Background: an optimization exercise with open tools, aiming at small area. Do not read the settings as production practice. Where RTL was checked, it was by simulation tests only, not by an equivalence proof against the original. Some runs may be left out. An edit can pass the tests and still lose a function that they never use. Function not checked in runs 2 and 8 to 10: the RTL went through the layout flow alone.

==> run_1/power_grid.png <==
Pins as bars on the die edge.
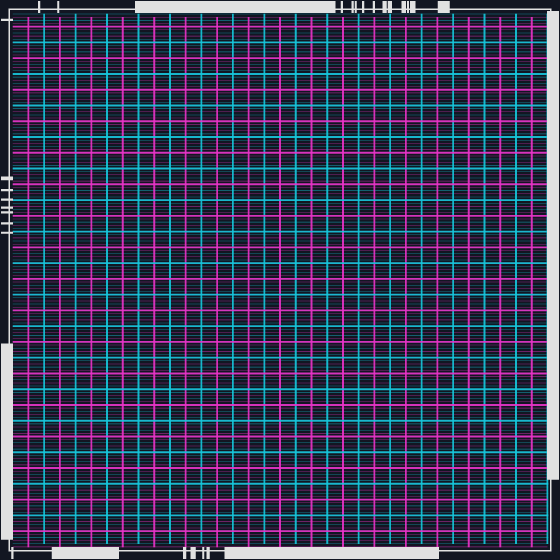
==> run_1/placement_by_type.png <==
Fill, decap, tap and diode cells in grey.
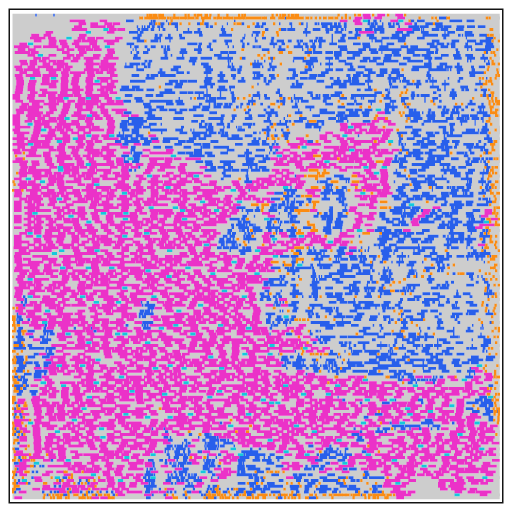
==> run_1/clk_routes.png <==
Scale bar: 100 um.
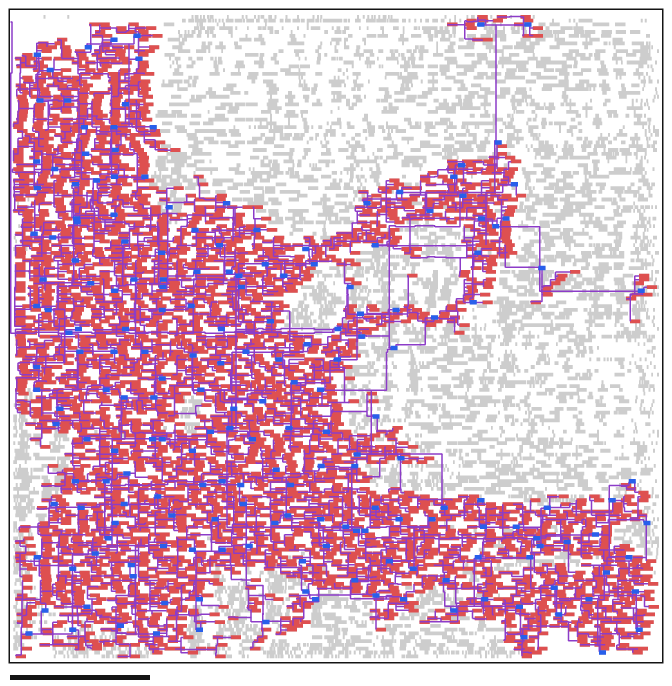
## flow/design.v in outline (module list and top-level ports)
// module top: 126 lines
// module srl_addr: 178 lines
// module fa: 4 lines
// module ha: 4 lines
// module srl_weights: 20 lines
// module srl_sum: 3659 lines
module top(
			clk, rst, data_in, data1, data2,
			lut_q_R0, lut_q_R1, lut_q_R2, lut_q_R3,
			lut_q_L0, lut_q_L1, lut_q_L2, lut_q_L3,
			lut_q_U0, lut_q_U1, lut_q_U2, lut_q_U3,
			lut_q_D0, lut_q_D1, lut_q_D2, lut_q_D3,
			out_valid,
			en,
			addr,
			out1, out2, out3, out4,
			addr1, addr2,
			lut_wen, lut_da, lut_db,
			lut_a_R0, lut_a_R1, lut_a_R2, lut_a_R3,
			lut_a_L0, lut_a_L1, lut_a_L2, lut_a_L3,
			lut_a_U0, lut_a_U1, lut_a_U2, lut_a_U3,
			lut_a_D0, lut_a_D1, lut_a_D2, lut_a_D3
			);
  // ...
==> flow/flow/run.sh <==
#!/bin/bash
# Standard layout, with the ports buffered by the smallest buffer and a
# clock tree built without dummy loads from mid-size clock buffers.
set -euo pipefail
export BUFFER_PORTS_ARGS="-buffer_cell sky130_fd_sc_hd__buf_1"
export CTS_ARGS="-sink_clustering_enable -repair_clock_nets -dont_use_dummy_load -buf_list {sky130_fd_sc_hd__clkbuf_8} -sink_clustering_size 20 -sink_clustering_max_diameter 60"
bash standard.sh > flow.log 2>&1
==> flow/standard.sh <==
#!/bin/bash
# synth_recipe.tcl (not shown) runs the flow's synth.tcl, then flattens the netlist and writes it again
# the make line also repeats each setting of config.mk as NAME=value (left out here)
make -C /OpenROAD-flow-scripts/flow DESIGN_CONFIG=/design/flow/config.mk WORK_HOME=/design/flow/orfs CLKGATE_MAP_FILE= SYNTH_SCRIPT=/design/flow/synth_recipe.tcl "${@:-finish}"
==> flow/config.mk <==
export PLATFORM = sky130hd
export DESIGN_NAME = top
export DESIGN_NICKNAME = top
export VERILOG_FILES = /design/flow/design.v
export SDC_FILE = /design/flow/constraint.sdc
export NUM_CORES = 4
export LEC_CHECK = 0
export CAP_MARGIN = 20
export CORE_MARGIN = 2
export CORE_UTILIZATION = 50
export SLEW_MARGIN = 20
export SYNTH_HIERARCHICAL = 1
export SYNTH_MINIMUM_KEEP_SIZE = 0
==> flow/constraint.sdc <==
create_clock -name core_clock -period 12.0 [get_ports {clk}]
set_input_delay 2.4000 -clock core_clock [delete_from_list [all_inputs] [get_ports {clk}]]
set_output_delay 2.4000 -clock core_clock [all_outputs]
set_load 0.01 [all_outputs]
==> impl_results.md, run 1 <==
* Fin nets at 9839
* Final Max Tran Viols at 0
* R2R depth at 31
* # H-tree levels at 4
* Multi-input logic area at 0.03575 sq mm
* Clk sinks at 3397
* Most Used Layer, Global Route: met2
* Top cells by count, synth: dfxtp_1 (3397), fa_1 (996), nand2_1 (567)
* DP Area at 0.1129 sq mm
* Largest register FFs at 3206
* Final core occ at 54.61%
* First-pass GRT wire length at 428200 um
* Final hold slack at 0.2184 ns
* # port buffers at 912
* Seq/Total Area, Yosys at 63.75%
* R2r setup slk at 0.46 ns
* Total gr overflow at 0
* Cts-stage hold buffer count at 0
* Final period util at 96.14%
* Xor and xnor area share after synthesis at 0.6076%
* Num sequential at 3397
* Met3 usage at 8.270%
* Fillers at 17640
* CP max-delay cell: xnor3_2
* Met1 Track Usage GR at 38.72%
* Post-synthesis mux area share at 1.282%
* Met2 usage at 39.84%
* Yosys warning count at 7
* Data buffer area share at 4.257%
* Io pins at 916
* Met3 Wirelength at 28910 um
* CP max stage delay at 0.65 ns
* Top delay family on crit path: adder cells
* Share of cells above drive strength 1 at 5.988%
* Clk cell area share at 2.376%
* Unrepaired setup endpoints after global routing: no
* Top sig layer: met5
* F_max at 0.08668 GHz
* CTS tree: yes
* Root Driver: clkbuf_8
* Status: complete, no violations
* Fraction of area in multi-input gates at 30.87%
* # diodes at 57
* Metal2 WL at 127100 um
* WHS Path Cells at 0
* Req. time, crit path at 12.71 ns
* Commonest non-fill, non-tap cell in the layout: dfxtp_1
* CP dominant cell by count: fa_1
* Layout area overhead at 8.581%
* Crit. path cell count at 31
* Critical path arrival at 12.25 ns
* Synth Cell Area at 0.1067 sq mm
* Final WS setup at 0.4634 ns
* Crit path capture type: flop
* DP Worst Slack at 0.1865 ns
* # placed instances at 10670
* Tightest Pin Transition at 1.083 ns
* Sequential Area at 0.06801 sq mm
* Initial drt markers at 5488
* Synth unique cells at 72
* DRT Pass-1 Iters at 9
* Count leader, synth: dfxtp_1
* Largest family of logic cells by synthesized area: adder cells
* Detailed Place HPWL at 229600 um
* Tmin final at 11.54 ns
* Simple-gate share of the synthesized area at 4.321%
* Max Cap Violations at 0
* Routed vias/inst at 5.338
* Largest net degree at the start of global routing at 80
* Vias in the first global route at 59050
About power_grid.png:
legend:
  VDD:
    colour: cyan
  VSS:
    colour: magenta
met5 straps: 33
met4 straps: 34
signal pins: 916
met1 rails: 170
die width: 465.9 um
Core ar.: 0.2121 sq mm
die height: 465.9 um

About placement_by_type.png:
legend:
  combinational and other logic:
    colour: blue
    cells: 3382
  flops:
    colour: magenta
    cells: 3397
  other buffers and delay cells:
    colour: orange
    cells: 1071
  clock drivers:
    colour: cyan
    cells: 200
row cnt: 169
final instance area: 0.1158 sq mm
Seq/total area: 58.72%

About clk_routes.png:
legend:
  clock wires:
    colour: purple
    length: 28.8 mm
  clock drivers:
    colour: blue
    count: 200
  flip-flops:
    colour: red
    count: 3397
flops lie: spread over the die

==> run_1/wires.png <==
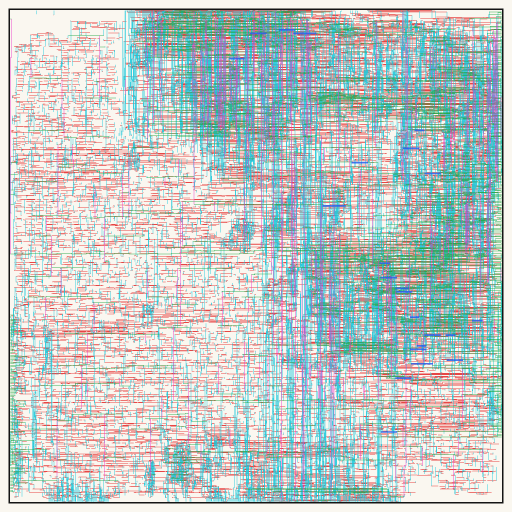

## Run 2: what changed since run 1
--- a/flow/design.v
+++ b/flow/design.v
@@ -87,15 +87,19 @@
 wire [7*459-1:0] taps = {4'b0, chain_last, chain};
 wire [6:0] ctr = taps[7*(230)-1 -: 7];
 wire [2:0] pctr = taps[7*(231)-5 -: 3];
-reg [11:0] a225;
-always @(*) begin
-	case (ctr[6:3])
-	4'd0: a225 = 12'd4081;     4'd1: a225 = 12'd210;   4'd2: a225 = 12'd435;   4'd3: a225 = 12'd660;
-	4'd4: a225 = 12'd885;   4'd5: a225 = 12'd1110;  4'd6: a225 = 12'd1335;  4'd7: a225 = 12'd1560;
-	4'd8: a225 = 12'd1785;  4'd9: a225 = 12'd2010;  4'd10: a225 = 12'd2235; 4'd11: a225 = 12'd2460;
-	4'd12: a225 = 12'd2685; 4'd13: a225 = 12'd2910; 4'd14: a225 = 12'd3135; default: a225 = 12'd3360;
-	endcase
-end
+wire [11:0] a225;   
+assign a225[0] = (ctr[6:3] == 4'd0) | (ctr[6:3] == 4'd2) | (ctr[6:3] == 4'd4) | (ctr[6:3] == 4'd6) | (ctr[6:3] == 4'd8) | (ctr[6:3] == 4'd10) | (ctr[6:3] == 4'd12) | (ctr[6:3] == 4'd14);
+assign a225[1] = (ctr[6:3] == 4'd1) | (ctr[6:3] == 4'd2) | (ctr[6:3] == 4'd5) | (ctr[6:3] == 4'd6) | (ctr[6:3] == 4'd9) | (ctr[6:3] == 4'd10) | (ctr[6:3] == 4'd13) | (ctr[6:3] == 4'd14);
+assign a225[2] = (ctr[6:3] == 4'd3) | (ctr[6:3] == 4'd4) | (ctr[6:3] == 4'd5) | (ctr[6:3] == 4'd6) | (ctr[6:3] == 4'd11) | (ctr[6:3] == 4'd12) | (ctr[6:3] == 4'd13) | (ctr[6:3] == 4'd14);
+assign a225[3] = (ctr[6:3] == 4'd7) | (ctr[6:3] == 4'd8) | (ctr[6:3] == 4'd9) | (ctr[6:3] == 4'd10) | (ctr[6:3] == 4'd11) | (ctr[6:3] == 4'd12) | (ctr[6:3] == 4'd13) | (ctr[6:3] == 4'd14);
+assign a225[4] = (ctr[6:3] == 4'd0) | (ctr[6:3] == 4'd1) | (ctr[6:3] == 4'd2) | (ctr[6:3] == 4'd3) | (ctr[6:3] == 4'd4) | (ctr[6:3] == 4'd5) | (ctr[6:3] == 4'd6) | (ctr[6:3] == 4'd7) | (ctr[6:3] == 4'd8) | (ctr[6:3] == 4'd9) | (ctr[6:3] == 4'd10) | (ctr[6:3] == 4'd11) | (ctr[6:3] == 4'd12) | (ctr[6:3] == 4'd13) | (ctr[6:3] == 4'd14);
+assign a225[5] = (ctr[6:3] == 4'd0) | (ctr[6:3] == 4'd2) | (ctr[6:3] == 4'd4) | (ctr[6:3] == 4'd6) | (ctr[6:3] == 4'd8) | (ctr[6:3] == 4'd10) | (ctr[6:3] == 4'd12) | (ctr[6:3] == 4'd14) | (ctr[6:3] == 4'd15);
+assign a225[6] = (ctr[6:3] == 4'd0) | (ctr[6:3] == 4'd1) | (ctr[6:3] == 4'd4) | (ctr[6:3] == 4'd5) | (ctr[6:3] == 4'd8) | (ctr[6:3] == 4'd9) | (ctr[6:3] == 4'd12) | (ctr[6:3] == 4'd13);
+assign a225[7] = (ctr[6:3] == 4'd0) | (ctr[6:3] == 4'd1) | (ctr[6:3] == 4'd2) | (ctr[6:3] == 4'd3) | (ctr[6:3] == 4'd8) | (ctr[6:3] == 4'd9) | (ctr[6:3] == 4'd10) | (ctr[6:3] == 4'd11);
+assign a225[8] = (ctr[6:3] == 4'd0) | (ctr[6:3] == 4'd2) | (ctr[6:3] == 4'd4) | (ctr[6:3] == 4'd6) | (ctr[6:3] == 4'd9) | (ctr[6:3] == 4'd11) | (ctr[6:3] == 4'd13) | (ctr[6:3] == 4'd15);
+assign a225[9] = (ctr[6:3] == 4'd0) | (ctr[6:3] == 4'd3) | (ctr[6:3] == 4'd4) | (ctr[6:3] == 4'd7) | (ctr[6:3] == 4'd8) | (ctr[6:3] == 4'd9) | (ctr[6:3] == 4'd12) | (ctr[6:3] == 4'd13);
+assign a225[10] = (ctr[6:3] == 4'd0) | (ctr[6:3] == 4'd5) | (ctr[6:3] == 4'd6) | (ctr[6:3] == 4'd7) | (ctr[6:3] == 4'd8) | (ctr[6:3] == 4'd9) | (ctr[6:3] == 4'd14) | (ctr[6:3] == 4'd15);
+assign a225[11] = (ctr[6:3] == 4'd0) | (ctr[6:3] == 4'd10) | (ctr[6:3] == 4'd11) | (ctr[6:3] == 4'd12) | (ctr[6:3] == 4'd13) | (ctr[6:3] == 4'd14) | (ctr[6:3] == 4'd15);
 wire [10:0] lbase = cnt[10:0] - 11'd2;
 wire [11:0] A = sr ? a225 : {lbase, 1'b0};
 srl_addr ad_R(.sr(sr), .A(A), .pb(taps[7*(229)-1 -: 7]), .pc(taps[7*(228)-1 -: 7]), .fx(ctr[2:0]),
==> run_2/wires.png <==
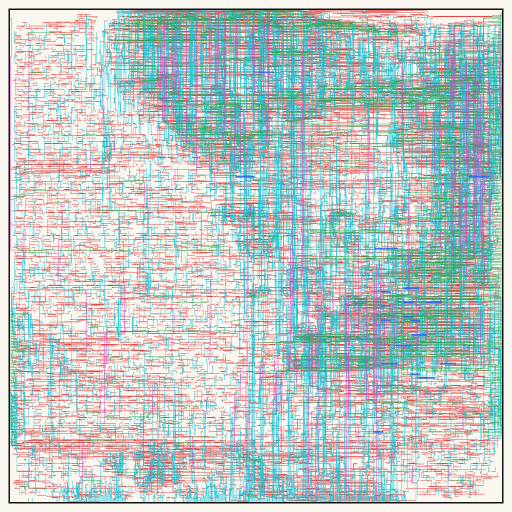
legend:
  metal 4:
    colour: magenta
    wire_length: 13500 um
  metal 3:
    colour: green
    wire_length: 27.0 mm
  metal 5:
    colour: blue
    wire_length: 224 um
  metal 2:
    colour: cyan
    wire_length: 131 mm
  metal 1:
    colour: red
    wire_length: 134 mm
Tot GR Track Use: 28.20%
drt total wl: 305300 um
total number of vias: 58250
per-cell routed wire length: 27.93 um

==> run_2/power_grid.png <==
Pins as bars on the die edge.
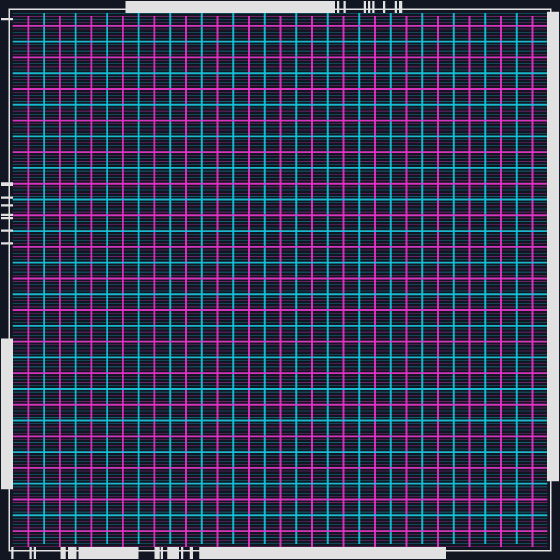
legend:
  VSS:
    colour: magenta
  VDD:
    colour: cyan
signal pins: 916
rows: 169
met5 straps: 33
met1 rails: 170
die width: 465.2 um
Core ar.: 0.2117 sq mm
die height: 465.2 um

==> run_2/congestion.png <==
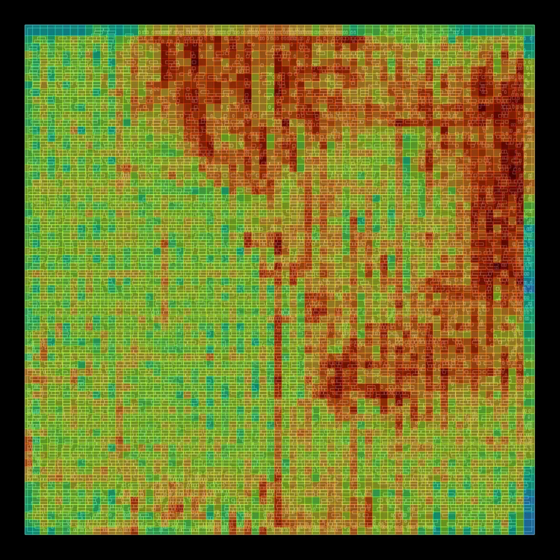
met2 usage: 41.06%
met1 Track Usage GR: 40.05%
final core occ: 54.66%
Most Used Layer, Global Route: met2

==> impl_results.md, run 2 <==
* Largest net degree at the start of global routing at 83 (+3.8%)
* DRT Pass-1 Iters at 7 (-2)
* Req. time, crit path at 12.80 ns (+0.09 ns)
* DP Area at 0.1128 sq mm (-0.15%)
* # port buffers at 912 (unchanged)
* Mean area per synthesized cell at 14.82 sq um
* Post-synthesis mux area share at 1.322% (+0.041 points)
* Max Cap Violations at 0 (unchanged)
* Final WS setup at 0.5378 ns (+0.07444 ns)
* Multi-input logic area at 0.03566 sq mm (-0.26%)
* Synth Cell Area at 0.1063 sq mm (-0.31%)
* Routed vias/inst at 5.328 (-0.19%)
* Met3 Wirelength at 26980 um (-6.7%)
* CTS tree: yes
* Tmin final at 11.46 ns (-0.07444 ns)
* Simple-gate share of the synthesized area at 4.273% (-0.048 points)
* Io pins at 916 (unchanged)
* Top delay family on crit path: adder cells
* Num sequential at 3385 (-0.35%)
* Layout area overhead at 8.791%
* Final hold slack at 0.1397 ns (-0.07876 ns)
* Clk cell area share at 2.379% (+0.0029 points)
* Crit path capture type: flop
* Seq/Total Area, Yosys at 63.72% (about the same)
* Met3 usage at 7.349% (-0.92 points)
* Crit. path cell count at 30 (-3.2%)
* Vias in the first global route at 59570 (+0.88%)
* Final period util at 95.52% (-0.62 points)
* Row cnt at 169 (unchanged)
* Clk sinks at 3385 (-0.35%)
* Final Max Tran Viols at 0 (unchanged)
* Unrepaired setup endpoints after global routing: no
* # H-tree levels at 4 (unchanged)
* F_max at 0.08724 GHz (+0.65%)
* Root Driver: clkbuf_8
* Largest register FFs at 3206 (unchanged)
* Postcts setup bufs at 0
* Sequential Area at 0.06777 sq mm (-0.36%)
* Initial drt markers at 5904 (+7.6%)
* Final instance area at 0.1157 sq mm (-0.12%)
* Synth unique cells at 70 (-2.8%)
* Commonest non-fill, non-tap cell in the layout: dfxtp_1
* Largest family of logic cells by synthesized area: adder cells
* Detailed Place HPWL at 232600 um (+1.3%)
* Top sig layer: met5
* DP Worst Slack at 0.2915 ns (+0.1050 ns)
* # placed instances at 10670 (-0.0094%)
* Cts-stage hold buffer count at 0 (unchanged)
* First-pass GRT wire length at 433900 um (+1.4%)
* Data buffer area share at 4.420% (+0.16 points)
* WP buf/inv at 2
* Status: complete, no violations
* Metal2 WL at 130900 um (+3.0%)
* CP max-delay cell: dfxtp_1
* # diodes at 60 (+5.3%)
* Fillers at 17670 (+0.17%)
* R2r setup slk at 0.54 ns (+0.07 ns)
* Count leader, synth: dfxtp_1
* Critical path arrival at 12.27 ns (+0.02 ns)
==> run_2/clk_routes.png <==
Scale bar: 100 um.
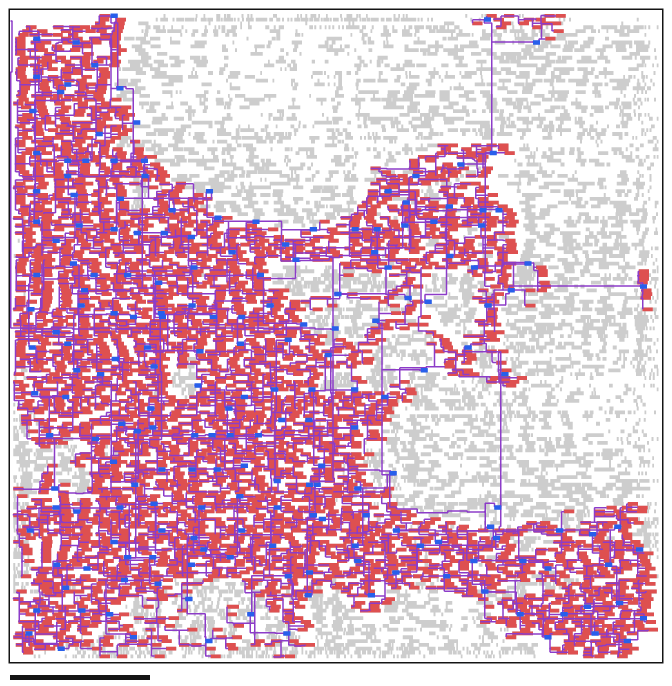

## Run 3: what changed since run 2
--- a/flow/design.v
+++ b/flow/design.v
@@ -70,18 +70,13 @@
 	end
 end
 reg [6:0] wdata;
-reg [6:0] x1, x2;
-reg [2:0] x3;
-always @(posedge clk) begin
+always @(posedge clk)
 	wdata <= {data_in[7:4] - 4'd1, data_in[3:1]};
-	x1 <= wdata;
-	x2 <= x1;
-	x3 <= x2[2:0];
-end
 reg [7*458-1:0] chain;
 reg [2:0] chain_last;
+wire en_2 = sr & (|cnt[14:2]);   
 always @(posedge clk) begin
-	chain <= {chain[7*457-1:0], (en ? wdata : 7'b1111000)};
+	chain <= {chain[7*457-1:14], (en_2 ? chain[13:7] : 7'b1111000), chain[6:0], wdata};
 	chain_last <= chain[7*457 +: 3];
 end
 wire [7*459-1:0] taps = {4'b0, chain_last, chain};
@@ -108,13 +103,13 @@
 	.o0(lut_a_L0), .o1(lut_a_L1), .o2(lut_a_L2), .o3(lut_a_L3));
 srl_addr ad_U(.sr(sr), .A(A), .pb(taps[7*(344)-1 -: 7]), .pc(taps[7*(458)-1 -: 7]), .fx(ctr[2:0]),
 	.o0(lut_a_U0), .o1(lut_a_U1), .o2(lut_a_U2), .o3(lut_a_U3));
-srl_addr ad_D(.sr(sr), .A(A), .pb(taps[7*(116)-1 -: 7]), .pc(x2), .fx(ctr[2:0]),
+srl_addr ad_D(.sr(sr), .A(A), .pb(taps[7*(116)-1 -: 7]), .pc(taps[7*(2)-1 -: 7]), .fx(ctr[2:0]),
 	.o0(lut_a_D0), .o1(lut_a_D1), .o2(lut_a_D2), .o3(lut_a_D3));
 wire [13:0] wR, wL, wU, wD;
 srl_weights we_R(.fx(pctr), .fy(taps[7*(230)-5 -: 3]), .fz(taps[7*(229)-5 -: 3]), .w(wR));
 srl_weights we_L(.fx(pctr), .fy(taps[7*(232)-5 -: 3]), .fz(taps[7*(233)-5 -: 3]), .w(wL));
 srl_weights we_U(.fx(pctr), .fy(taps[7*(345)-5 -: 3]), .fz(taps[7*(459)-5 -: 3]), .w(wU));
-srl_weights we_D(.fx(pctr), .fy(taps[7*(117)-5 -: 3]), .fz(x3), .w(wD));
+srl_weights we_D(.fx(pctr), .fy(taps[7*(117)-5 -: 3]), .fz(taps[7*(3)-5 -: 3]), .w(wD));
 wire [7:0] r1, r2, r3, r4;
 srl_sum sum_i(
 	.qR0(lut_q_R0), .qR1(lut_q_R1), .qR2(lut_q_R2), .qR3(lut_q_R3),
--- a/flow/config.mk
+++ b/flow/config.mk
@@ -5,6 +5,7 @@
 export SDC_FILE = /design/flow/constraint.sdc
 export NUM_CORES = 4
 export LEC_CHECK = 0
+export ABC_AREA = 1
 export CAP_MARGIN = 20
 export CORE_MARGIN = 2
 export CORE_UTILIZATION = 50
==> run_3/clk_routes.png <==
Scale bar: 100 um.
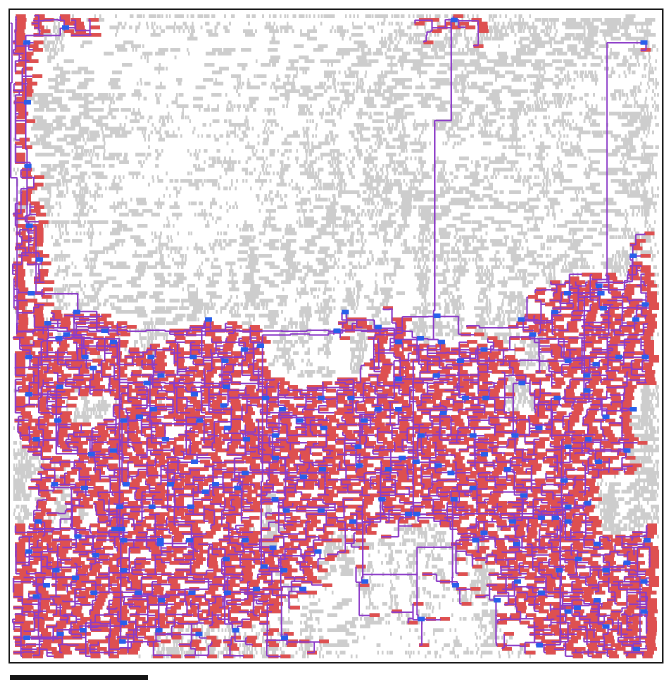
Fin Clk Skew: 0.1467 ns
later-pin clock latency in the skew report: 0.99 ns

==> run_3/wires.png <==
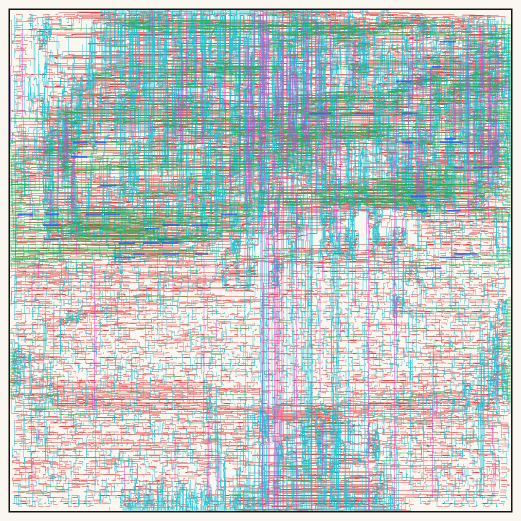
legend:
  metal 4:
    colour: magenta
    wire_length: 15900 um
  metal 3:
    colour: green
    wire_length: 37.8 mm
  metal 1:
    colour: red
    wire_length: 145 mm
  metal 5:
    colour: blue
    wire_length: 524 um
  metal 2:
    colour: cyan
    wire_length: 136 mm
drt total wl: 335200 um
per-cell routed wire length: 26.41 um

==> impl_results.md, run 3 <==
* Status: complete, no violations
* Layout area overhead at 7.812%
* Cts-stage hold buffer count at 0 (unchanged)
* # diodes at 73 (+22%)
* Data buffer area share at 3.934% (-0.49 points)
* Final period util at 95.27% (-0.25 points)
* Met3 usage at 11.33% (+4.0 points)
* Crit path capture type: flop
* Top sig layer: met5
* DP Area at 0.1161 sq mm (+2.9%)
* Postcts setup bufs at 0 (unchanged)
* Critical path arrival at 12.15 ns (-0.12 ns)
* Mean area per synthesized cell at 12.39 sq um (-16%)
* Clk cell area share at 2.257% (-0.12 points)
* Tmin final at 11.43 ns (-0.03018 ns)
* Final instance area at 0.1189 sq mm (+2.8%)
* DRT Pass-1 Iters at 8 (+1)
* Multi-input logic area at 0.03629 sq mm (+1.8%)
* F_max at 0.08747 GHz (+0.26%)
* Top cells by count, synth: dfxtp_1 (3368), nand2_1 (1316), inv_1 (1015)
* Non-Clock Inverter Count at 1077
* Initial drt markers at 6279 (+6.4%)
* First-pass GRT wire length at 468800 um (+8.0%)
* Final Max Tran Viols at 0 (unchanged)
* Final hold slack at 0.2236 ns (+0.08398 ns)
* Num sequential at 3368 (-0.50%)
* Met3 Wirelength at 37770 um (+40%)
* DP Worst Slack at 0.6667 ns (+0.3752 ns)
* Crit. path cell count at 35 (+17%)
* Req. time, crit path at 12.72 ns (-0.08 ns)
* Row cnt at 172 (+1.8%)
* Final WS setup at 0.5680 ns (+0.03018 ns)
* WP buf/inv at 3 (+1)
* CTS tree: yes
* Synth unique cells at 47 (-33%)
* Largest register FFs at 3206 (unchanged)
* CP Launch Type: flop
* Sequential Area at 0.06743 sq mm (-0.50%)
* Setup TNS at 0 ns
* Final core occ at 54.18% (-0.48 points)
* Simple-gate share of the synthesized area at 7.911% (+3.6 points)
* Detailed Place HPWL at 261400 um (+12%)
* Fillers at 18970 (+7.3%)
* Clk sinks at 3368 (-0.50%)
* Total number of vias at 64740 (+11%)
* Post-synthesis mux area share at 0% (-1.3 points)
* Largest net degree at the start of global routing at 83 (unchanged)
* Count leader, synth: dfxtp_1
* Root Driver: clkbuf_8
* # port buffers at 912 (unchanged)
* Largest family of logic cells by synthesized area: adder cells
* WHS Path Cells at 0
* Io pins at 916 (unchanged)
* Met2 usage at 41.54% (+0.48 points)
* Max Cap Violations at 0 (unchanged)
* Share of cells above drive strength 1 at 6.153%
* R2r setup slk at 0.57 ns (+0.03 ns)
* CP max-delay cell: nand2_2
* Vias in the first global route at 64460 (+8.2%)
* # H-tree levels at 4 (unchanged)
* Met1 Track Usage GR at 41.39% (+1.3 points)
* Seq/Total Area, Yosys at 61.12% (-2.6 points)
* Routed vias/inst at 5.099 (-4.3%)
* Most frequent cells in the layout: dfxtp_1 (3367), nand2_1 (1305), inv_1 (1004)
* # placed instances at 12430 (+16%)
* Most Used Layer, Global Route: met2
* Synth Cell Area at 0.1103 sq mm (+3.7%)
* Commonest non-fill, non-tap cell in the layout: dfxtp_1
* Non-clk bufs at 1059
* Top delay family on crit path: adder cells
* Metal2 WL at 136400 um (+4.3%)
* Unrepaired setup endpoints after global routing: no
==> run_3/power_grid.png <==
Pins as bars on the die edge.
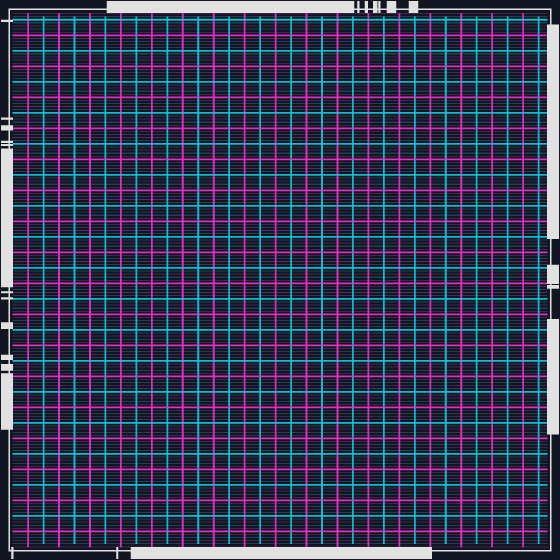
Core ar.: 0.2195 sq mm
die height: 473.7 um
die width: 473.7 um

==> run_3/congestion.png <==
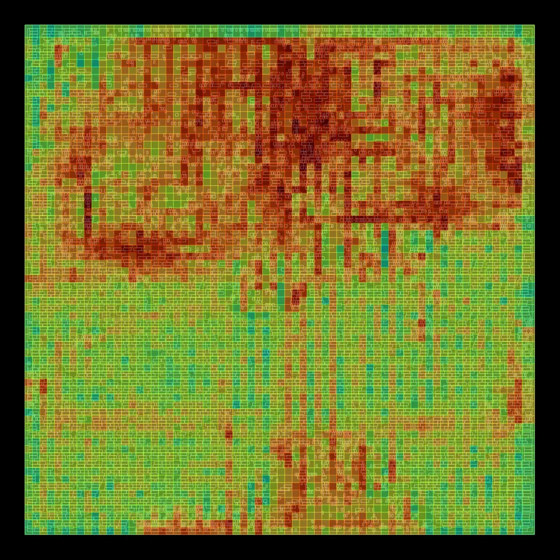

## Run 4: what changed since run 3
--- a/flow/config.mk
+++ b/flow/config.mk
@@ -5,7 +5,6 @@
 export SDC_FILE = /design/flow/constraint.sdc
 export NUM_CORES = 4
 export LEC_CHECK = 0
-export ABC_AREA = 1
 export CAP_MARGIN = 20
 export CORE_MARGIN = 2
 export CORE_UTILIZATION = 50
==> run_4/congestion.png <==
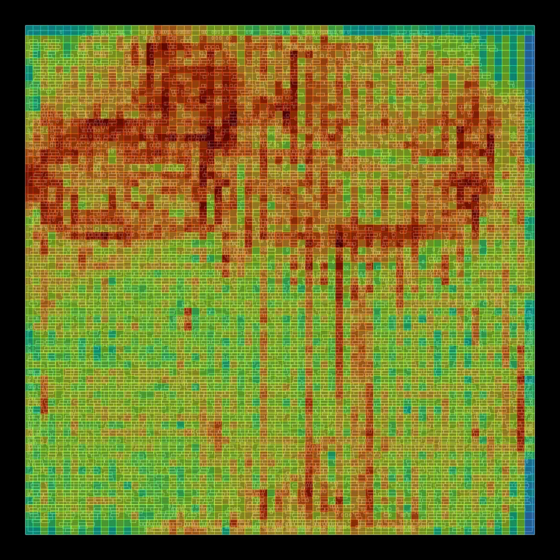
per-cell routed wire length: 27.81 um
Tot GR Track Use: 28.04%
met2 usage: 40.53%
met3 usage: 9.439%
met1 Track Usage GR: 38.84%

==> run_4/clk_routes.png <==
Scale bar: 100 um.
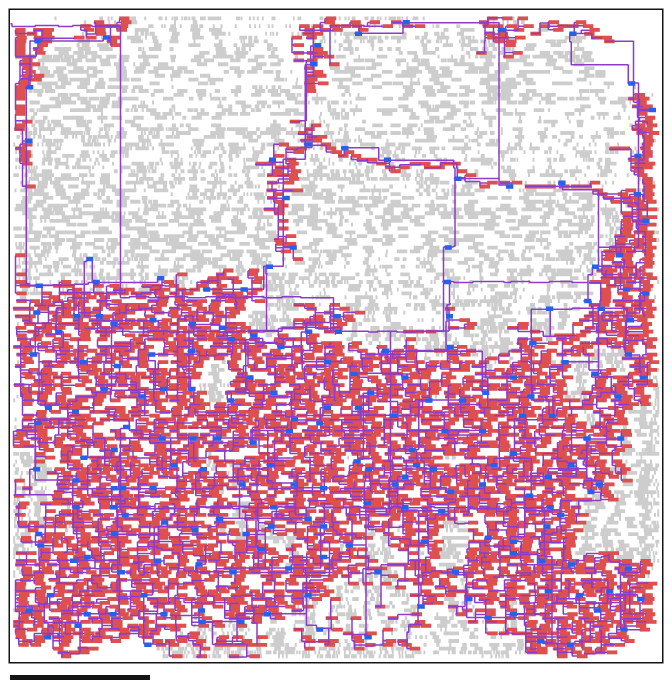
legend:
  clock wires:
    colour: purple
    length: 29.0 mm
  flip-flops:
    colour: red
    count: 3368
  clock drivers:
    colour: blue
    count: 201
routed clock nets: 202

==> impl_results.md, run 4 <==
* Total gr overflow at 0
* Later-pin clock latency in the skew report at 1.00 ns (about the same)
* Die height at 464.3 um (-2.0%)
* Setup TNS at 0 ns (unchanged)
* DP Worst Slack at 0.3271 ns (-0.3396 ns)
* Most Used Layer, Global Route: met2
* Largest register FFs at 3206 (unchanged)
* Top cells by count, synth: dfxtp_1 (3368), fa_1 (996), nand2_1 (565)
* Die width at 464.3 um (-2.0%)
* Met3 Wirelength at 30180 um (-20%)
* Initial drt markers at 5640 (-10%)
* FF+latch count, synth at 3368
* Post-synth EDFFs at 0
* Metal2 WL at 130100 um (-4.6%)
* Commonest non-fill, non-tap cell in the layout: dfxtp_1
* Compound-cell area share of the yosys netlist at 5.920%
* Clk sinks at 3368 (unchanged)
* First-pass GRT wire length at 428400 um (-8.6%)
* CP Launch Type: flop
* Final Max Tran Viols at 0 (unchanged)
* DP Area at 0.1120 sq mm (-3.5%)
* Cts-stage hold buffer count at 0 (unchanged)
* Top sig layer: met5
* Top delay family on crit path: adder cells
* Fillers at 17690 (-6.7%)
* Tightest Pin Transition at 1.076 ns
* Seq/Total Area, Yosys at 63.63% (+2.5 points)
* Post-synthesis mux area share at 1.337% (+1.3 points)
* # placed instances at 10610 (-15%)
* Critical path arrival at 12.46 ns (+0.31 ns)
* Multi-input logic area at 0.03561 sq mm (-1.9%)
* Req. time, crit path at 12.82 ns (+0.10 ns)
* Non-Clock Inverter Count at 193 (-82%)
* Crit. path cell count at 32 (-8.6%)
* Mean area per synthesized cell at 14.81 sq um (+20%)
* Status: complete, no violations
* Crit path capture type: flop
* WP buf/inv at 3 (unchanged)
* WHS Path Cells at 0 (unchanged)
* Share of cells above drive strength 1 at 5.835% (-0.32 points)
* Total number of vias at 57680 (-11%)
* Final hold slack at 0.2464 ns (+0.02279 ns)
* Io pins at 916 (unchanged)
* Sequential Area at 0.06743 sq mm (unchanged)
* Synth Cell Area at 0.1060 sq mm (-3.9%)
* F_max at 0.08592 GHz (-1.8%)
* Most frequent cells in the layout: dfxtp_1 (3367), fa_1 (996), buf_1 (911)
* Fin Clk Skew at 0.1045 ns (-0.04222 ns)
* Count leader, synth: dfxtp_1
* Data buffer area share at 4.089% (+0.16 points)
* Simple-gate share of the synthesized area at 4.284% (-3.6 points)
* Drt total wl at 303600 um (-9.4%)
* Final WS setup at 0.3611 ns (-0.2069 ns)
* Root Driver: clkbuf_8
* Detailed Place HPWL at 237600 um (-9.1%)
* Synth unique cells at 67 (+43%)
* CTS tree: yes
* # diodes at 108 (+48%)
* Largest net degree at the start of global routing at 82 (-1.2%)
* Num sequential at 3368 (unchanged)
* # port buffers at 912 (unchanged)
* Clk cell area share at 2.405% (+0.15 points)
* DRT Pass-1 Iters at 6 (-2)
* Final period util at 96.99% (+1.7 points)
* Postcts setup bufs at 0 (unchanged)
* Largest family of logic cells by synthesized area: adder cells
* CP max-delay cell: xnor3_2
==> run_4/placement_by_type.png <==
Fill, decap, tap and diode cells in grey.
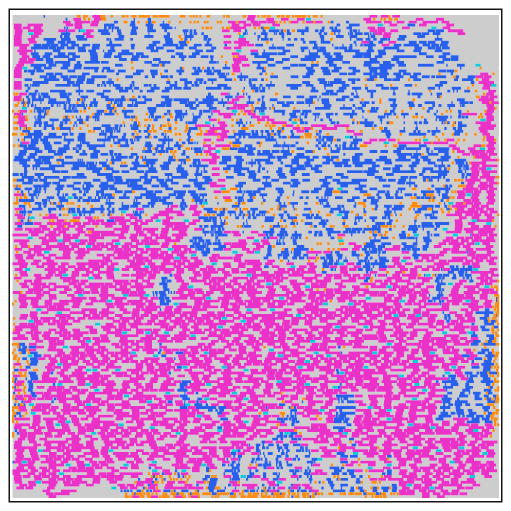
Seq/total area: 58.63%
final core occ: 54.71%
row cnt: 168
Core ar.: 0.2102 sq mm
final instance area: 0.1150 sq mm

==> run_4/power_grid.png <==
Pins as bars on the die edge.
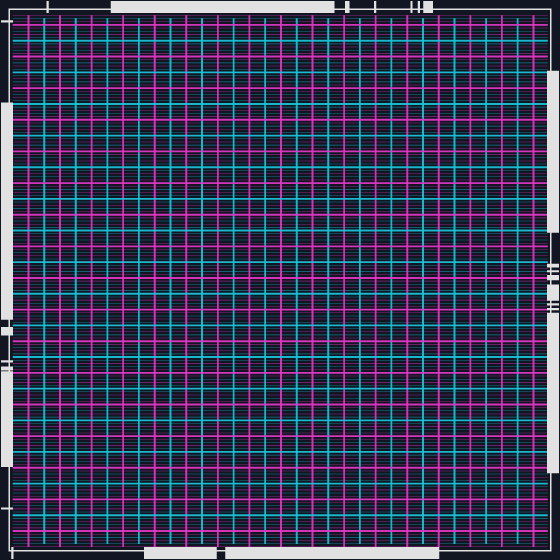

## Run 5: what changed since run 4
--- a/flow/design.v
+++ b/flow/design.v
@@ -191,7 +191,11 @@
   wire pa_37;
   assign pa_37 = A[11] ^ pa_36;
   assign o0 = {pa_37, pa_35, pa_33, pa_31, pa_29, pa_25, pa_21, pa_17, pa_13, pa_9, pa_5, pa_1};
-  wire c1 = fx > fy, c2 = fy > fz, c3 = fx > fz, c4 = fz > fy, c5 = fz > fx;
+  wire c1 = (fx[2] & ~fy[2]) | ((fx[2] | ~fy[2]) & ((fx[1] & ~fy[1]) | ((fx[1] | ~fy[1]) & fx[0] & ~fy[0])));
+  wire c2 = (fy[2] & ~fz[2]) | ((fy[2] | ~fz[2]) & ((fy[1] & ~fz[1]) | ((fy[1] | ~fz[1]) & fy[0] & ~fz[0])));
+  wire c3 = (fx[2] & ~fz[2]) | ((fx[2] | ~fz[2]) & ((fx[1] & ~fz[1]) | ((fx[1] | ~fz[1]) & fx[0] & ~fz[0])));
+  wire c4 = (fz[2] & ~fy[2]) | ((fz[2] | ~fy[2]) & ((fz[1] & ~fy[1]) | ((fz[1] | ~fy[1]) & fz[0] & ~fy[0])));
+  wire c5 = (fz[2] & ~fx[2]) | ((fz[2] | ~fx[2]) & ((fz[1] & ~fx[1]) | ((fz[1] | ~fx[1]) & fz[0] & ~fx[0])));
   wire sa = sr & c1 & (c2 | c3);
   wire sb = sr & ~c1 & ~c4;
   wire t240 = sr & ((c1 & c2) | (~c1 & ~c4 & ~c5));
@@ -311,9 +315,9 @@
   assign co = a & b;
 endmodule
 module srl_weights(input [2:0] fx, input [2:0] fy, input [2:0] fz, output [13:0] w);
-  wire gxy = (fx[2] & ~fy[2]) | (~(fx[2] ^ fy[2]) & ((fx[1] & ~fy[1]) | (~(fx[1] ^ fy[1]) & fx[0] & ~fy[0])));
-  wire gyz = (fy[2] & ~fz[2]) | (~(fy[2] ^ fz[2]) & ((fy[1] & ~fz[1]) | (~(fy[1] ^ fz[1]) & fy[0] & ~fz[0])));
-  wire gxz = (fx[2] & ~fz[2]) | (~(fx[2] ^ fz[2]) & ((fx[1] & ~fz[1]) | (~(fx[1] ^ fz[1]) & fx[0] & ~fz[0])));
+  wire gxy = (fx[2] & ~fy[2]) | ((fx[2] | ~fy[2]) & ((fx[1] & ~fy[1]) | ((fx[1] | ~fy[1]) & fx[0] & ~fy[0])));
+  wire gyz = (fy[2] & ~fz[2]) | ((fy[2] | ~fz[2]) & ((fy[1] & ~fz[1]) | ((fy[1] | ~fz[1]) & fy[0] & ~fz[0])));
+  wire gxz = (fx[2] & ~fz[2]) | ((fx[2] | ~fz[2]) & ((fx[1] & ~fz[1]) | ((fx[1] | ~fz[1]) & fx[0] & ~fz[0])));
   wire [2:0] mx = gxy ? (gxz ? fx : fz) : (gyz ? fy : fz);
   wire [2:0] mn = gxy ? (gyz ? fz : fy) : (gxz ? fz : fx);
   wire [2:0] md = gxy ? (gyz ? fy : (gxz ? fz : fx)) : (gxz ? fx : (gyz ? fz : fy));
@@ -1263,7 +1267,10 @@
   assign s1_448 = s1_447 ^ s1_446;
   wire [12:0] t1 = {s1_448, s1_445, s1_439, s1_427, s1_403, s1_361, s1_307, s1_253, s1_199, s1_147, s1_97, s1_51, s1_15};
   wire [12:0] R1 = ~t1;
-  assign r1 = R1[12] ? 8'd16 : ((R1[11] || R1[10:3] >= 8'd219) ? 8'd235 : R1[10:3] + 8'd16);
+  wire [7:0] v1 = R1[10:3];
+  wire ge1 = v1[7] & v1[6] & (v1[5] | (v1[4] & v1[3] & (v1[2] | (v1[1] & v1[0]))));
+  wire [3:0] hi1 = {v1[7] ^ (v1[6] & v1[5] & v1[4]), v1[6] ^ (v1[5] & v1[4]), v1[5] ^ v1[4], ~v1[4]};
+  assign r1 = R1[12] ? 8'd16 : ((R1[11] | ge1) ? 8'd235 : {hi1, v1[3:0]});
   wire p2_R2_m0 = ~(wR[0] ? 1'b0 : qR0[16]);
   wire p2_R2_m1 = ~(wR[0] ? qR0[16] : qR0[17]);
   wire p2_R2_m2 = ~(wR[0] ? qR0[17] : qR0[18]);
@@ -2171,7 +2178,10 @@
   assign s2_448 = s2_447 ^ s2_446;
   wire [12:0] t2 = {s2_448, s2_445, s2_439, s2_427, s2_403, s2_361, s2_307, s2_253, s2_199, s2_147, s2_97, s2_51, s2_15};
   wire [12:0] R2 = ~t2;
-  assign r2 = R2[12] ? 8'd16 : ((R2[11] || R2[10:3] >= 8'd219) ? 8'd235 : R2[10:3] + 8'd16);
+  wire [7:0] v2 = R2[10:3];
+  wire ge2 = v2[7] & v2[6] & (v2[5] | (v2[4] & v2[3] & (v2[2] | (v2[1] & v2[0]))));
+  wire [3:0] hi2 = {v2[7] ^ (v2[6] & v2[5] & v2[4]), v2[6] ^ (v2[5] & v2[4]), v2[5] ^ v2[4], ~v2[4]};
+  assign r2 = R2[12] ? 8'd16 : ((R2[11] | ge2) ? 8'd235 : {hi2, v2[3:0]});
   wire p3_R3_m0 = ~(wR[0] ? 1'b0 : qR0[8]);
   wire p3_R3_m1 = ~(wR[0] ? qR0[8] : qR0[9]);
   wire p3_R3_m2 = ~(wR[0] ? qR0[9] : qR0[10]);
@@ -3079,7 +3089,10 @@
   assign s3_448 = s3_447 ^ s3_446;
   wire [12:0] t3 = {s3_448, s3_445, s3_439, s3_427, s3_403, s3_361, s3_307, s3_253, s3_199, s3_147, s3_97, s3_51, s3_15};
   wire [12:0] R3 = ~t3;
-  assign r3 = R3[12] ? 8'd16 : ((R3[11] || R3[10:3] >= 8'd219) ? 8'd235 : R3[10:3] + 8'd16);
+  wire [7:0] v3 = R3[10:3];
+  wire ge3 = v3[7] & v3[6] & (v3[5] | (v3[4] & v3[3] & (v3[2] | (v3[1] & v3[0]))));
+  wire [3:0] hi3 = {v3[7] ^ (v3[6] & v3[5] & v3[4]), v3[6] ^ (v3[5] & v3[4]), v3[5] ^ v3[4], ~v3[4]};
+  assign r3 = R3[12] ? 8'd16 : ((R3[11] | ge3) ? 8'd235 : {hi3, v3[3:0]});
   wire p4_R4_m0 = ~(wR[0] ? 1'b0 : qR0[0]);
   wire p4_R4_m1 = ~(wR[0] ? qR0[0] : qR0[1]);
   wire p4_R4_m2 = ~(wR[0] ? qR0[1] : qR0[2]);
@@ -3987,5 +4000,8 @@
   assign s4_448 = s4_447 ^ s4_446;
   wire [12:0] t4 = {s4_448, s4_445, s4_439, s4_427, s4_403, s4_361, s4_307, s4_253, s4_199, s4_147, s4_97, s4_51, s4_15};
   wire [12:0] R4 = ~t4;
-  assign r4 = R4[12] ? 8'd16 : ((R4[11] || R4[10:3] >= 8'd219) ? 8'd235 : R4[10:3] + 8'd16);
+  wire [7:0] v4 = R4[10:3];
+  wire ge4 = v4[7] & v4[6] & (v4[5] | (v4[4] & v4[3] & (v4[2] | (v4[1] & v4[0]))));
+  wire [3:0] hi4 = {v4[7] ^ (v4[6] & v4[5] & v4[4]), v4[6] ^ (v4[5] & v4[4]), v4[5] ^ v4[4], ~v4[4]};
+  assign r4 = R4[12] ? 8'd16 : ((R4[11] | ge4) ? 8'd235 : {hi4, v4[3:0]});
 endmodule
==> flow/flow/run.sh (replaced) <==
#!/bin/bash
# Standard layout, with the ports buffered by the smallest buffer and a
# clock tree built without dummy loads from mid-size clock buffers.
set -euo pipefail
export BUFFER_PORTS_ARGS="-buffer_cell sky130_fd_sc_hd__buf_1"
export CTS_ARGS="-sink_clustering_enable -repair_clock_nets -dont_use_dummy_load -buf_list {sky130_fd_sc_hd__clkbuf_8} -sink_clustering_size 23 -sink_clustering_max_diameter 50"
bash standard.sh > flow.log 2>&1
==> run_5/power_grid.png <==
Pins as bars on the die edge.
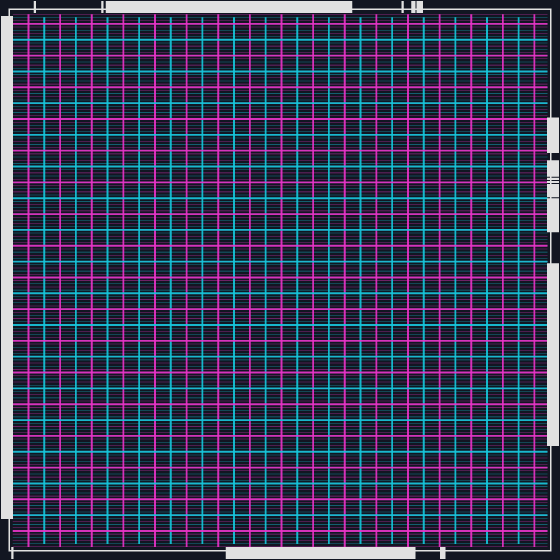
legend:
  VSS:
    colour: magenta
  VDD:
    colour: cyan
met4 straps: 33
met5 straps: 33
rows: 168
signal pins: 916

==> run_5/congestion.png <==
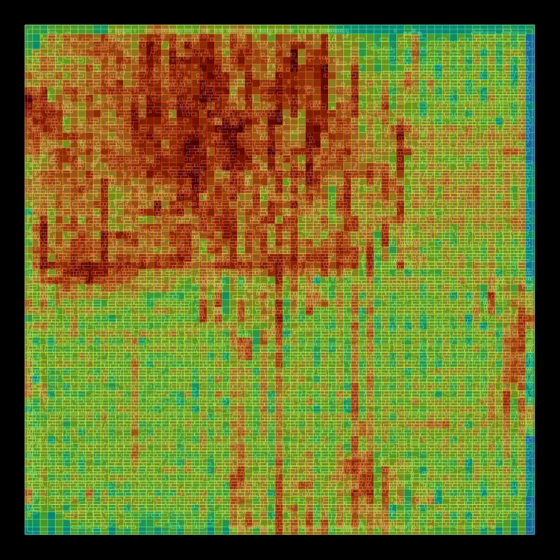
per-cell routed wire length: 28.06 um
met1 Track Usage GR: 38.63%
Tot GR Track Use: 28.33%
final core occ: 54.67%

==> impl_results.md, run 5 <==
* Total gr overflow at 0 (unchanged)
* Clk sinks at 3368 (unchanged)
* # placed instances at 10600 (-0.11%)
* Top delay family on crit path: adder cells
* Final period util at 96.41% (-0.58 points)
* Final Max Tran Viols at 0 (unchanged)
* Detailed Place HPWL at 233600 um (-1.7%)
* Largest register FFs at 3206 (unchanged)
* Seq/Total Area, Yosys at 63.88% (+0.24 points)
* Non-Clock Inverter Count at 169 (-12%)
* Data buffer area share at 4.153% (+0.064 points)
* Die width at 463.5 um (-0.19%)
* Top cells by count, synth: dfxtp_1 (3368), fa_1 (996), nand2_1 (569)
* Share of cells above drive strength 1 at 5.992% (+0.16 points)
* Crit path capture type: flop
* Met3 Wirelength at 34290 um (+14%)
* Num sequential at 3368 (unchanged)
* Simple-gate share of the synthesized area at 4.551% (+0.27 points)
* Post-synthesis mux area share at 1.185% (-0.15 points)
* Total number of vias at 57870 (+0.33%)
* Met3 usage at 10.79% (+1.3 points)
* Mean area per synthesized cell at 14.74 sq um (-0.49%)
* WP buf/inv at 3 (unchanged)
* Most Used Layer, Global Route: met2
* Clk cell area share at 2.388% (-0.017 points)
* Row cnt at 168 (unchanged)
* FF+latch count, synth at 3368 (unchanged)
* # diodes at 99 (-8.3%)
* Setup TNS at 0 ns (unchanged)
* DRT Pass-1 Iters at 7 (+1)
* DP Area at 0.1116 sq mm (-0.28%)
* DP Worst Slack at 0.4820 ns (+0.1549 ns)
* Initial drt markers at 5578 (-1.1%)
* CTS tree: yes
* Largest net degree at the start of global routing at 64 (-22%)
* First-pass GRT wire length at 431300 um (+0.68%)
* WHS Path Cells at 0 (unchanged)
* Die height at 463.5 um (-0.19%)
* Status: complete, no violations
* Wire length on met1 at 129500 um
* Largest family of logic cells by synthesized area: adder cells
* Cts-stage hold buffer count at 0 (unchanged)
* Count leader, synth: dfxtp_1
* Multi-input logic area at 0.03537 sq mm (-0.66%)
* Root Driver: clkbuf_8
* Crit. path cell count at 31 (-3.1%)
* Drt total wl at 305800 um (+0.73%)
* Post-synth EDFFs at 0 (unchanged)
* Synth unique cells at 75 (+12%)
* Most frequent cells in the layout: dfxtp_1 (3366), fa_1 (996), buf_1 (911)
* Critical path arrival at 12.29 ns (-0.17 ns)
* Io pins at 916 (unchanged)
* Tightest Pin Transition at 1.189 ns (+0.1125 ns)
* Commonest non-fill, non-tap cell in the layout: dfxtp_1
* Later-pin clock latency in the skew report at 1.00 ns (about the same)
* Sequential Area at 0.06743 sq mm (about the same)
* Top sig layer: met5
* Fillers at 17520 (-0.96%)
* Final WS setup at 0.4304 ns (+0.06930 ns)
* Fin Clk Skew at 0.1680 ns (+0.06353 ns)
* Met2 usage at 39.41% (-1.1 points)
* Compound-cell area share of the yosys netlist at 6.272% (+0.35 points)
* # port buffers at 912 (unchanged)
* Final hold slack at 0.2193 ns (-0.02715 ns)
* CP max-delay cell: a221oi_1
* CP Launch Type: flop
* # H-tree levels at 4
==> run_5/placement_by_type.png <==
Fill, decap, tap and diode cells in grey.
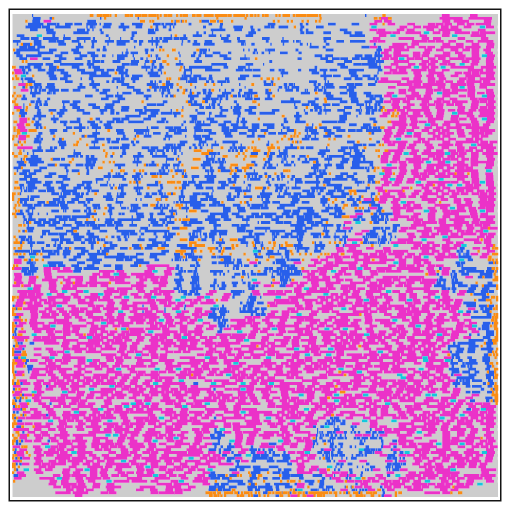
Seq/total area: 58.79%
Core ar.: 0.2098 sq mm
final instance area: 0.1147 sq mm

==> run_5/clk_routes.png <==
Scale bar: 100 um.
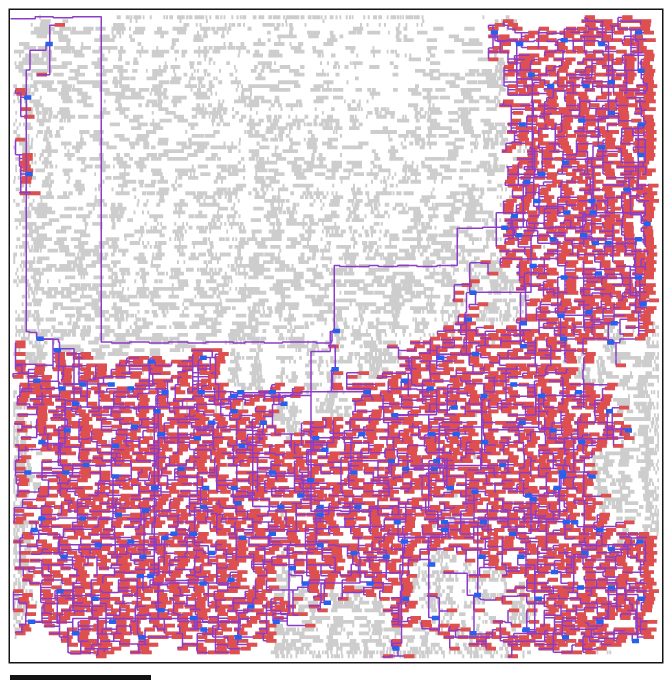

## Run 6: what changed since run 5
==> flow/flow/run.sh (replaced) <==
#!/bin/bash
# Standard layout, with the ports buffered by the smallest buffer and a
# clock tree built without dummy loads from mid-size clock buffers.
set -euo pipefail
export BUFFER_PORTS_ARGS="-buffer_cell sky130_fd_sc_hd__buf_1"
export CTS_ARGS="-sink_clustering_enable -repair_clock_nets -dont_use_dummy_load -buf_list {sky130_fd_sc_hd__clkbuf_8} -sink_clustering_size 20 -sink_clustering_max_diameter 60"
bash standard.sh > flow.log 2>&1
==> run_6/clk_routes.png <==
Scale bar: 100 um.
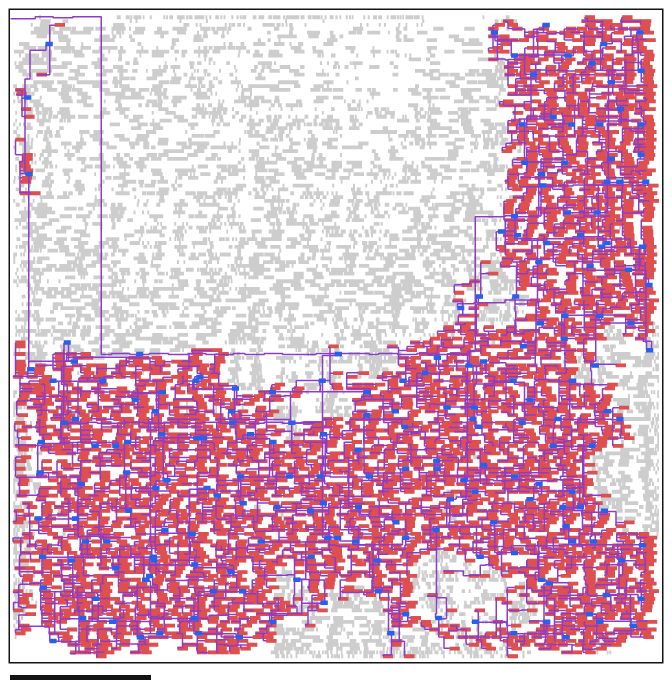
legend:
  clock drivers:
    colour: blue
    count: 199
  clock wires:
    colour: purple
    length: 28.2 mm
  flip-flops:
    colour: red
    count: 3368
flops lie: spread over the die
Fin Clk Skew: 0.1150 ns

==> run_6/placement_by_type.png <==
Fill, decap, tap and diode cells in grey.
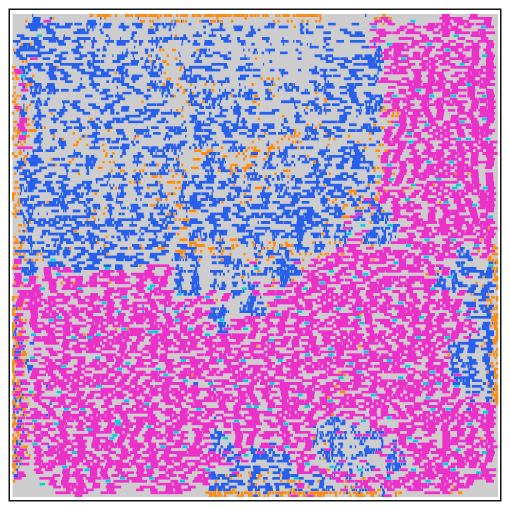
final instance area: 0.1147 sq mm
final core occ: 54.69%
Seq/total area: 58.77%

==> run_6/wires.png <==
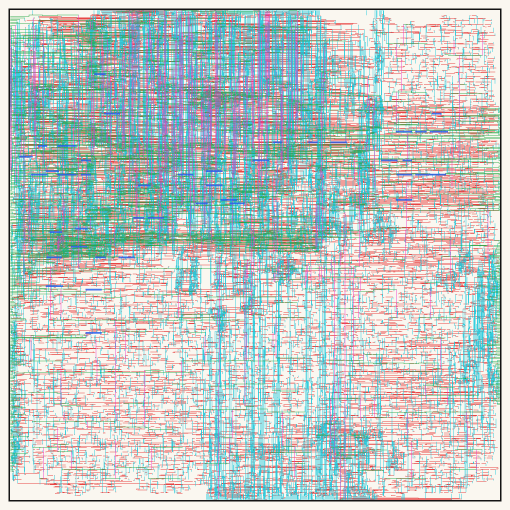
legend:
  metal 1:
    colour: red
    wire_length: 129 mm
  metal 3:
    colour: green
    wire_length: 34.4 mm
  metal 5:
    colour: blue
    wire_length: 501 um
  metal 4:
    colour: magenta
    wire_length: 15600 um
  metal 2:
    colour: cyan
    wire_length: 126 mm

==> impl_results.md, run 6 <==
* Synth unique cells at 75 (unchanged)
* Simple-gate share of the synthesized area at 4.551% (unchanged)
* Row cnt at 168 (unchanged)
* Top delay family on crit path: adder cells
* Xor and xnor area share after synthesis at 0.6081%
* Met2 usage at 39.24% (-0.17 points)
* Clk sinks at 3368 (unchanged)
* Cts-stage hold buffer count at 0 (unchanged)
* Crit path capture type: flop
* Largest family of logic cells by synthesized area: adder cells
* Largest register FFs at 3206 (unchanged)
* Met3 usage at 10.88% (+0.098 points)
* First-pass GRT wire length at 431200 um (about the same)
* Largest net degree at the start of global routing at 64 (unchanged)
* Share of cells above drive strength 1 at 6.004% (+0.012 points)
* Fraction of area in multi-input gates at 30.83%
* Compound-cell area share of the yosys netlist at 6.272% (unchanged)
* Synth Cell Area at 0.1056 sq mm
* Core ar. at 0.2098 sq mm (unchanged)
* Final period util at 96.26% (-0.16 points)
* Count leader, synth: dfxtp_1
* Top sig layer: met5
* Multi-input logic area at 0.03537 sq mm (unchanged)
* DP Worst Slack at 0.4820 ns (unchanged)
* CP max-delay cell: a221oi_1
* Crit. path cell count at 31 (unchanged)
* Post-synthesis mux area share at 1.185% (unchanged)
* Post_cts resized at 0
* CP Launch Type: flop
* Later-pin clock latency in the skew report at 0.97 ns (-0.03 ns)
* CP Class: flop to flop
* Final Max Tran Viols at 0 (unchanged)
* Total gr overflow at 0 (unchanged)
* Met3 Wirelength at 34380 um (+0.27%)
* Tot GR Track Use at 28.34% (about the same)
* Clk cell area share at 2.387% (about the same)
* Yosys top cell area share at 63.88%
* Sequential Area at 0.06743 sq mm (unchanged)
* # diodes at 113 (+14%)
* Critical path arrival at 12.25 ns (-0.04 ns)
* Post-synth EDFFs at 0 (unchanged)
* Io pins at 916 (unchanged)
* Tightest Pin Transition at 1.179 ns (-0.009518 ns)
* Status: complete, no violations
* Wire length on met1 at 129200 um (-0.20%)
* Mean area per synthesized cell at 14.74 sq um (unchanged)
* CTS Buffer Depth at 3
* DP Area at 0.1116 sq mm (unchanged)
* Detailed Place HPWL at 233600 um (unchanged)
* # H-tree levels at 4 (unchanged)
* Num sequential at 3368 (unchanged)
* Die width at 463.5 um (unchanged)
* Layout Cells excl Fill at 10910
* DRT Pass-1 Iters at 7 (unchanged)
* Most Used Layer, Global Route: met2
* Fillers at 17520 (+0.011%)
* Initial drt markers at 5548 (-0.54%)
* Non-clk bufs at 1053
* Setup TNS at 0 ns (unchanged)
* Most frequent cells in the layout: dfxtp_1 (3366), fa_1 (996), buf_1 (911)
* FF+latch count, synth at 3368 (unchanged)
* # port buffers at 912 (unchanged)
* Root Driver: clkbuf_8
* Seq/Total Area, Yosys at 63.88% (unchanged)
* Data buffer area share at 4.158% (+0.0050 points)
* Final WS setup at 0.4493 ns (+0.01894 ns)
* R2r setup slk at 0.45 ns
* Commonest non-fill, non-tap cell in the layout: dfxtp_1
* Die height at 463.5 um (unchanged)
* Top cells by count, synth: dfxtp_1 (3368), fa_1 (996), nand2_1 (569)
* WP buf/inv at 3 (unchanged)
* # placed instances at 10600 (unchanged)
* CP dominant cell by count: fa_1
* Met1 Track Usage GR at 38.62% (about the same)
* Final hold slack at 0.2275 ns (+0.008265 ns)
* Per-cell routed wire length at 28.01 um (-0.18%)
* Total number of vias at 58030 (+0.26%)
* CTS tree: yes
* WHS Path Cells at 0 (unchanged)
* Drt total wl at 305700 um (about the same)
* Non-Clock Inverter Count at 169 (unchanged)
==> run_6/congestion.png <==
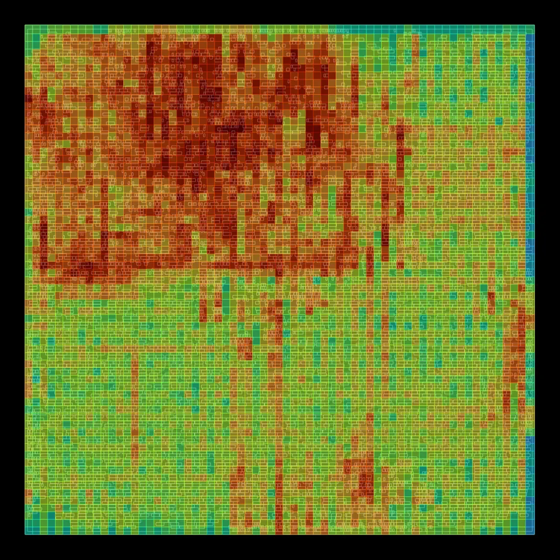

## Run 7: what changed since run 6
--- a/flow/config.mk
+++ b/flow/config.mk
@@ -5,9 +5,9 @@
 export SDC_FILE = /design/flow/constraint.sdc
 export NUM_CORES = 4
 export LEC_CHECK = 0
-export CAP_MARGIN = 20
+export CAP_MARGIN = 5
 export CORE_MARGIN = 2
 export CORE_UTILIZATION = 50
-export SLEW_MARGIN = 20
+export SLEW_MARGIN = 5
 export SYNTH_HIERARCHICAL = 1
 export SYNTH_MINIMUM_KEEP_SIZE = 0
==> run_7/congestion.png <==
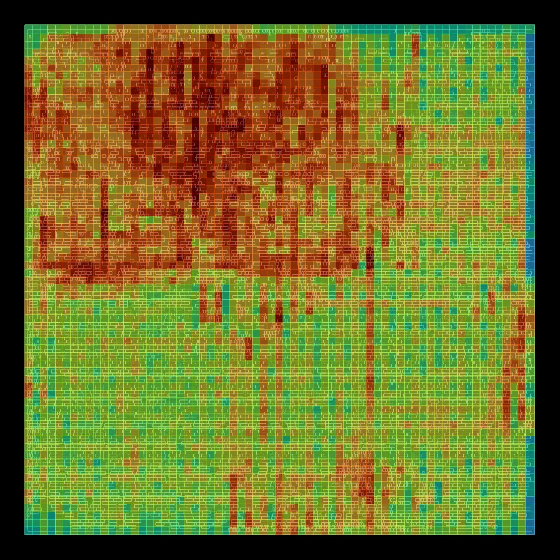
Tot GR Track Use: 28.36%
met2 usage: 39.33%
per-cell routed wire length: 28.07 um
met1 Track Usage GR: 38.47%

==> run_7/clk_routes.png <==
Scale bar: 100 um.
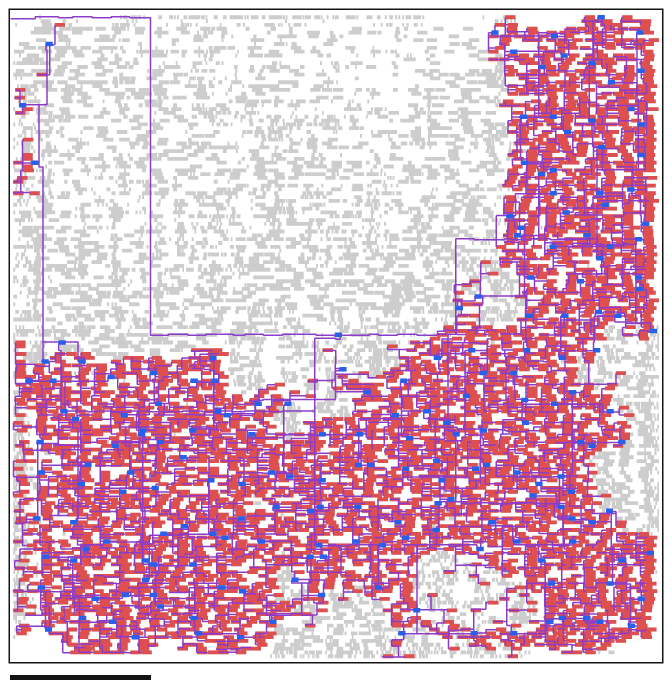
legend:
  flip-flops:
    colour: red
    count: 3368
  clock drivers:
    colour: blue
    count: 197
  clock wires:
    colour: purple
    length: 28.3 mm
routed clock nets: 198

==> impl_results.md, run 7 <==
* Status: complete, no violations
* Seq/Total Area, Yosys at 63.88% (unchanged)
* Share of cells above drive strength 1 at 5.920% (-0.084 points)
* CP max-delay cell: dfxtp_1
* Sequential Area at 0.06743 sq mm (about the same)
* DP Worst Slack at 0.4753 ns (-0.006654 ns)
* Commonest non-fill, non-tap cell in the layout: dfxtp_1
* Yosys top cell area share at 63.88% (unchanged)
* Final WS setup at 0.3039 ns (-0.1455 ns)
* Tmin final at 11.70 ns
* Post_cts resized at 0 (unchanged)
* Top sig layer: met5
* Cts-stage hold buffer count at 0 (unchanged)
* CP dominant cell by count: fa_1
* Non-Clock Inverter Count at 169 (unchanged)
* Largest net degree at the start of global routing at 64 (unchanged)
* Fillers at 17520 (-0.0057%)
* Row cnt at 168 (unchanged)
* WP buf/inv at 2 (-1)
* Largest family of logic cells by synthesized area: adder cells
* First-pass GRT wire length at 431400 um (about the same)
* Mean area per synthesized cell at 14.74 sq um (unchanged)
* CTS tree: yes
* Setup TNS at 0 ns (unchanged)
* Clk cell area share at 2.365% (-0.022 points)
* Fin. Hold Viols at 0
* Final Max Tran Viols at 0 (unchanged)
* Final instance area at 0.1146 sq mm (about the same)
* # H-tree levels at 4 (unchanged)
* Wire length on met1 at 129800 um (+0.47%)
* Num sequential at 3368 (unchanged)
* Data buffer area share at 4.131% (-0.027 points)
* CP Class: flop to flop
* FF+latch count, synth at 3368 (unchanged)
* Detailed Place HPWL at 233600 um (about the same)
* Post-synthesis mux area share at 1.185% (unchanged)
* Top delay family on crit path: adder cells
* Compound-cell area share of the yosys netlist at 6.272% (unchanged)
* Total gr overflow at 0 (unchanged)
* Initial drt markers at 5534 (-0.25%)
* Seq/total area at 58.82% (about the same)
* Die width at 463.5 um (unchanged)
* Root Driver: clkbuf_8
* Simple-gate share of the synthesized area at 4.551% (unchanged)
* Met3 usage at 11.09% (+0.21 points)
* Most Used Layer, Global Route: met2
* # placed instances at 10600 (unchanged)
* Fin Clk Skew at 0.1675 ns (+0.05250 ns)
* Fraction of area in multi-input gates at 30.84% (about the same)
* WHS Path Cells at 0 (unchanged)
* Multi-input logic area at 0.03536 sq mm (about the same)
* Core ar. at 0.2098 sq mm (unchanged)
* CTS Buffer Depth at 3 (unchanged)
* Final core occ at 54.64% (about the same)
* Most frequent cells in the layout: dfxtp_1 (3367), fa_1 (996), buf_1 (911)
* Synth unique cells at 75 (unchanged)
* Clk sinks at 3368 (unchanged)
* Crit. path cell count at 31 (unchanged)
* Count leader, synth: dfxtp_1
* Crit path capture type: flop
* DP Area at 0.1116 sq mm (about the same)
* Xor and xnor area share after synthesis at 0.6081% (unchanged)
* Largest register FFs at 3206 (unchanged)
* Synth Cell Area at 0.1056 sq mm (unchanged)
* Met3 Wirelength at 34430 um (+0.13%)
* F_max at 0.08550 GHz
* Tightest Pin Transition at 1.239 ns (+0.05928 ns)
* CP max stage delay at 0.80 ns
* Die height at 463.5 um (unchanged)
* Layout Cells excl Fill at 10900 (-0.15%)
* CP Launch Type: flop
* DRT Pass-1 Iters at 7 (unchanged)
==> run_7/wires.png <==
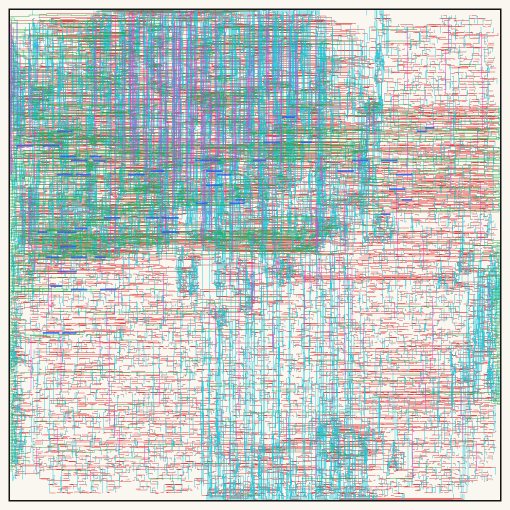
legend:
  metal 3:
    colour: green
    wire_length: 34.4 mm
  metal 4:
    colour: magenta
    wire_length: 14700 um
  metal 5:
    colour: blue
    wire_length: 589 um
  metal 1:
    colour: red
    wire_length: 130 mm
  metal 2:
    colour: cyan
    wire_length: 126 mm
total number of vias: 57780
drt total wl: 305900 um

==> run_7/placement_by_type.png <==
Fill, decap, tap and diode cells in grey.
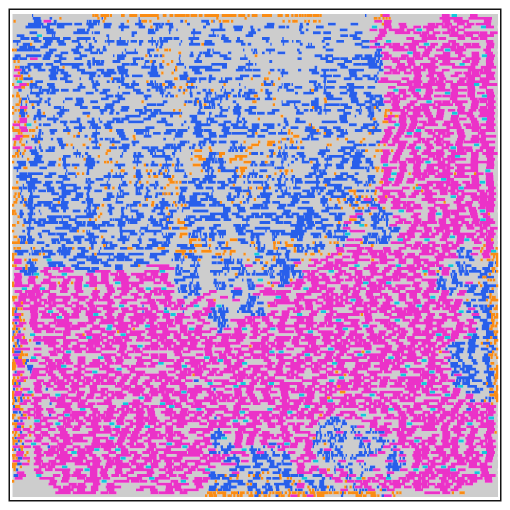

==> run 8: a larger rewrite; changed files in full <==
removed: flow/flow/run.sh
removed: flow/standard.sh
==> flow/design.v <==
`timescale 1ns/10ps
module top(
			clk, rst, data_in, data1, data2,
			lut_q_R0, lut_q_R1, lut_q_R2, lut_q_R3,
			lut_q_L0, lut_q_L1, lut_q_L2, lut_q_L3,
			lut_q_U0, lut_q_U1, lut_q_U2, lut_q_U3,
			lut_q_D0, lut_q_D1, lut_q_D2, lut_q_D3,
			out_valid,  
			en, 
			addr,
			out1, out2, out3, out4,
			addr1, addr2,
			lut_wen, lut_da, lut_db,
			lut_a_R0, lut_a_R1, lut_a_R2, lut_a_R3,
			lut_a_L0, lut_a_L1, lut_a_L2, lut_a_L3,
			lut_a_U0, lut_a_U1, lut_a_U2, lut_a_U3,
			lut_a_D0, lut_a_D1, lut_a_D2, lut_a_D3
			);
parameter width = 114; 
parameter width_minus_1 = width - 1; 
parameter height = 172; 
input clk, rst;
input [7:0] data_in;
input [31:0] data1, data2;
output reg out_valid;
output reg en;
output reg [$clog2(width*height)-1:0] addr;
output reg signed [7:0] out1, out2, out3, out4;
output [11 :0] addr1, addr2;
input  [31:0] lut_q_R0, lut_q_R1, lut_q_R2, lut_q_R3;
input  [31:0] lut_q_L0, lut_q_L1, lut_q_L2, lut_q_L3;
input  [31:0] lut_q_U0, lut_q_U1, lut_q_U2, lut_q_U3;
input  [31:0] lut_q_D0, lut_q_D1, lut_q_D2, lut_q_D3;
output lut_wen;
output [31:0] lut_da, lut_db;
output [11:0] lut_a_R0, lut_a_R1, lut_a_R2, lut_a_R3;
output [11:0] lut_a_L0, lut_a_L1, lut_a_L2, lut_a_L3;
output [11:0] lut_a_U0, lut_a_U1, lut_a_U2, lut_a_U3;
output [11:0] lut_a_D0, lut_a_D1, lut_a_D2, lut_a_D3;
wire  [31:0] O0_R = lut_q_R0, O1_R = lut_q_R1, O2_R = lut_q_R2, O3_R = lut_q_R3;
wire  [31:0] O0_L = lut_q_L0, O1_L = lut_q_L1, O2_L = lut_q_L2, O3_L = lut_q_L3; 
wire  [31:0] O0_U = lut_q_U0, O1_U = lut_q_U1, O2_U = lut_q_U2, O3_U = lut_q_U3; 
wire  [31:0] O0_D = lut_q_D0, O1_D = lut_q_D1, O2_D = lut_q_D2, O3_D = lut_q_D3; 
reg SR_start, LUT_WE;
wire [11:0] O0_addr_R, O1_addr_R, O2_addr_R, O3_addr_R, O0_addr_L, O1_addr_L, O2_addr_L, O3_addr_L, O0_addr_U, O1_addr_U, O2_addr_U, O3_addr_U, O0_addr_D, O1_addr_D, O2_addr_D, O3_addr_D;
parameter IDLE = 0;
parameter STATE1 = 1;
parameter STATE2 = 2; 
reg [1:0] cur_state, next_state;
reg [7:0] wdata; 
reg [7:0] col_1 [0:4];
reg [7:0] col_2 [0:4];
reg [7:0] col_3 [0:4];
reg [7:0] col_4 [0:4];
wire [7:0] SRAM_0, SRAM_1, SRAM_2, SRAM_3;
wire signed [10:0] out1_R, out2_R, out3_R, out4_R;
wire signed [10:0] out1_L, out2_L, out3_L, out4_L;
wire signed [10:0] out1_U, out2_U, out3_U, out4_U;
wire signed [10:0] out1_D, out2_D, out3_D, out4_D;
wire signed [8:0] out1_buffer, out2_buffer, out3_buffer, out4_buffer; 
Rotational_Ensemble_calculator_Y_8_C my_REC_8(
			.out1_R(out1_R), .out2_R(out2_R), .out3_R(out3_R), .out4_R(out4_R), 
			.out1_L(out1_L), .out2_L(out2_L), .out3_L(out3_L), .out4_L(out4_L), 
			.out1_U(out1_U), .out2_U(out2_U), .out3_U(out3_U), .out4_U(out4_U), 
			.out1_D(out1_D), .out2_D(out2_D), .out3_D(out3_D), .out4_D(out4_D), 
			.out1_buffer(out1_buffer), .out2_buffer(out2_buffer), .out3_buffer(out3_buffer), .out4_buffer(out4_buffer)
			);
Direction_Calculator_Y_8 Right(
			.clk(clk), .rst(rst), .center(col_3[2]), .data1(col_4[2]), .data2(SRAM_2), .O0(O0_R), .O1(O1_R), .O2(O2_R), .O3(O3_R), 
			.O0_addr(O0_addr_R), .O1_addr(O1_addr_R), .O2_addr(O2_addr_R), .O3_addr(O3_addr_R),
			.out1(out1_R), .out2(out2_R), .out3(out3_R), .out4(out4_R)
			);
Direction_Calculator_Y_8 Left(
			.clk(clk), .rst(rst), .center(col_3[2]), .data1(col_2[2]), .data2(col_1[2]), .O0(O0_L), .O1(O1_L), .O2(O2_L), .O3(O3_L), 
			.O0_addr(O0_addr_L), .O1_addr(O1_addr_L), .O2_addr(O2_addr_L), .O3_addr(O3_addr_L),
			.out1(out1_L), .out2(out2_L), .out3(out3_L), .out4(out4_L)
			);
Direction_Calculator_Y_8 Up(
			.clk(clk), .rst(rst), .center(col_3[2]), .data1(col_3[1]), .data2(col_3[0]), .O0(O0_U), .O1(O1_U), .O2(O2_U), .O3(O3_U), 
			.O0_addr(O0_addr_U), .O1_addr(O1_addr_U), .O2_addr(O2_addr_U), .O3_addr(O3_addr_U),
			.out1(out1_U), .out2(out2_U), .out3(out3_U), .out4(out4_U)
			);
Direction_Calculator_Y_8 Down(
			.clk(clk), .rst(rst), .center(col_3[2]), .data1(col_3[3]), .data2(col_3[4]), .O0(O0_D), .O1(O1_D), .O2(O2_D), .O3(O3_D), 
			.O0_addr(O0_addr_D), .O1_addr(O1_addr_D), .O2_addr(O2_addr_D), .O3_addr(O3_addr_D),
			.out1(out1_D), .out2(out2_D), .out3(out3_D), .out4(out4_D)
			);
Line_Buf my_Line_Buf
(
	.clk(clk),
	.rst(rst),
	.en(en),
	.wdata(wdata),
	.out1(SRAM_0),
	.out2(SRAM_1),
	.out3(SRAM_2),
	.out4(SRAM_3)
);
assign lut_wen = LUT_WE;
LUT myLUT
(
    .clk(clk),
	.rst(rst),
    .data1(data1), .data2(data2),
    .O0_addr_R(O0_addr_R), .O1_addr_R(O1_addr_R), .O2_addr_R(O2_addr_R), .O3_addr_R(O3_addr_R), 
	.O0_addr_L(O0_addr_L), .O1_addr_L(O1_addr_L), .O2_addr_L(O2_addr_L), .O3_addr_L(O3_addr_L), 
	.O0_addr_U(O0_addr_U), .O1_addr_U(O1_addr_U), .O2_addr_U(O2_addr_U), .O3_addr_U(O3_addr_U), 
	.O0_addr_D(O0_addr_D), .O1_addr_D(O1_addr_D), .O2_addr_D(O2_addr_D), .O3_addr_D(O3_addr_D), 	
    .addr1(addr1), .addr2(addr2), .SR_start(SR_start),
    .data1_(lut_da), .data2_(lut_db),
    .addr1_R(lut_a_R0), .addr2_R(lut_a_R1), .addr3_R(lut_a_R2), .addr4_R(lut_a_R3),
    .addr1_L(lut_a_L0), .addr2_L(lut_a_L1), .addr3_L(lut_a_L2), .addr4_L(lut_a_L3),
    .addr1_U(lut_a_U0), .addr2_U(lut_a_U1), .addr3_U(lut_a_U2), .addr4_U(lut_a_U3),
    .addr1_D(lut_a_D0), .addr2_D(lut_a_D1), .addr3_D(lut_a_D2), .addr4_D(lut_a_D3)
);
integer i;
always@(posedge clk) begin
		if(rst) begin
			for(i=0 ; i<=4 ; i=i+1)	begin
				col_1[i] <= 0;
				col_2[i] <= 0;
				col_3[i] <= 0;
				col_4[i] <= 0;
			end
			wdata <= 0;
			out1 <= 0;
			out2 <= 0;
			out3 <= 0;
			out4 <= 0;
		end
		else begin
			wdata <= data_in;
			col_4[0] <= SRAM_0;
			col_4[1] <= SRAM_1;
			col_4[2] <= SRAM_2;
			col_4[3] <= SRAM_3;
			col_4[4] <= wdata;
			for(i=0 ; i<=4 ; i=i+1)	begin
				col_1[i] <= col_2[i];
				col_2[i] <= col_3[i];
				col_3[i] <= col_4[i];
			end
			out1 <= $signed(out1_buffer[7:0]);
			out2 <= $signed(out2_buffer[7:0]);
			out3 <= $signed(out3_buffer[7:0]);
			out4 <= $signed(out4_buffer[7:0]);
		end
	end
reg [10:0] addr_base;
assign addr1 = {addr_base, 1'b0};
assign addr2 = {addr_base, 1'b1};
always@(posedge clk) begin
	if(rst) begin
		LUT_WE <= 0;
		SR_start <= 0;
		addr_base <= 0;
	end
	else begin
		if(addr_base >= 1689) begin
			LUT_WE <= 1;
			SR_start <= 1;
		end	
		else begin
			addr_base <= addr_base + 1;
		end	
	end
end
if (((width & (width - 1)) == 0)) begin 
	always@(posedge clk) begin
		if(rst) addr <= {$clog2(width*height){1'b1}};
		else begin
			if(SR_start) addr <= addr + 1;
		end
	end
	wire [$clog2(width)-1:0] X = addr[$clog2(width)-1:0];
	wire [$clog2(height)-1:0] Y = addr[$clog2(width*height)-1:$clog2(width)];
	always@(*) begin
		case(cur_state)
		IDLE: next_state = STATE1;
		STATE1: begin
			if(X == 7 && Y == 4) next_state = STATE2;
			else next_state = STATE1;
		end
		STATE2: next_state = STATE2;
		default: next_state = IDLE;
		endcase
	end
	always@(posedge clk) begin
		if(rst) cur_state <= IDLE;
		else cur_state <= next_state;
	end
	always@(posedge clk) begin
		if(rst) begin	
			out_valid <= 0;
			en <= 0;
		end
		else begin		
			case(cur_state) 
			IDLE: out_valid <= 0;
			STATE1: begin
				out_valid <= 0;				
				if(X && !Y) en <= 1;
			end
			STATE2:	begin				
				if(X > 3 && X < 8) out_valid <= 0; 			
				else out_valid <= 1;
			end
			endcase
		end
	end
end 	
else begin
	reg [$clog2(width)-1:0] pixel_x;
	reg [$clog2(height)-1:0] pixel_y;
	wire [$clog2(width*height)-1:0] addr_buffer = (pixel_y*width) + pixel_x;
	always@(*) begin
		case(cur_state)
		IDLE: next_state = STATE1;
		STATE1: begin
			if(pixel_x == 8 && pixel_y == 4) next_state = STATE2;			
			else next_state = STATE1;
		end
		STATE2: next_state = STATE2;
		default: next_state = IDLE;
		endcase
	end
	always@(posedge clk) begin
		if(rst) cur_state <= IDLE;
		else cur_state <= next_state;
	end
	always@(posedge clk) begin
		if(rst) begin
			pixel_x <= 0;
			pixel_y <= 0;
			addr <= 0;
		end
		else begin
			if(SR_start) begin
				if(pixel_x >= width_minus_1) begin
					pixel_x <= 0;
					pixel_y <= pixel_y + 1;
				end
				else pixel_x <= pixel_x + 1;
			end			
			addr <= addr_buffer;
		end
	end
	always@(posedge clk) begin
		if(rst) begin	
			out_valid <= 0;
			en <= 0;
		end
		else begin		
			case(cur_state) 
			IDLE: out_valid <= 0;
			STATE1: begin
				out_valid <= 0;			
				if(pixel_x > 1) en <= 1;
			end
			STATE2:	begin		
				if(pixel_x > 4 && pixel_x < 9) out_valid <= 0;
			else out_valid <= 1;
			end
			endcase
		end
	end
end
endmodule
module LUT
(    
    clk,
    rst,
    data1, data2,
    O0_addr_R, O1_addr_R, O2_addr_R, O3_addr_R, 
    O0_addr_L, O1_addr_L, O2_addr_L, O3_addr_L, 
    O0_addr_U, O1_addr_U, O2_addr_U, O3_addr_U, 
    O0_addr_D, O1_addr_D, O2_addr_D, O3_addr_D,
    addr1, addr2, SR_start,
    data1_, data2_,
    addr1_R, addr2_R, addr3_R, addr4_R,
    addr1_L, addr2_L, addr3_L, addr4_L,
    addr1_U, addr2_U, addr3_U, addr4_U,
    addr1_D, addr2_D, addr3_D, addr4_D
);
input clk, rst;
input [31:0] data1, data2;
input [11:0] O0_addr_R, O1_addr_R, O2_addr_R, O3_addr_R, O0_addr_L, O1_addr_L, O2_addr_L, O3_addr_L, O0_addr_U, O1_addr_U, O2_addr_U, O3_addr_U, O0_addr_D, O1_addr_D, O2_addr_D, O3_addr_D;
input [11:0] addr1, addr2;
input SR_start;
output reg [31:0] data1_, data2_;
output [11:0] addr1_R, addr2_R, addr3_R, addr4_R;
output [11:0] addr1_L, addr2_L, addr3_L, addr4_L;
output [11:0] addr1_U, addr2_U, addr3_U, addr4_U;
output [11:0] addr1_D, addr2_D, addr3_D, addr4_D;
assign addr1_R = (SR_start)? O0_addr_R : (addr1-4);
assign addr2_R = (SR_start)? O1_addr_R : (addr2-4);
assign addr3_R = (SR_start)? O2_addr_R : (addr1-4);
assign addr4_R = (SR_start)? O3_addr_R : (addr2-4);
always@(posedge clk) begin
	if(rst) begin
        data1_ <= 0;
        data2_ <= 0;
	end
	else begin
        data1_ <= data1;
        data2_ <= data2;
	end
end
assign addr1_L = (SR_start)? O0_addr_L : addr1-4;
assign addr2_L = (SR_start)? O1_addr_L : addr2-4;
assign addr3_L = (SR_start)? O2_addr_L : addr1-4;
assign addr4_L = (SR_start)? O3_addr_L : addr2-4;
assign addr1_U = (SR_start)? O0_addr_U : addr1-4;
assign addr2_U = (SR_start)? O1_addr_U : addr2-4;
assign addr3_U = (SR_start)? O2_addr_U : addr1-4;
assign addr4_U = (SR_start)? O3_addr_U : addr2-4;
assign addr1_D = (SR_start)? O0_addr_D : addr1-4;
assign addr2_D = (SR_start)? O1_addr_D : addr2-4;
assign addr3_D = (SR_start)? O2_addr_D : addr1-4;
assign addr4_D = (SR_start)? O3_addr_D : addr2-4;
endmodule
module Line_Buf
(
    clk,
    rst,
    en,
    wdata,
    out1,
    out2,
    out3,
    out4
);
parameter input_size = 8;
parameter line_width = 114;
input clk;
input rst;
input en;
input [input_size-1:0] wdata;
output [input_size-1:0] out1;
output [input_size-1:0] out2;
output [input_size-1:0] out3;
output [input_size-1:0] out4;
reg [8:0] cur_waddr, cur_raddr;
wire [input_size*4-1:0] full_wdata;
wire [input_size*4-1:0] full_rdata;
assign out1 = full_rdata[input_size*4-1 : input_size*3];
assign out2 = full_rdata[input_size*3-1 : input_size*2];
assign out3 = full_rdata[input_size*2-1 : input_size*1];
assign out4 = full_rdata[input_size*1-1 : 0];
assign full_wdata = (en)?{out2, out3, out4, wdata}:32'b0;
reg [8:0] rst_addr;
wire [8:0] waddr = (en)?cur_waddr:rst_addr;
always@(posedge clk) begin
    if(rst) begin
        cur_waddr <= $unsigned(2'b00);
        cur_raddr <= $unsigned(2'b01);
        rst_addr <= 0;
    end        
    else begin
        if(en) begin
            cur_waddr <= (cur_waddr == line_width-$unsigned(2'b01))? 0 : cur_waddr+$unsigned(2'b01);
            cur_raddr <= (cur_raddr == line_width-$unsigned(2'b01))? 0 : cur_raddr+$unsigned(2'b01);            
        end
        else begin
            rst_addr <= rst_addr + 1;
        end
    end
end
reg [31:0] out_reg;
reg [31:0] line_mem [0:line_width-1];
assign full_rdata = out_reg;
always@(posedge clk) begin
    if(waddr < line_width) line_mem[waddr] <= full_wdata;     
    out_reg <= line_mem[cur_raddr];
end
endmodule
module Direction_Calculator_Y_8(
			clk, rst, center, data1, data2, O0, O1, O2, O3, 
			O0_addr, O1_addr, O2_addr, O3_addr,
			out1, out2, out3, out4
			);
input clk, rst;
input [7:0] center, data1, data2;  
input [31:0] O0, O1, O2, O3;  
output reg [11:0] O0_addr, O1_addr, O2_addr, O3_addr;
output reg signed [10:0] out1, out2, out3, out4; 
wire [7:0] center_Normal = center-16;
wire [7:0] data1_Normal = data1-16;
wire [7:0] data2_Normal = data2-16;
wire [3:0] img_a1 = center_Normal[7:4];  
wire [3:0] img_b1 = data1_Normal[7:4];
wire [3:0] img_c1 = data2_Normal[7:4];
wire [4:0] img_a2 = img_a1 + 1;  
wire [4:0] img_b2 = img_b1 + 1;
wire [4:0] img_c2 = img_c1 + 1;
wire [2:0] Lx = center[3:1];
wire [2:0] Ly = data1[3:1];
wire [2:0] Lz = data2[3:1];
wire [11:0] addr_P000 = img_a1*225 + img_b1*15 + img_c1;  
wire [11:0] addr_P001 = addr_P000 + 1;
wire [11:0] addr_P010 = addr_P000 + 15;
wire [11:0] addr_P011 = addr_P000 + 16;
wire [11:0] addr_P100 = addr_P000 + 225;
wire [11:0] addr_P101 = addr_P000 + 226;
wire [11:0] addr_P110 = addr_P000 + 240;
wire [11:0] addr_P111 = addr_P000 + 241;
reg signed [4:0] W0;  
reg signed [3:0] W1, W2, W3;  
reg [3:0] W0_;  
reg [2:0] W1_, W2_, W3_;  
always@(posedge clk) begin
	if(rst) begin
		W0 <= 0;
		W1 <= 0;
		W2 <= 0;
		W3 <= 0;
	end
	else begin
		W0 <= {1'b0, W0_};
		W1 <= {1'b0, W1_};
		W2 <= {1'b0, W2_};
		W3 <= {1'b0, W3_};
		out1  <= ($signed(O0[31:24])*W0 + $signed(O1[31:24])*W1) + ($signed(O2[31:24])*W2 + $signed(O3[31:24])*W3);
		out2  <= ($signed(O0[23:16])*W0 + $signed(O1[23:16])*W1) + ($signed(O2[23:16])*W2 + $signed(O3[23:16])*W3);
		out3  <= ($signed(O0[15:8])*W0 + $signed(O1[15:8])*W1) + ($signed(O2[15:8])*W2 + $signed(O3[15:8])*W3);
		out4  <= ($signed(O0[7:0])*W0 + $signed(O1[7:0])*W1) + ($signed(O2[7:0])*W2 + $signed(O3[7:0])*W3);		 
	end
end
always@(*) begin
	if(Lx > Ly) begin
		if(Ly > Lz) begin
			W0_ = 8 - Lx;
			W1_ = Lx - Ly;
			W2_ = Ly - Lz;
			W3_ = Lz;
			O0_addr = addr_P000;			
			O1_addr = addr_P100;
			O2_addr = addr_P110;
			O3_addr = addr_P111;			
		end
		else if(Lx > Lz) begin
			W0_ = 8 - Lx;
			W1_ = Lx - Lz;
			W2_ = Lz - Ly;
			W3_ = Ly;
			O0_addr = addr_P000;
			O1_addr = addr_P100;
			O2_addr = addr_P101;
			O3_addr = addr_P111;			                           
		end
		else begin
			W0_ = 8 - Lz;
			W1_ = Lz - Lx;
			W2_ = Lx - Ly;
			W3_ = Ly;
			O0_addr = addr_P000;
			O1_addr = addr_P001;
			O2_addr = addr_P101;
			O3_addr = addr_P111;			                          
		end
	end
	else begin
		if(Lz > Ly) begin
			W0_ = 8 - Lz;
			W1_ = Lz - Ly;
			W2_ = Ly - Lx;
			W3_ = Lx;
			O0_addr = addr_P000;
			O1_addr = addr_P001;
			O2_addr = addr_P011;
			O3_addr = addr_P111;			
		end
		else if(Lz > Lx) begin
			W0_ = 8 - Ly;
			W1_ = Ly - Lz;
			W2_ = Lz - Lx;
			W3_ = Lx;
			O0_addr = addr_P000;
			O1_addr = addr_P010;
			O2_addr = addr_P011;
			O3_addr = addr_P111;                         
		end
		else begin
			W0_ = 8 - Ly;
			W1_ = Ly - Lx;
			W2_ = Lx - Lz;
			W3_ = Lz;
			O0_addr = addr_P000;
			O1_addr = addr_P010;
			O2_addr = addr_P110;
			O3_addr = addr_P111;			
		end
	end
end
endmodule
module Rotational_Ensemble_calculator_Y_8_C(
			out1_R, out2_R, out3_R, out4_R,
            out1_L, out2_L, out3_L, out4_L,
            out1_U, out2_U, out3_U, out4_U,
            out1_D, out2_D, out3_D, out4_D,
			out1_buffer,out2_buffer, out3_buffer, out4_buffer
			);
input signed [10:0] out1_R, out2_R, out3_R, out4_R;
input signed [10:0] out1_L, out2_L, out3_L, out4_L;
input signed [10:0] out1_U, out2_U, out3_U, out4_U;
input signed [10:0] out1_D, out2_D, out3_D, out4_D;
output signed [8:0] out1_buffer,out2_buffer, out3_buffer, out4_buffer;
wire signed [12:0] out1_1 = (out1_R + out4_L) + (out2_U + out3_D);
wire signed [8:0] out1_1_ = $signed({1'b0,out1_1[10:3]}) + $signed({7'b0,out1_1[2]});  
wire signed [8:0] out1_buffer = (out1_1[12])? 16 : (out1_1 >= 1752)? 235 : (out1_1_+16) ;  
wire signed [12:0] out2_1 = (out2_R + out3_L) + (out4_U + out1_D);
wire signed [8:0] out2_1_ = $signed({1'b0,out2_1[10:3]}) + $signed({7'b0,out2_1[2]}); 
wire signed [8:0] out2_buffer = (out2_1[12])? 16 : (out2_1 >= 1752)? 235 : (out2_1_+16) ;
wire signed [12:0] out3_1 = (out3_R + out2_L) + (out1_U + out4_D);
wire signed [8:0] out3_1_ = $signed({1'b0,out3_1[10:3]}) + $signed({7'b0,out3_1[2]}); 
wire signed [8:0] out3_buffer = (out3_1[12])? 16 : (out3_1 >= 1752)? 235 : (out3_1_+16) ;
wire signed [12:0] out4_1 = (out4_R + out1_L) + (out3_U + out2_D);
wire signed [8:0] out4_1_ = $signed({1'b0,out4_1[10:3]}) + $signed({7'b0,out4_1[2]}); 
wire signed [8:0] out4_buffer = (out4_1[12])? 16 : (out4_1 >= 1752)? 235 : (out4_1_+16) ;
endmodule
==> flow/run.sh <==
#!/bin/bash
# synth_recipe.tcl (not shown) runs the flow's synth.tcl, then flattens the netlist and writes it again
# the make line also repeats each setting of config.mk as NAME=value (left out here)
make -C /OpenROAD-flow-scripts/flow DESIGN_CONFIG=/design/flow/config.mk WORK_HOME=/design/flow/orfs CLKGATE_MAP_FILE= SYNTH_SCRIPT=/design/flow/synth_recipe.tcl finish
==> flow/config.mk <==
export PLATFORM = sky130hd
export DESIGN_NAME = top
export DESIGN_NICKNAME = top
export VERILOG_FILES = /design/flow/design.v
export SDC_FILE = /design/flow/constraint.sdc
export NUM_CORES = 4
export LEC_CHECK = 0
export CAP_MARGIN = 20
export CORE_MARGIN = 2
export CORE_UTILIZATION = 50
export SLEW_MARGIN = 20
==> run_8/placement_by_type.png <==
Fill, decap, tap and diode cells in grey.
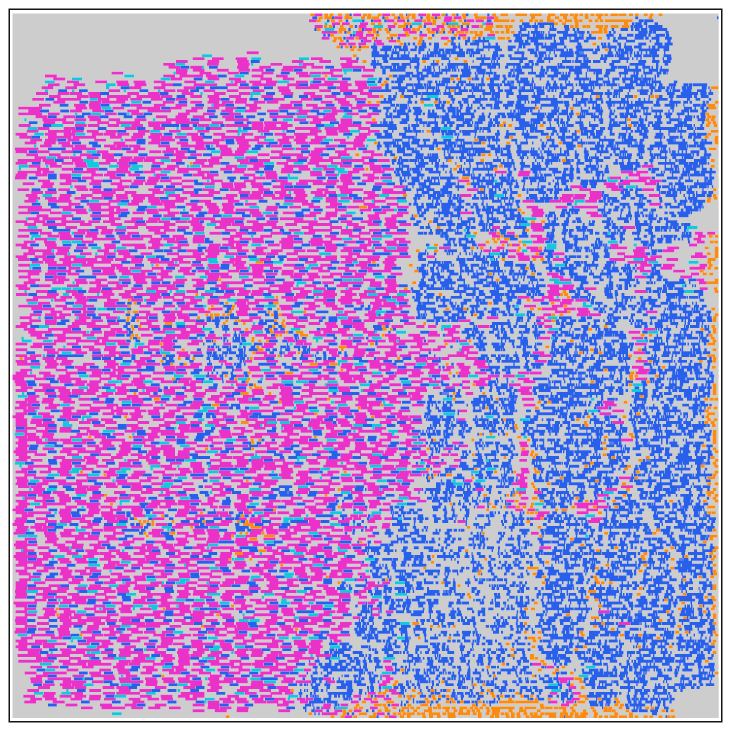
legend:
  combinational and other logic:
    colour: blue
    cells: 11068
  flops:
    colour: magenta
    cells: 3708
  other buffers and delay cells:
    colour: orange
    cells: 1198
  clock drivers and dummy loads:
    colour: cyan
    cells: 702
final instance area: 0.2479 sq mm
Seq/total area: 43.57%
final core occ: 57.08%
Core ar.: 0.4342 sq mm

==> run_8/congestion.png <==
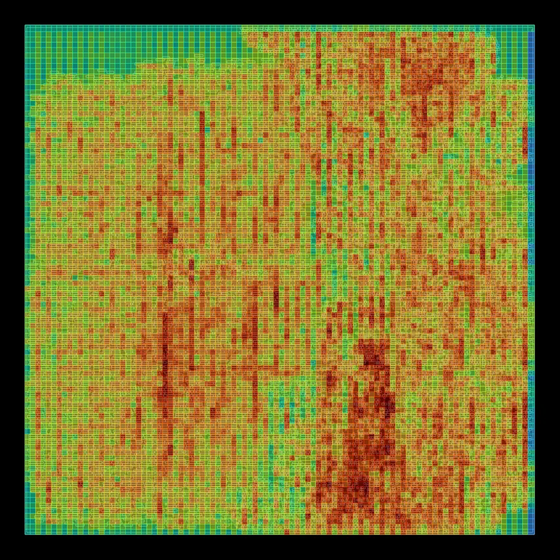
met3 usage: 4.344%
met2 usage: 48.71%

==> impl_results.md, run 8 <==
* Fraction of area in multi-input gates at 40.56% (+9.7 points)
* Largest family of logic cells by synthesized area: adder cells
* Share of cells above drive strength 1 at 12.92% (+7.0 points)
* F_max at 0.09246 GHz (+8.1%)
* Setup TNS at 0 ns (unchanged)
* Initial drt markers at 11850 (+110%)
* Crit. path cell count at 21 (-32%)
* Simple-gate share of the synthesized area at 7.114% (+2.6 points)
* Post_cts resized at 0 (unchanged)
* Fin. Hold Viols at 0 (unchanged)
* WP buf/inv at 5 (+3)
* Count leader, synth: edfxtp_1
* Tmin final at 10.82 ns (-0.8804 ns)
* Total gr overflow at 0 (unchanged)
* Row cnt at 242 (+44%)
* # placed instances at 21710 (+100%)
* Root Driver: clkbuf_16
* Yosys top cell area share at 46.41% (-17 points)
* CTS Buffer Depth at 4 (+1)
* Wire length on met1 at 253900 um (+96%)
* Fillers at 35050 (+100%)
* FF+latch count, synth at 3708 (+10%)
* CTS tree: yes
* # H-tree levels at 5 (+1)
* Final Max Tran Viols at 0 (unchanged)
* Compound-cell area share of the yosys netlist at 3.758% (-2.5 points)
* Crit path capture type: primary output
* Num sequential at 3708 (+10%)
* Status: complete, no violations
* Data buffer area share at 4.651% (+0.52 points)
* Xor and xnor area share after synthesis at 3.359% (+2.8 points)
* Tot GR Track Use at 28.95% (+0.59 points)
* DP Worst Slack at 2.214 ns (+1.738 ns)
* Commonest non-fill, non-tap cell in the layout: edfxtp_1
==> run_8/power_grid.png <==
Pins as bars on the die edge.
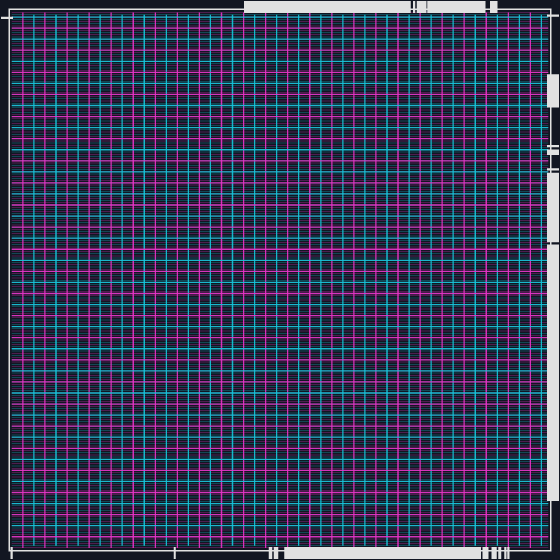
legend:
  VDD:
    colour: cyan
  VSS:
    colour: magenta
signal pins: 916
met4 straps: 48
die height: 664.2 um
die width: 664.2 um

==> run_8/wires.png <==
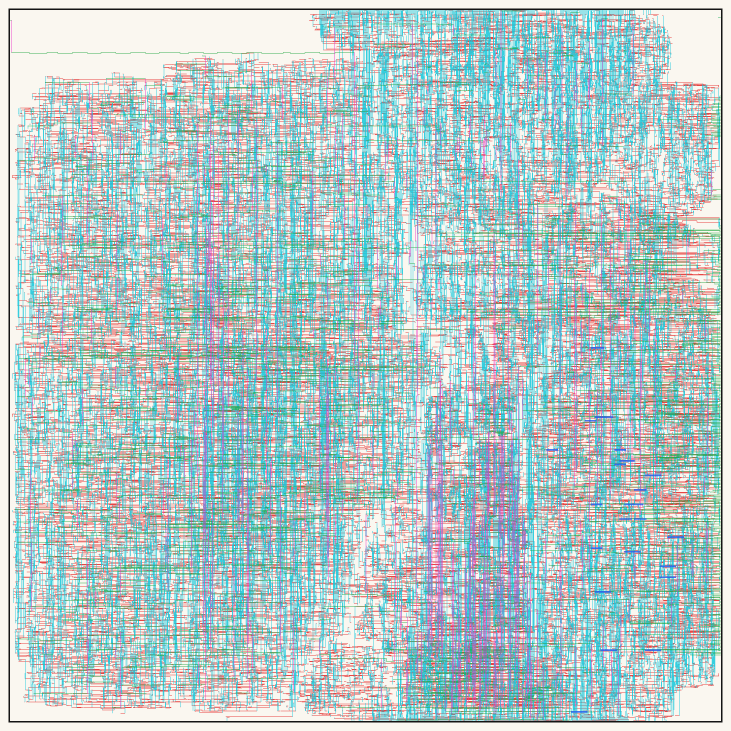

--- run 9: outline of the changes from run 8 ---
flow/design.v: 520 -> 4972 lines; modules unchanged: 0
  top: edited, 267 -> 126 lines
  srl_addr: new, 193 lines
  fa: new, 4 lines
  ha: new, 4 lines
  srl_weights: new, 13 lines
  srl_sum: new, 4631 lines
  removed: LUT, Line_Buf, Direction_Calculator_Y_8, Rotational_Ensemble_calculator_Y_8_C
==> module ha as of run 9 <==
module ha(input a, input b, output s, output co);
  assign s = a ^ b;
  assign co = a & b;
endmodule
==> module srl_weights as of run 9 <==
module srl_weights(input [2:0] fx, input [2:0] fy, input [2:0] fz, output [12:0] w);
  wire [2:0] mx1 = (fx > fy) ? fx : fy;
  wire [2:0] mn1 = (fx > fy) ? fy : fx;
  wire [2:0] mx = (mx1 > fz) ? mx1 : fz;
  wire [2:0] r = (mx1 > fz) ? fz : mx1;
  wire [2:0] md = (mn1 > r) ? mn1 : r;
  wire [2:0] mn = (mn1 > r) ? r : mn1;
  wire [2:0] a0 = ~mx;
  wire [2:0] w1 = mx - md;
  wire [2:0] w2 = md - mn;
  wire [2:0] w3 = mn;
  assign w = {1'b0, w3[2], w2[2], w1[2], a0[2], w3[1], w2[1], w1[1], a0[1], w3[0], w2[0], w1[0], a0[0]};
endmodule
==> module top as of run 9 <==
module top(
			clk, rst, data_in, data1, data2,
			lut_q_R0, lut_q_R1, lut_q_R2, lut_q_R3,
			lut_q_L0, lut_q_L1, lut_q_L2, lut_q_L3,
			lut_q_U0, lut_q_U1, lut_q_U2, lut_q_U3,
			lut_q_D0, lut_q_D1, lut_q_D2, lut_q_D3,
			out_valid,
			en,
			addr,
			out1, out2, out3, out4,
			addr1, addr2,
			lut_wen, lut_da, lut_db,
			lut_a_R0, lut_a_R1, lut_a_R2, lut_a_R3,
			lut_a_L0, lut_a_L1, lut_a_L2, lut_a_L3,
			lut_a_U0, lut_a_U1, lut_a_U2, lut_a_U3,
			lut_a_D0, lut_a_D1, lut_a_D2, lut_a_D3
			);
input clk, rst;
input [7:0] data_in;
input [31:0] data1, data2;
output out_valid;
output en;
output [14:0] addr;
output reg signed [7:0] out1, out2, out3, out4;
output [11 :0] addr1, addr2;
input  [31:0] lut_q_R0, lut_q_R1, lut_q_R2, lut_q_R3;
input  [31:0] lut_q_L0, lut_q_L1, lut_q_L2, lut_q_L3;
input  [31:0] lut_q_U0, lut_q_U1, lut_q_U2, lut_q_U3;
input  [31:0] lut_q_D0, lut_q_D1, lut_q_D2, lut_q_D3;
output lut_wen;
output reg [31:0] lut_da, lut_db;
output [11:0] lut_a_R0, lut_a_R1, lut_a_R2, lut_a_R3;
output [11:0] lut_a_L0, lut_a_L1, lut_a_L2, lut_a_L3;
output [11:0] lut_a_U0, lut_a_U1, lut_a_U2, lut_a_U3;
output [11:0] lut_a_D0, lut_a_D1, lut_a_D2, lut_a_D3;
reg sr, sr_d;
reg [14:0] cnt;
reg [6:0] cmod;
wire load_end = (cnt[10:0] == 11'd1689);
always @(posedge clk) begin
	if (rst) begin
		sr <= 1'b0;
		sr_d <= 1'b0;
		cnt <= 15'd0;
		cmod <= 7'd0;
	end
	else begin
		sr <= sr | load_end;
		sr_d <= sr;
		if (sr_d) cnt <= cnt + 15'd1;
		else if (!sr) cnt <= load_end ? 15'd0 : cnt + 15'd1;
		if (sr_d) cmod <= (cmod == 7'd113) ? 7'd0 : cmod + 7'd1;
	end
end
assign lut_wen = sr;
assign addr = sr ? cnt : 15'd0;
assign addr1 = {(sr ? 11'd1689 : cnt[10:0]), 1'b0};
assign addr2 = {(sr ? 11'd1689 : cnt[10:0]), 1'b1};
assign en = sr & (|cnt[14:1]);
assign out_valid = sr & (cnt >= 15'd465) & ~((cmod >= 7'd5) & (cmod <= 7'd8));
always @(posedge clk) begin
	if (rst) begin
		lut_da <= 32'd0;
		lut_db <= 32'd0;
	end
	else begin
		lut_da <= data1;
		lut_db <= data2;
	end
end
reg [6:0] wdata;
reg [6:0] x1, x2;
reg [2:0] x3;
always @(posedge clk) begin
	wdata <= {data_in[7:4] - 4'd1, data_in[3:1]};
	x1 <= wdata;
	x2 <= x1;
	x3 <= x2[2:0];
end
reg [7*458-1:0] chain;
reg [2:0] chain_last;
always @(posedge clk) begin
	chain <= {chain[7*457-1:0], (en ? wdata : 7'b1111000)};
	chain_last <= chain[7*457 +: 3];
end
wire [7*459-1:0] taps = {4'b0, chain_last, chain};
wire [6:0] ctr = taps[7*(230)-1 -: 7];
wire [2:0] pctr = taps[7*(231)-5 -: 3];
reg [11:0] a225;
always @(*) begin
	case (ctr[6:3])
	4'd0: a225 = 12'd0;     4'd1: a225 = 12'd225;   4'd2: a225 = 12'd450;   4'd3: a225 = 12'd675;
	4'd4: a225 = 12'd900;   4'd5: a225 = 12'd1125;  4'd6: a225 = 12'd1350;  4'd7: a225 = 12'd1575;
	4'd8: a225 = 12'd1800;  4'd9: a225 = 12'd2025;  4'd10: a225 = 12'd2250; 4'd11: a225 = 12'd2475;
	4'd12: a225 = 12'd2700; 4'd13: a225 = 12'd2925; 4'd14: a225 = 12'd3150; default: a225 = 12'd3375;
	endcase
end
wire [10:0] lbase = cnt[10:0] - 11'd2;
wire [11:0] A = sr ? a225 : {lbase, 1'b0};
srl_addr ad_R(.sr(sr), .A(A), .pb(taps[7*(229)-1 -: 7]), .pc(taps[7*(228)-1 -: 7]), .fx(ctr[2:0]),
	.o0(lut_a_R0), .o1(lut_a_R1), .o2(lut_a_R2), .o3(lut_a_R3));
srl_addr ad_L(.sr(sr), .A(A), .pb(taps[7*(231)-1 -: 7]), .pc(taps[7*(232)-1 -: 7]), .fx(ctr[2:0]),
	.o0(lut_a_L0), .o1(lut_a_L1), .o2(lut_a_L2), .o3(lut_a_L3));
srl_addr ad_U(.sr(sr), .A(A), .pb(taps[7*(344)-1 -: 7]), .pc(taps[7*(458)-1 -: 7]), .fx(ctr[2:0]),
	.o0(lut_a_U0), .o1(lut_a_U1), .o2(lut_a_U2), .o3(lut_a_U3));
srl_addr ad_D(.sr(sr), .A(A), .pb(taps[7*(116)-1 -: 7]), .pc(x2), .fx(ctr[2:0]),
	.o0(lut_a_D0), .o1(lut_a_D1), .o2(lut_a_D2), .o3(lut_a_D3));
wire [12:0] wR, wL, wU, wD;
srl_weights we_R(.fx(pctr), .fy(taps[7*(230)-5 -: 3]), .fz(taps[7*(229)-5 -: 3]), .w(wR));
srl_weights we_L(.fx(pctr), .fy(taps[7*(232)-5 -: 3]), .fz(taps[7*(233)-5 -: 3]), .w(wL));
srl_weights we_U(.fx(pctr), .fy(taps[7*(345)-5 -: 3]), .fz(taps[7*(459)-5 -: 3]), .w(wU));
srl_weights we_D(.fx(pctr), .fy(taps[7*(117)-5 -: 3]), .fz(x3), .w(wD));
wire [7:0] r1, r2, r3, r4;
srl_sum sum_i(
	.qR0(lut_q_R0), .qR1(lut_q_R1), .qR2(lut_q_R2), .qR3(lut_q_R3),
	.qL0(lut_q_L0), .qL1(lut_q_L1), .qL2(lut_q_L2), .qL3(lut_q_L3),
	.qU0(lut_q_U0), .qU1(lut_q_U1), .qU2(lut_q_U2), .qU3(lut_q_U3),
	.qD0(lut_q_D0), .qD1(lut_q_D1), .qD2(lut_q_D2), .qD3(lut_q_D3),
	.wR(wR), .wL(wL), .wU(wU), .wD(wD),
	.r1(r1), .r2(r2), .r3(r3), .r4(r4));
reg [7:0] p1, p2, p3, p4;
always @(posedge clk) begin
	p1 <= r1; p2 <= r2; p3 <= r3; p4 <= r4;
	out1 <= p1; out2 <= p2; out3 <= p3; out4 <= p4;
end
endmodule
==> module fa as of run 9 <==
module fa(input a, input b, input c, output s, output co);
  assign s = a ^ b ^ c;
  assign co = (a & b) | (c & (a ^ b));
endmodule
--- a/flow/config.mk
+++ b/flow/config.mk
@@ -10,2 +10,4 @@
 export CORE_UTILIZATION = 50
 export SLEW_MARGIN = 20
+export SYNTH_HIERARCHICAL = 1
+export SYNTH_MINIMUM_KEEP_SIZE = 0
==> run_9/wires.png <==
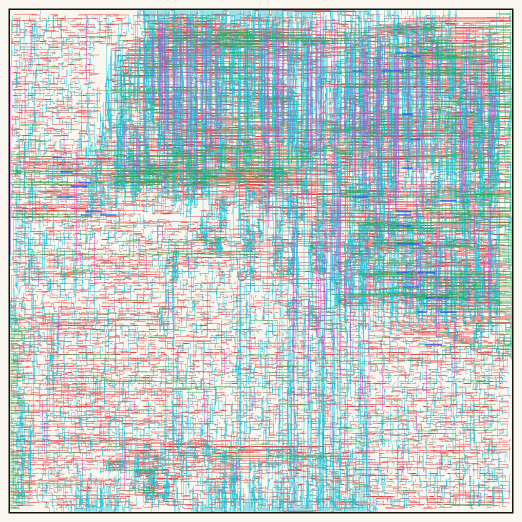
legend:
  metal 2:
    colour: cyan
    wire_length: 141 mm
  metal 5:
    colour: blue
    wire_length: 332 um
  metal 4:
    colour: magenta
    wire_length: 18500 um
  metal 1:
    colour: red
    wire_length: 128 mm
  metal 3:
    colour: green
    wire_length: 26.0 mm
Tot GR Track Use: 28.05%
per-cell routed wire length: 26.15 um

==> run_9/power_grid.png <==
Pins as bars on the die edge.
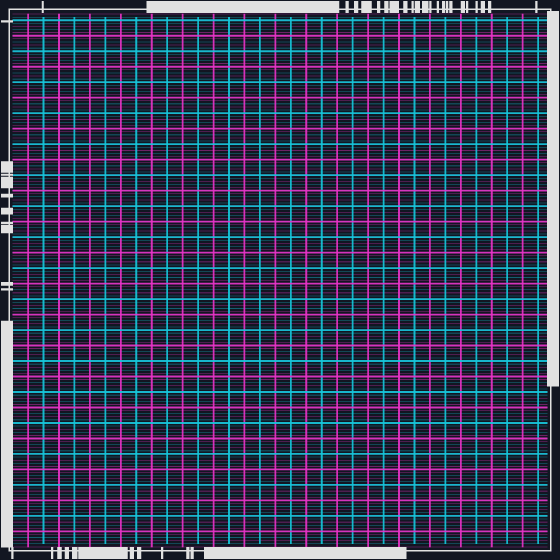
legend:
  VDD:
    colour: cyan
  VSS:
    colour: magenta
met1 rails: 173
met4 straps: 34
rows: 172

==> run_9/clk_routes.png <==
Scale bar: 100 um.
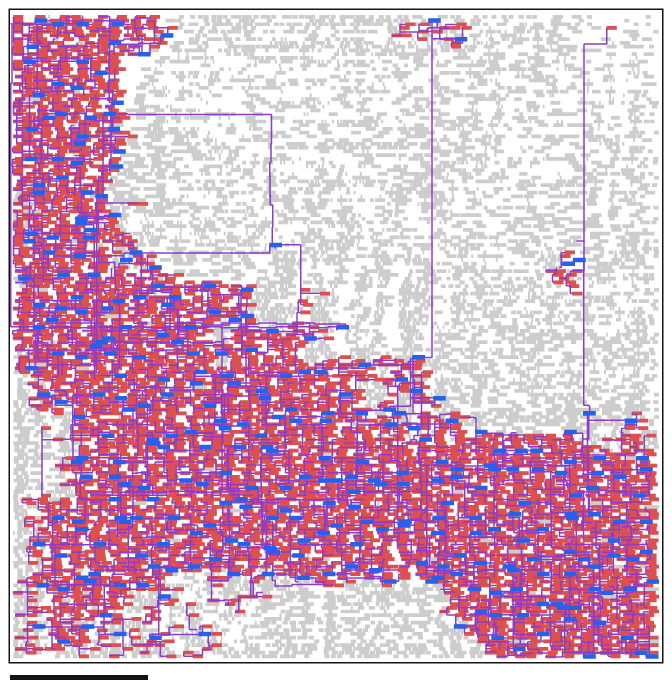
legend:
  clock drivers:
    colour: blue
    count: 311
  flip-flops:
    colour: red
    count: 3391
  clock wires:
    colour: purple
    length: 32.8 mm
routed clock nets: 312

==> impl_results.md, run 9 <==
* Final WS setup at 0.3376 ns
* Final hold slack at 0.2117 ns
* Crit path capture type: flop
* Most frequent cells in the layout: dfxtp_1 (3386), fa_1 (1217), nand2_1 (968)
* # H-tree levels at 5 (unchanged)
* Die height at 474.1 um (-29%)
* Rel. slew slack at 15.80%
* Layout Cells excl Fill at 12000
* Fin Clk Skew at 0.1175 ns
* Crit. path cell count at 38 (+81%)
* Clk cell area share at 7.621%
* Root Driver: clkbuf_16
* Fin. Hold Viols at 0 (unchanged)
* Row cnt at 172 (-29%)
* CP dominant cell by count: fa_1
* Top sig layer: met5
* Die width at 474.1 um (-29%)
* Mapped Cells at 7480
* # diodes at 52
* TAP cells at 2958
* First-pass GRT wire length at 448300 um
* CTS Buffer Depth at 4 (unchanged)
* CTS tree: yes
* CP Class: flop to flop
* DP Area at 0.1248 sq mm
* Tightest Pin Transition at 1.237 ns
* Total gr overflow at 0 (unchanged)
* Fraction of area in multi-input gates at 30.08% (-10 points)
* Min-delay worst type: flop to flop
* Largest net degree at the start of global routing at 86
* Share of cells above drive strength 1 at 12.45% (-0.46 points)
* # port buffers at 912
* Sequential Area at 0.06790 sq mm
* Status: complete, no violations
* Final instance area at 0.1364 sq mm (-45%)
* # placed instances at 11390 (-48%)
* Core ar. at 0.2197 sq mm (-49%)
* Routed vias/inst at 5.029
* Most Used Layer, Global Route: met2
* Metal2 WL at 141100 um
* Vias in the first global route at 64350
* Wire length on met1 at 127600 um (-50%)
* Max Cap Violations at 0
* Met1 Track Usage GR at 36.50%
* Commonest non-fill, non-tap cell in the layout: dfxtp_1
* WP buf/inv at 6 (+1)
* Seq/total area at 49.79% (+6.2 points)
* Synth Cell Area at 0.1105 sq mm
* Met3 Wirelength at 26030 um
* Tmin final at 11.66 ns (+0.8467 ns)
* R2R depth at 38
* DP Worst Slack at -0.3229 ns (-2.537 ns)
* Multi-input logic area at 0.04102 sq mm
* Non-Clock Inverter Count at 190
* DIE AREA at 0.2248 sq mm
* Met2 usage at 42.74% (-6.0 points)
* Met3 usage at 7.729% (+3.4 points)
* Drt total wl at 313700 um
* Later-pin clock latency in the skew report at 0.93 ns
* Non-clk bufs at 1290
* Yosys warning count at 7
* Effective utilization at floorplan at 50.29%
* CP max-delay cell: fa_1
* Initial drt markers at 4066 (-66%)
* Fin nets at 10810
* Fillers at 16550 (-53%)
* Total number of vias at 60330
* Top delay family on crit path: adder cells
* CP max stage delay at 0.58 ns
* Final Max Tran Viols at 0 (unchanged)
* Final period util at 97.19%
* Final setup violation count at 0
* Num sequential at 3391 (-8.5%)
* F_max at 0.08575 GHz (-7.3%)
* Io pins at 916
* Clock buffer count at 428
* Data buffer area share at 9.181% (+4.5 points)
* Cts-stage hold buffer count at 0
* Req. time, crit path at 12.79 ns
* Biggest Area Class: sequential cells
* Post_cts resized at 45 (+45)
* CP Launch Type: flop
* Critical path fanouts, max at 7
* Layout area overhead at 23.42%
* Clock Pin Slew Worst Setup and Hold Paths at 0.06 ns
* DRT Pass-1 Iters at 7
* Postcts setup bufs at 4
* WHS Path Cells at 0
* Setup TNS at 0 ns (unchanged)
* Antenna Nets Post-Route at 0
* Initial antenna violation count at 100
* Final core occ at 62.07% (+5.0 points)
* GPL Wtd Cong at 0.9893
* Mean area per synthesized cell at 14.77 sq um
==> run_9/congestion.png <==
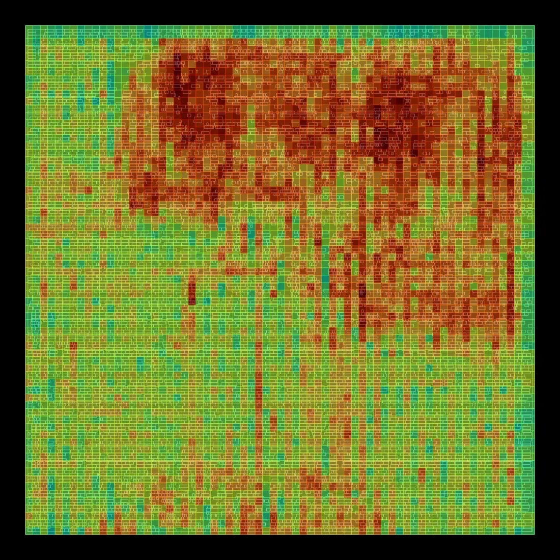

## Run 10: what changed since run 9
--- a/flow/design.v
+++ b/flow/design.v
@@ -327,15 +327,19 @@
   assign co = a & b;
 endmodule
 module srl_weights(input [2:0] fx, input [2:0] fy, input [2:0] fz, output [12:0] w);
-  wire [2:0] mx1 = (fx > fy) ? fx : fy;
-  wire [2:0] mn1 = (fx > fy) ? fy : fx;
-  wire [2:0] mx = (mx1 > fz) ? mx1 : fz;
-  wire [2:0] r = (mx1 > fz) ? fz : mx1;
-  wire [2:0] md = (mn1 > r) ? mn1 : r;
-  wire [2:0] mn = (mn1 > r) ? r : mn1;
+  wire gxy = (fx[2] & ~fy[2]) | (~(fx[2] ^ fy[2]) & ((fx[1] & ~fy[1]) | (~(fx[1] ^ fy[1]) & fx[0] & ~fy[0])));
+  wire gyz = (fy[2] & ~fz[2]) | (~(fy[2] ^ fz[2]) & ((fy[1] & ~fz[1]) | (~(fy[1] ^ fz[1]) & fy[0] & ~fz[0])));
+  wire gxz = (fx[2] & ~fz[2]) | (~(fx[2] ^ fz[2]) & ((fx[1] & ~fz[1]) | (~(fx[1] ^ fz[1]) & fx[0] & ~fz[0])));
+  wire [2:0] mx = gxy ? (gxz ? fx : fz) : (gyz ? fy : fz);
+  wire [2:0] mn = gxy ? (gyz ? fz : fy) : (gxz ? fz : fx);
+  wire [2:0] md = gxy ? (gyz ? fy : (gxz ? fz : fx)) : (gxz ? fx : (gyz ? fz : fy));
+  wire b11 = ~mx[0] & md[0];
+  wire b12 = (~mx[1] & md[1]) | (~(mx[1] ^ md[1]) & b11);
+  wire [2:0] w1 = {mx[2] ^ md[2] ^ b12, mx[1] ^ md[1] ^ b11, mx[0] ^ md[0]};
+  wire b21 = ~md[0] & mn[0];
+  wire b22 = (~md[1] & mn[1]) | (~(md[1] ^ mn[1]) & b21);
+  wire [2:0] w2 = {md[2] ^ mn[2] ^ b22, md[1] ^ mn[1] ^ b21, md[0] ^ mn[0]};
   wire [2:0] a0 = ~mx;
-  wire [2:0] w1 = mx - md;
-  wire [2:0] w2 = md - mn;
   wire [2:0] w3 = mn;
   assign w = {1'b0, w3[2], w2[2], w1[2], a0[2], w3[1], w2[1], w1[1], a0[1], w3[0], w2[0], w1[0], a0[0]};
 endmodule
==> flow/flow/run.sh (new file) <==
#!/bin/bash
# Standard layout, with the ports buffered by the smallest buffer and a
# clock tree built without dummy loads from mid-size clock buffers.
set -euo pipefail
export BUFFER_PORTS_ARGS="-buffer_cell sky130_fd_sc_hd__buf_1"
export CTS_ARGS="-sink_clustering_enable -repair_clock_nets -dont_use_dummy_load -buf_list {sky130_fd_sc_hd__clkbuf_8}"
bash standard.sh > flow.log 2>&1
==> flow/standard.sh (new file) <==
#!/bin/bash
# synth_recipe.tcl (not shown) runs the flow's synth.tcl, then flattens the netlist and writes it again
# the make line also repeats each setting of config.mk as NAME=value (left out here)
make -C /OpenROAD-flow-scripts/flow DESIGN_CONFIG=/design/flow/config.mk WORK_HOME=/design/flow/orfs CLKGATE_MAP_FILE= SYNTH_SCRIPT=/design/flow/synth_recipe.tcl "${@:-finish}"
removed: flow/run.sh
==> run_10/congestion.png <==
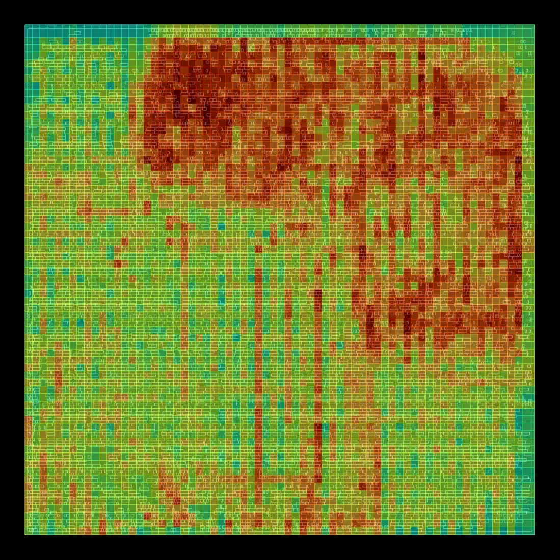
met3 usage: 7.846%
met2 usage: 41.65%

==> run_10/wires.png <==
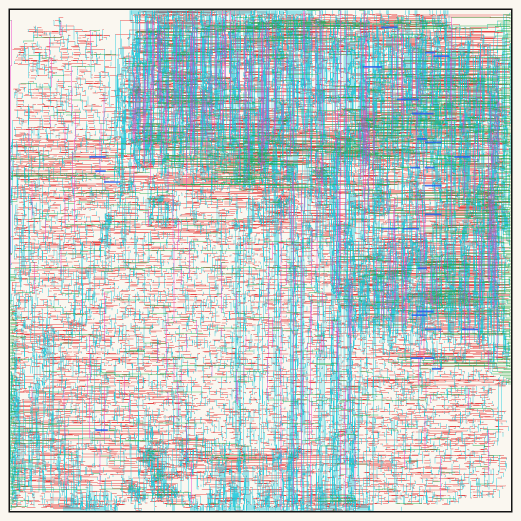
total number of vias: 59440
Tot GR Track Use: 27.35%
per-cell routed wire length: 26.45 um
drt total wl: 304500 um

==> impl_results.md, run 10 <==
* Seq/total area at 54.98% (+5.2 points)
* Clk cell area share at 5.317% (-2.3 points)
* CTS tree: yes
* First-pass GRT wire length at 438000 um (-2.3%)
* Final setup violation count at 0 (unchanged)
* CP dominant cell by count: fa_1
* Critical path fanouts, max at 22 (+15)
* Postcts setup bufs at 0 (-4)
* CP max stage delay at 0.74 ns (+0.16 ns)
* Post_cts resized at 0 (-100%)
* # diodes at 41 (-21%)
* Status: complete, no violations
* F_max at 0.08677 GHz (+1.2%)
* DP Area at 0.1168 sq mm (-6.4%)
* # H-tree levels at 5 (unchanged)
* Top delay family on crit path: adder cells
* Most Used Layer, Global Route: met2
* Initial antenna violation count at 91 (-9.0%)
* TAP cells at 2871 (-2.9%)
* Final core occ at 56.25% (-5.8 points)
* Yosys warning count at 7 (unchanged)
* Fillers at 18080 (+9.2%)
* Largest net degree at the start of global routing at 86 (unchanged)
* Max Cap Violations at 0 (unchanged)
* Commonest non-fill, non-tap cell in the layout: dfxtp_1
* Wire length on met1 at 124600 um (-2.4%)
* Most frequent cells in the layout: dfxtp_1 (3389), fa_1 (1260), nand2_1 (961)
* Multi-input logic area at 0.03995 sq mm (-2.6%)
* Rel. slew slack at 32.17% (+16 points)
* Row cnt at 172 (unchanged)
* # placed instances at 11000 (-3.4%)
* Met3 Wirelength at 26460 um (+1.7%)
* Final period util at 96.04% (-1.1 points)
* Metal2 WL at 136800 um (-3.1%)
* CP Launch Type: flop
* Routed vias/inst at 5.162 (+2.6%)
* Fin nets at 10660 (-1.4%)
* Tmin final at 11.52 ns (-0.1376 ns)
* Sequential Area at 0.06789 sq mm (about the same)
* Non-Clock Inverter Count at 178 (-6.3%)
* Total gr overflow at 0 (unchanged)
* Share of cells above drive strength 1 at 8.428% (-4.0 points)
* Req. time, crit path at 12.84 ns (+0.05 ns)
* Effective utilization at floorplan at 50.26% (about the same)
* Crit. path cell count at 33 (-13%)
* Vias in the first global route at 63430 (-1.4%)
* Layout area overhead at 11.93%
* Met1 Track Usage GR at 35.75% (-0.75 points)
* # port buffers at 912 (unchanged)
* DP Worst Slack at 0.2887 ns (+0.6116 ns)
* Data buffer area share at 3.811% (-5.4 points)
* Top sig layer: met5
* Final Max Tran Viols at 0 (unchanged)
* Final WS setup at 0.4752 ns (+0.1376 ns)
* Later-pin clock latency in the skew report at 0.99 ns (+0.06 ns)
* Clock Pin Slew Worst Setup and Hold Paths at 0.06 ns (about the same)
* CP max-delay cell: xnor3_2
* Min-delay worst type: flop to flop
* Root Driver: clkbuf_8
* Mean area per synthesized cell at 14.90 sq um (+0.86%)
* WHS Path Cells at 0 (unchanged)
* Crit path capture type: flop
* Non-clk bufs at 1046 (-19%)
* DRT Pass-1 Iters at 6 (-1)
==> run_10/power_grid.png <==
Pins as bars on the die edge.
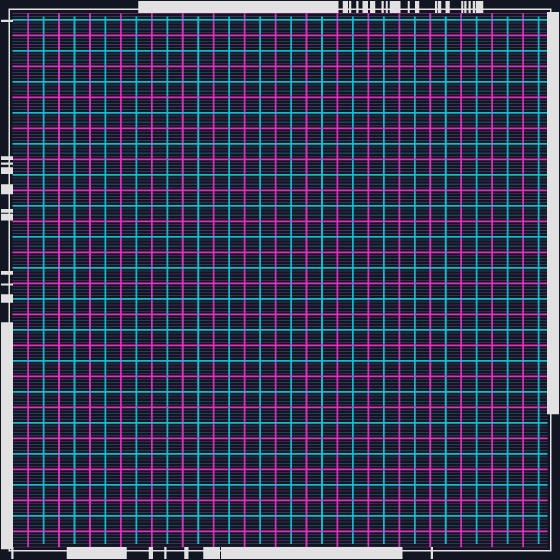
Core ar.: 0.2195 sq mm
die height: 473.7 um
die width: 473.7 um

==> port drivers added, routing unchanged <==
The flow's constraints put no driver on any port. The routed layouts listed below were extracted and timed again, unchanged, in two steps.
Step 1 assumes that a clkbuf_16 drives the clock port and a buf_2 every other input.
Step 2 adds t to the input delays and takes it off the output delays; t is the mean of the earliest and latest rising clock arrival at the registers after step 1. Input paths then give back, and output paths get back, about the clock's delay inside the block.
Three values: ideal ports, drivers, drivers and shift; two values: the first two.
run | t, ns | setup WS [ns] | hold slack, ns
run 1 | 0.985 | 0.463 / 0.463 / 0.463 | 0.218 / 0.218 / 0.218
run 2 | 0.982 | 0.538 / 0.538 / 0.538 | 0.140 / 0.140 / 0.140
run 3 | 0.998 | 0.568 / 0.568 / 0.568 | 0.224 / 0.224 / 0.224
run 4 | 1.021 | 0.361 / 0.361 / 0.361 | 0.246 / 0.246 / 0.246
run 5 | 1.008 | 0.430 / 0.430 / 0.430 | 0.219 / 0.219 / 0.219
run 6 | 0.990 | 0.449 / 0.449 / 0.449 | 0.228 / 0.228 / 0.228
run 7 | 1.015 | 0.304 / 0.304 / 0.304 | 0.198 / 0.198 / 0.198
run 8 | 1.052 | 1.184 / 1.070 / 2.122 | 0.430 / 0.430 / 0.430
run 9 | 0.968 | 0.338 / 0.338 / 0.338 | 0.212 / 0.212 / 0.212
run 10 | 1.050 | 0.475 / 0.475 / 0.475 | 0.197 / 0.197 / 0.197
After both steps every run listed still meets setup and hold.
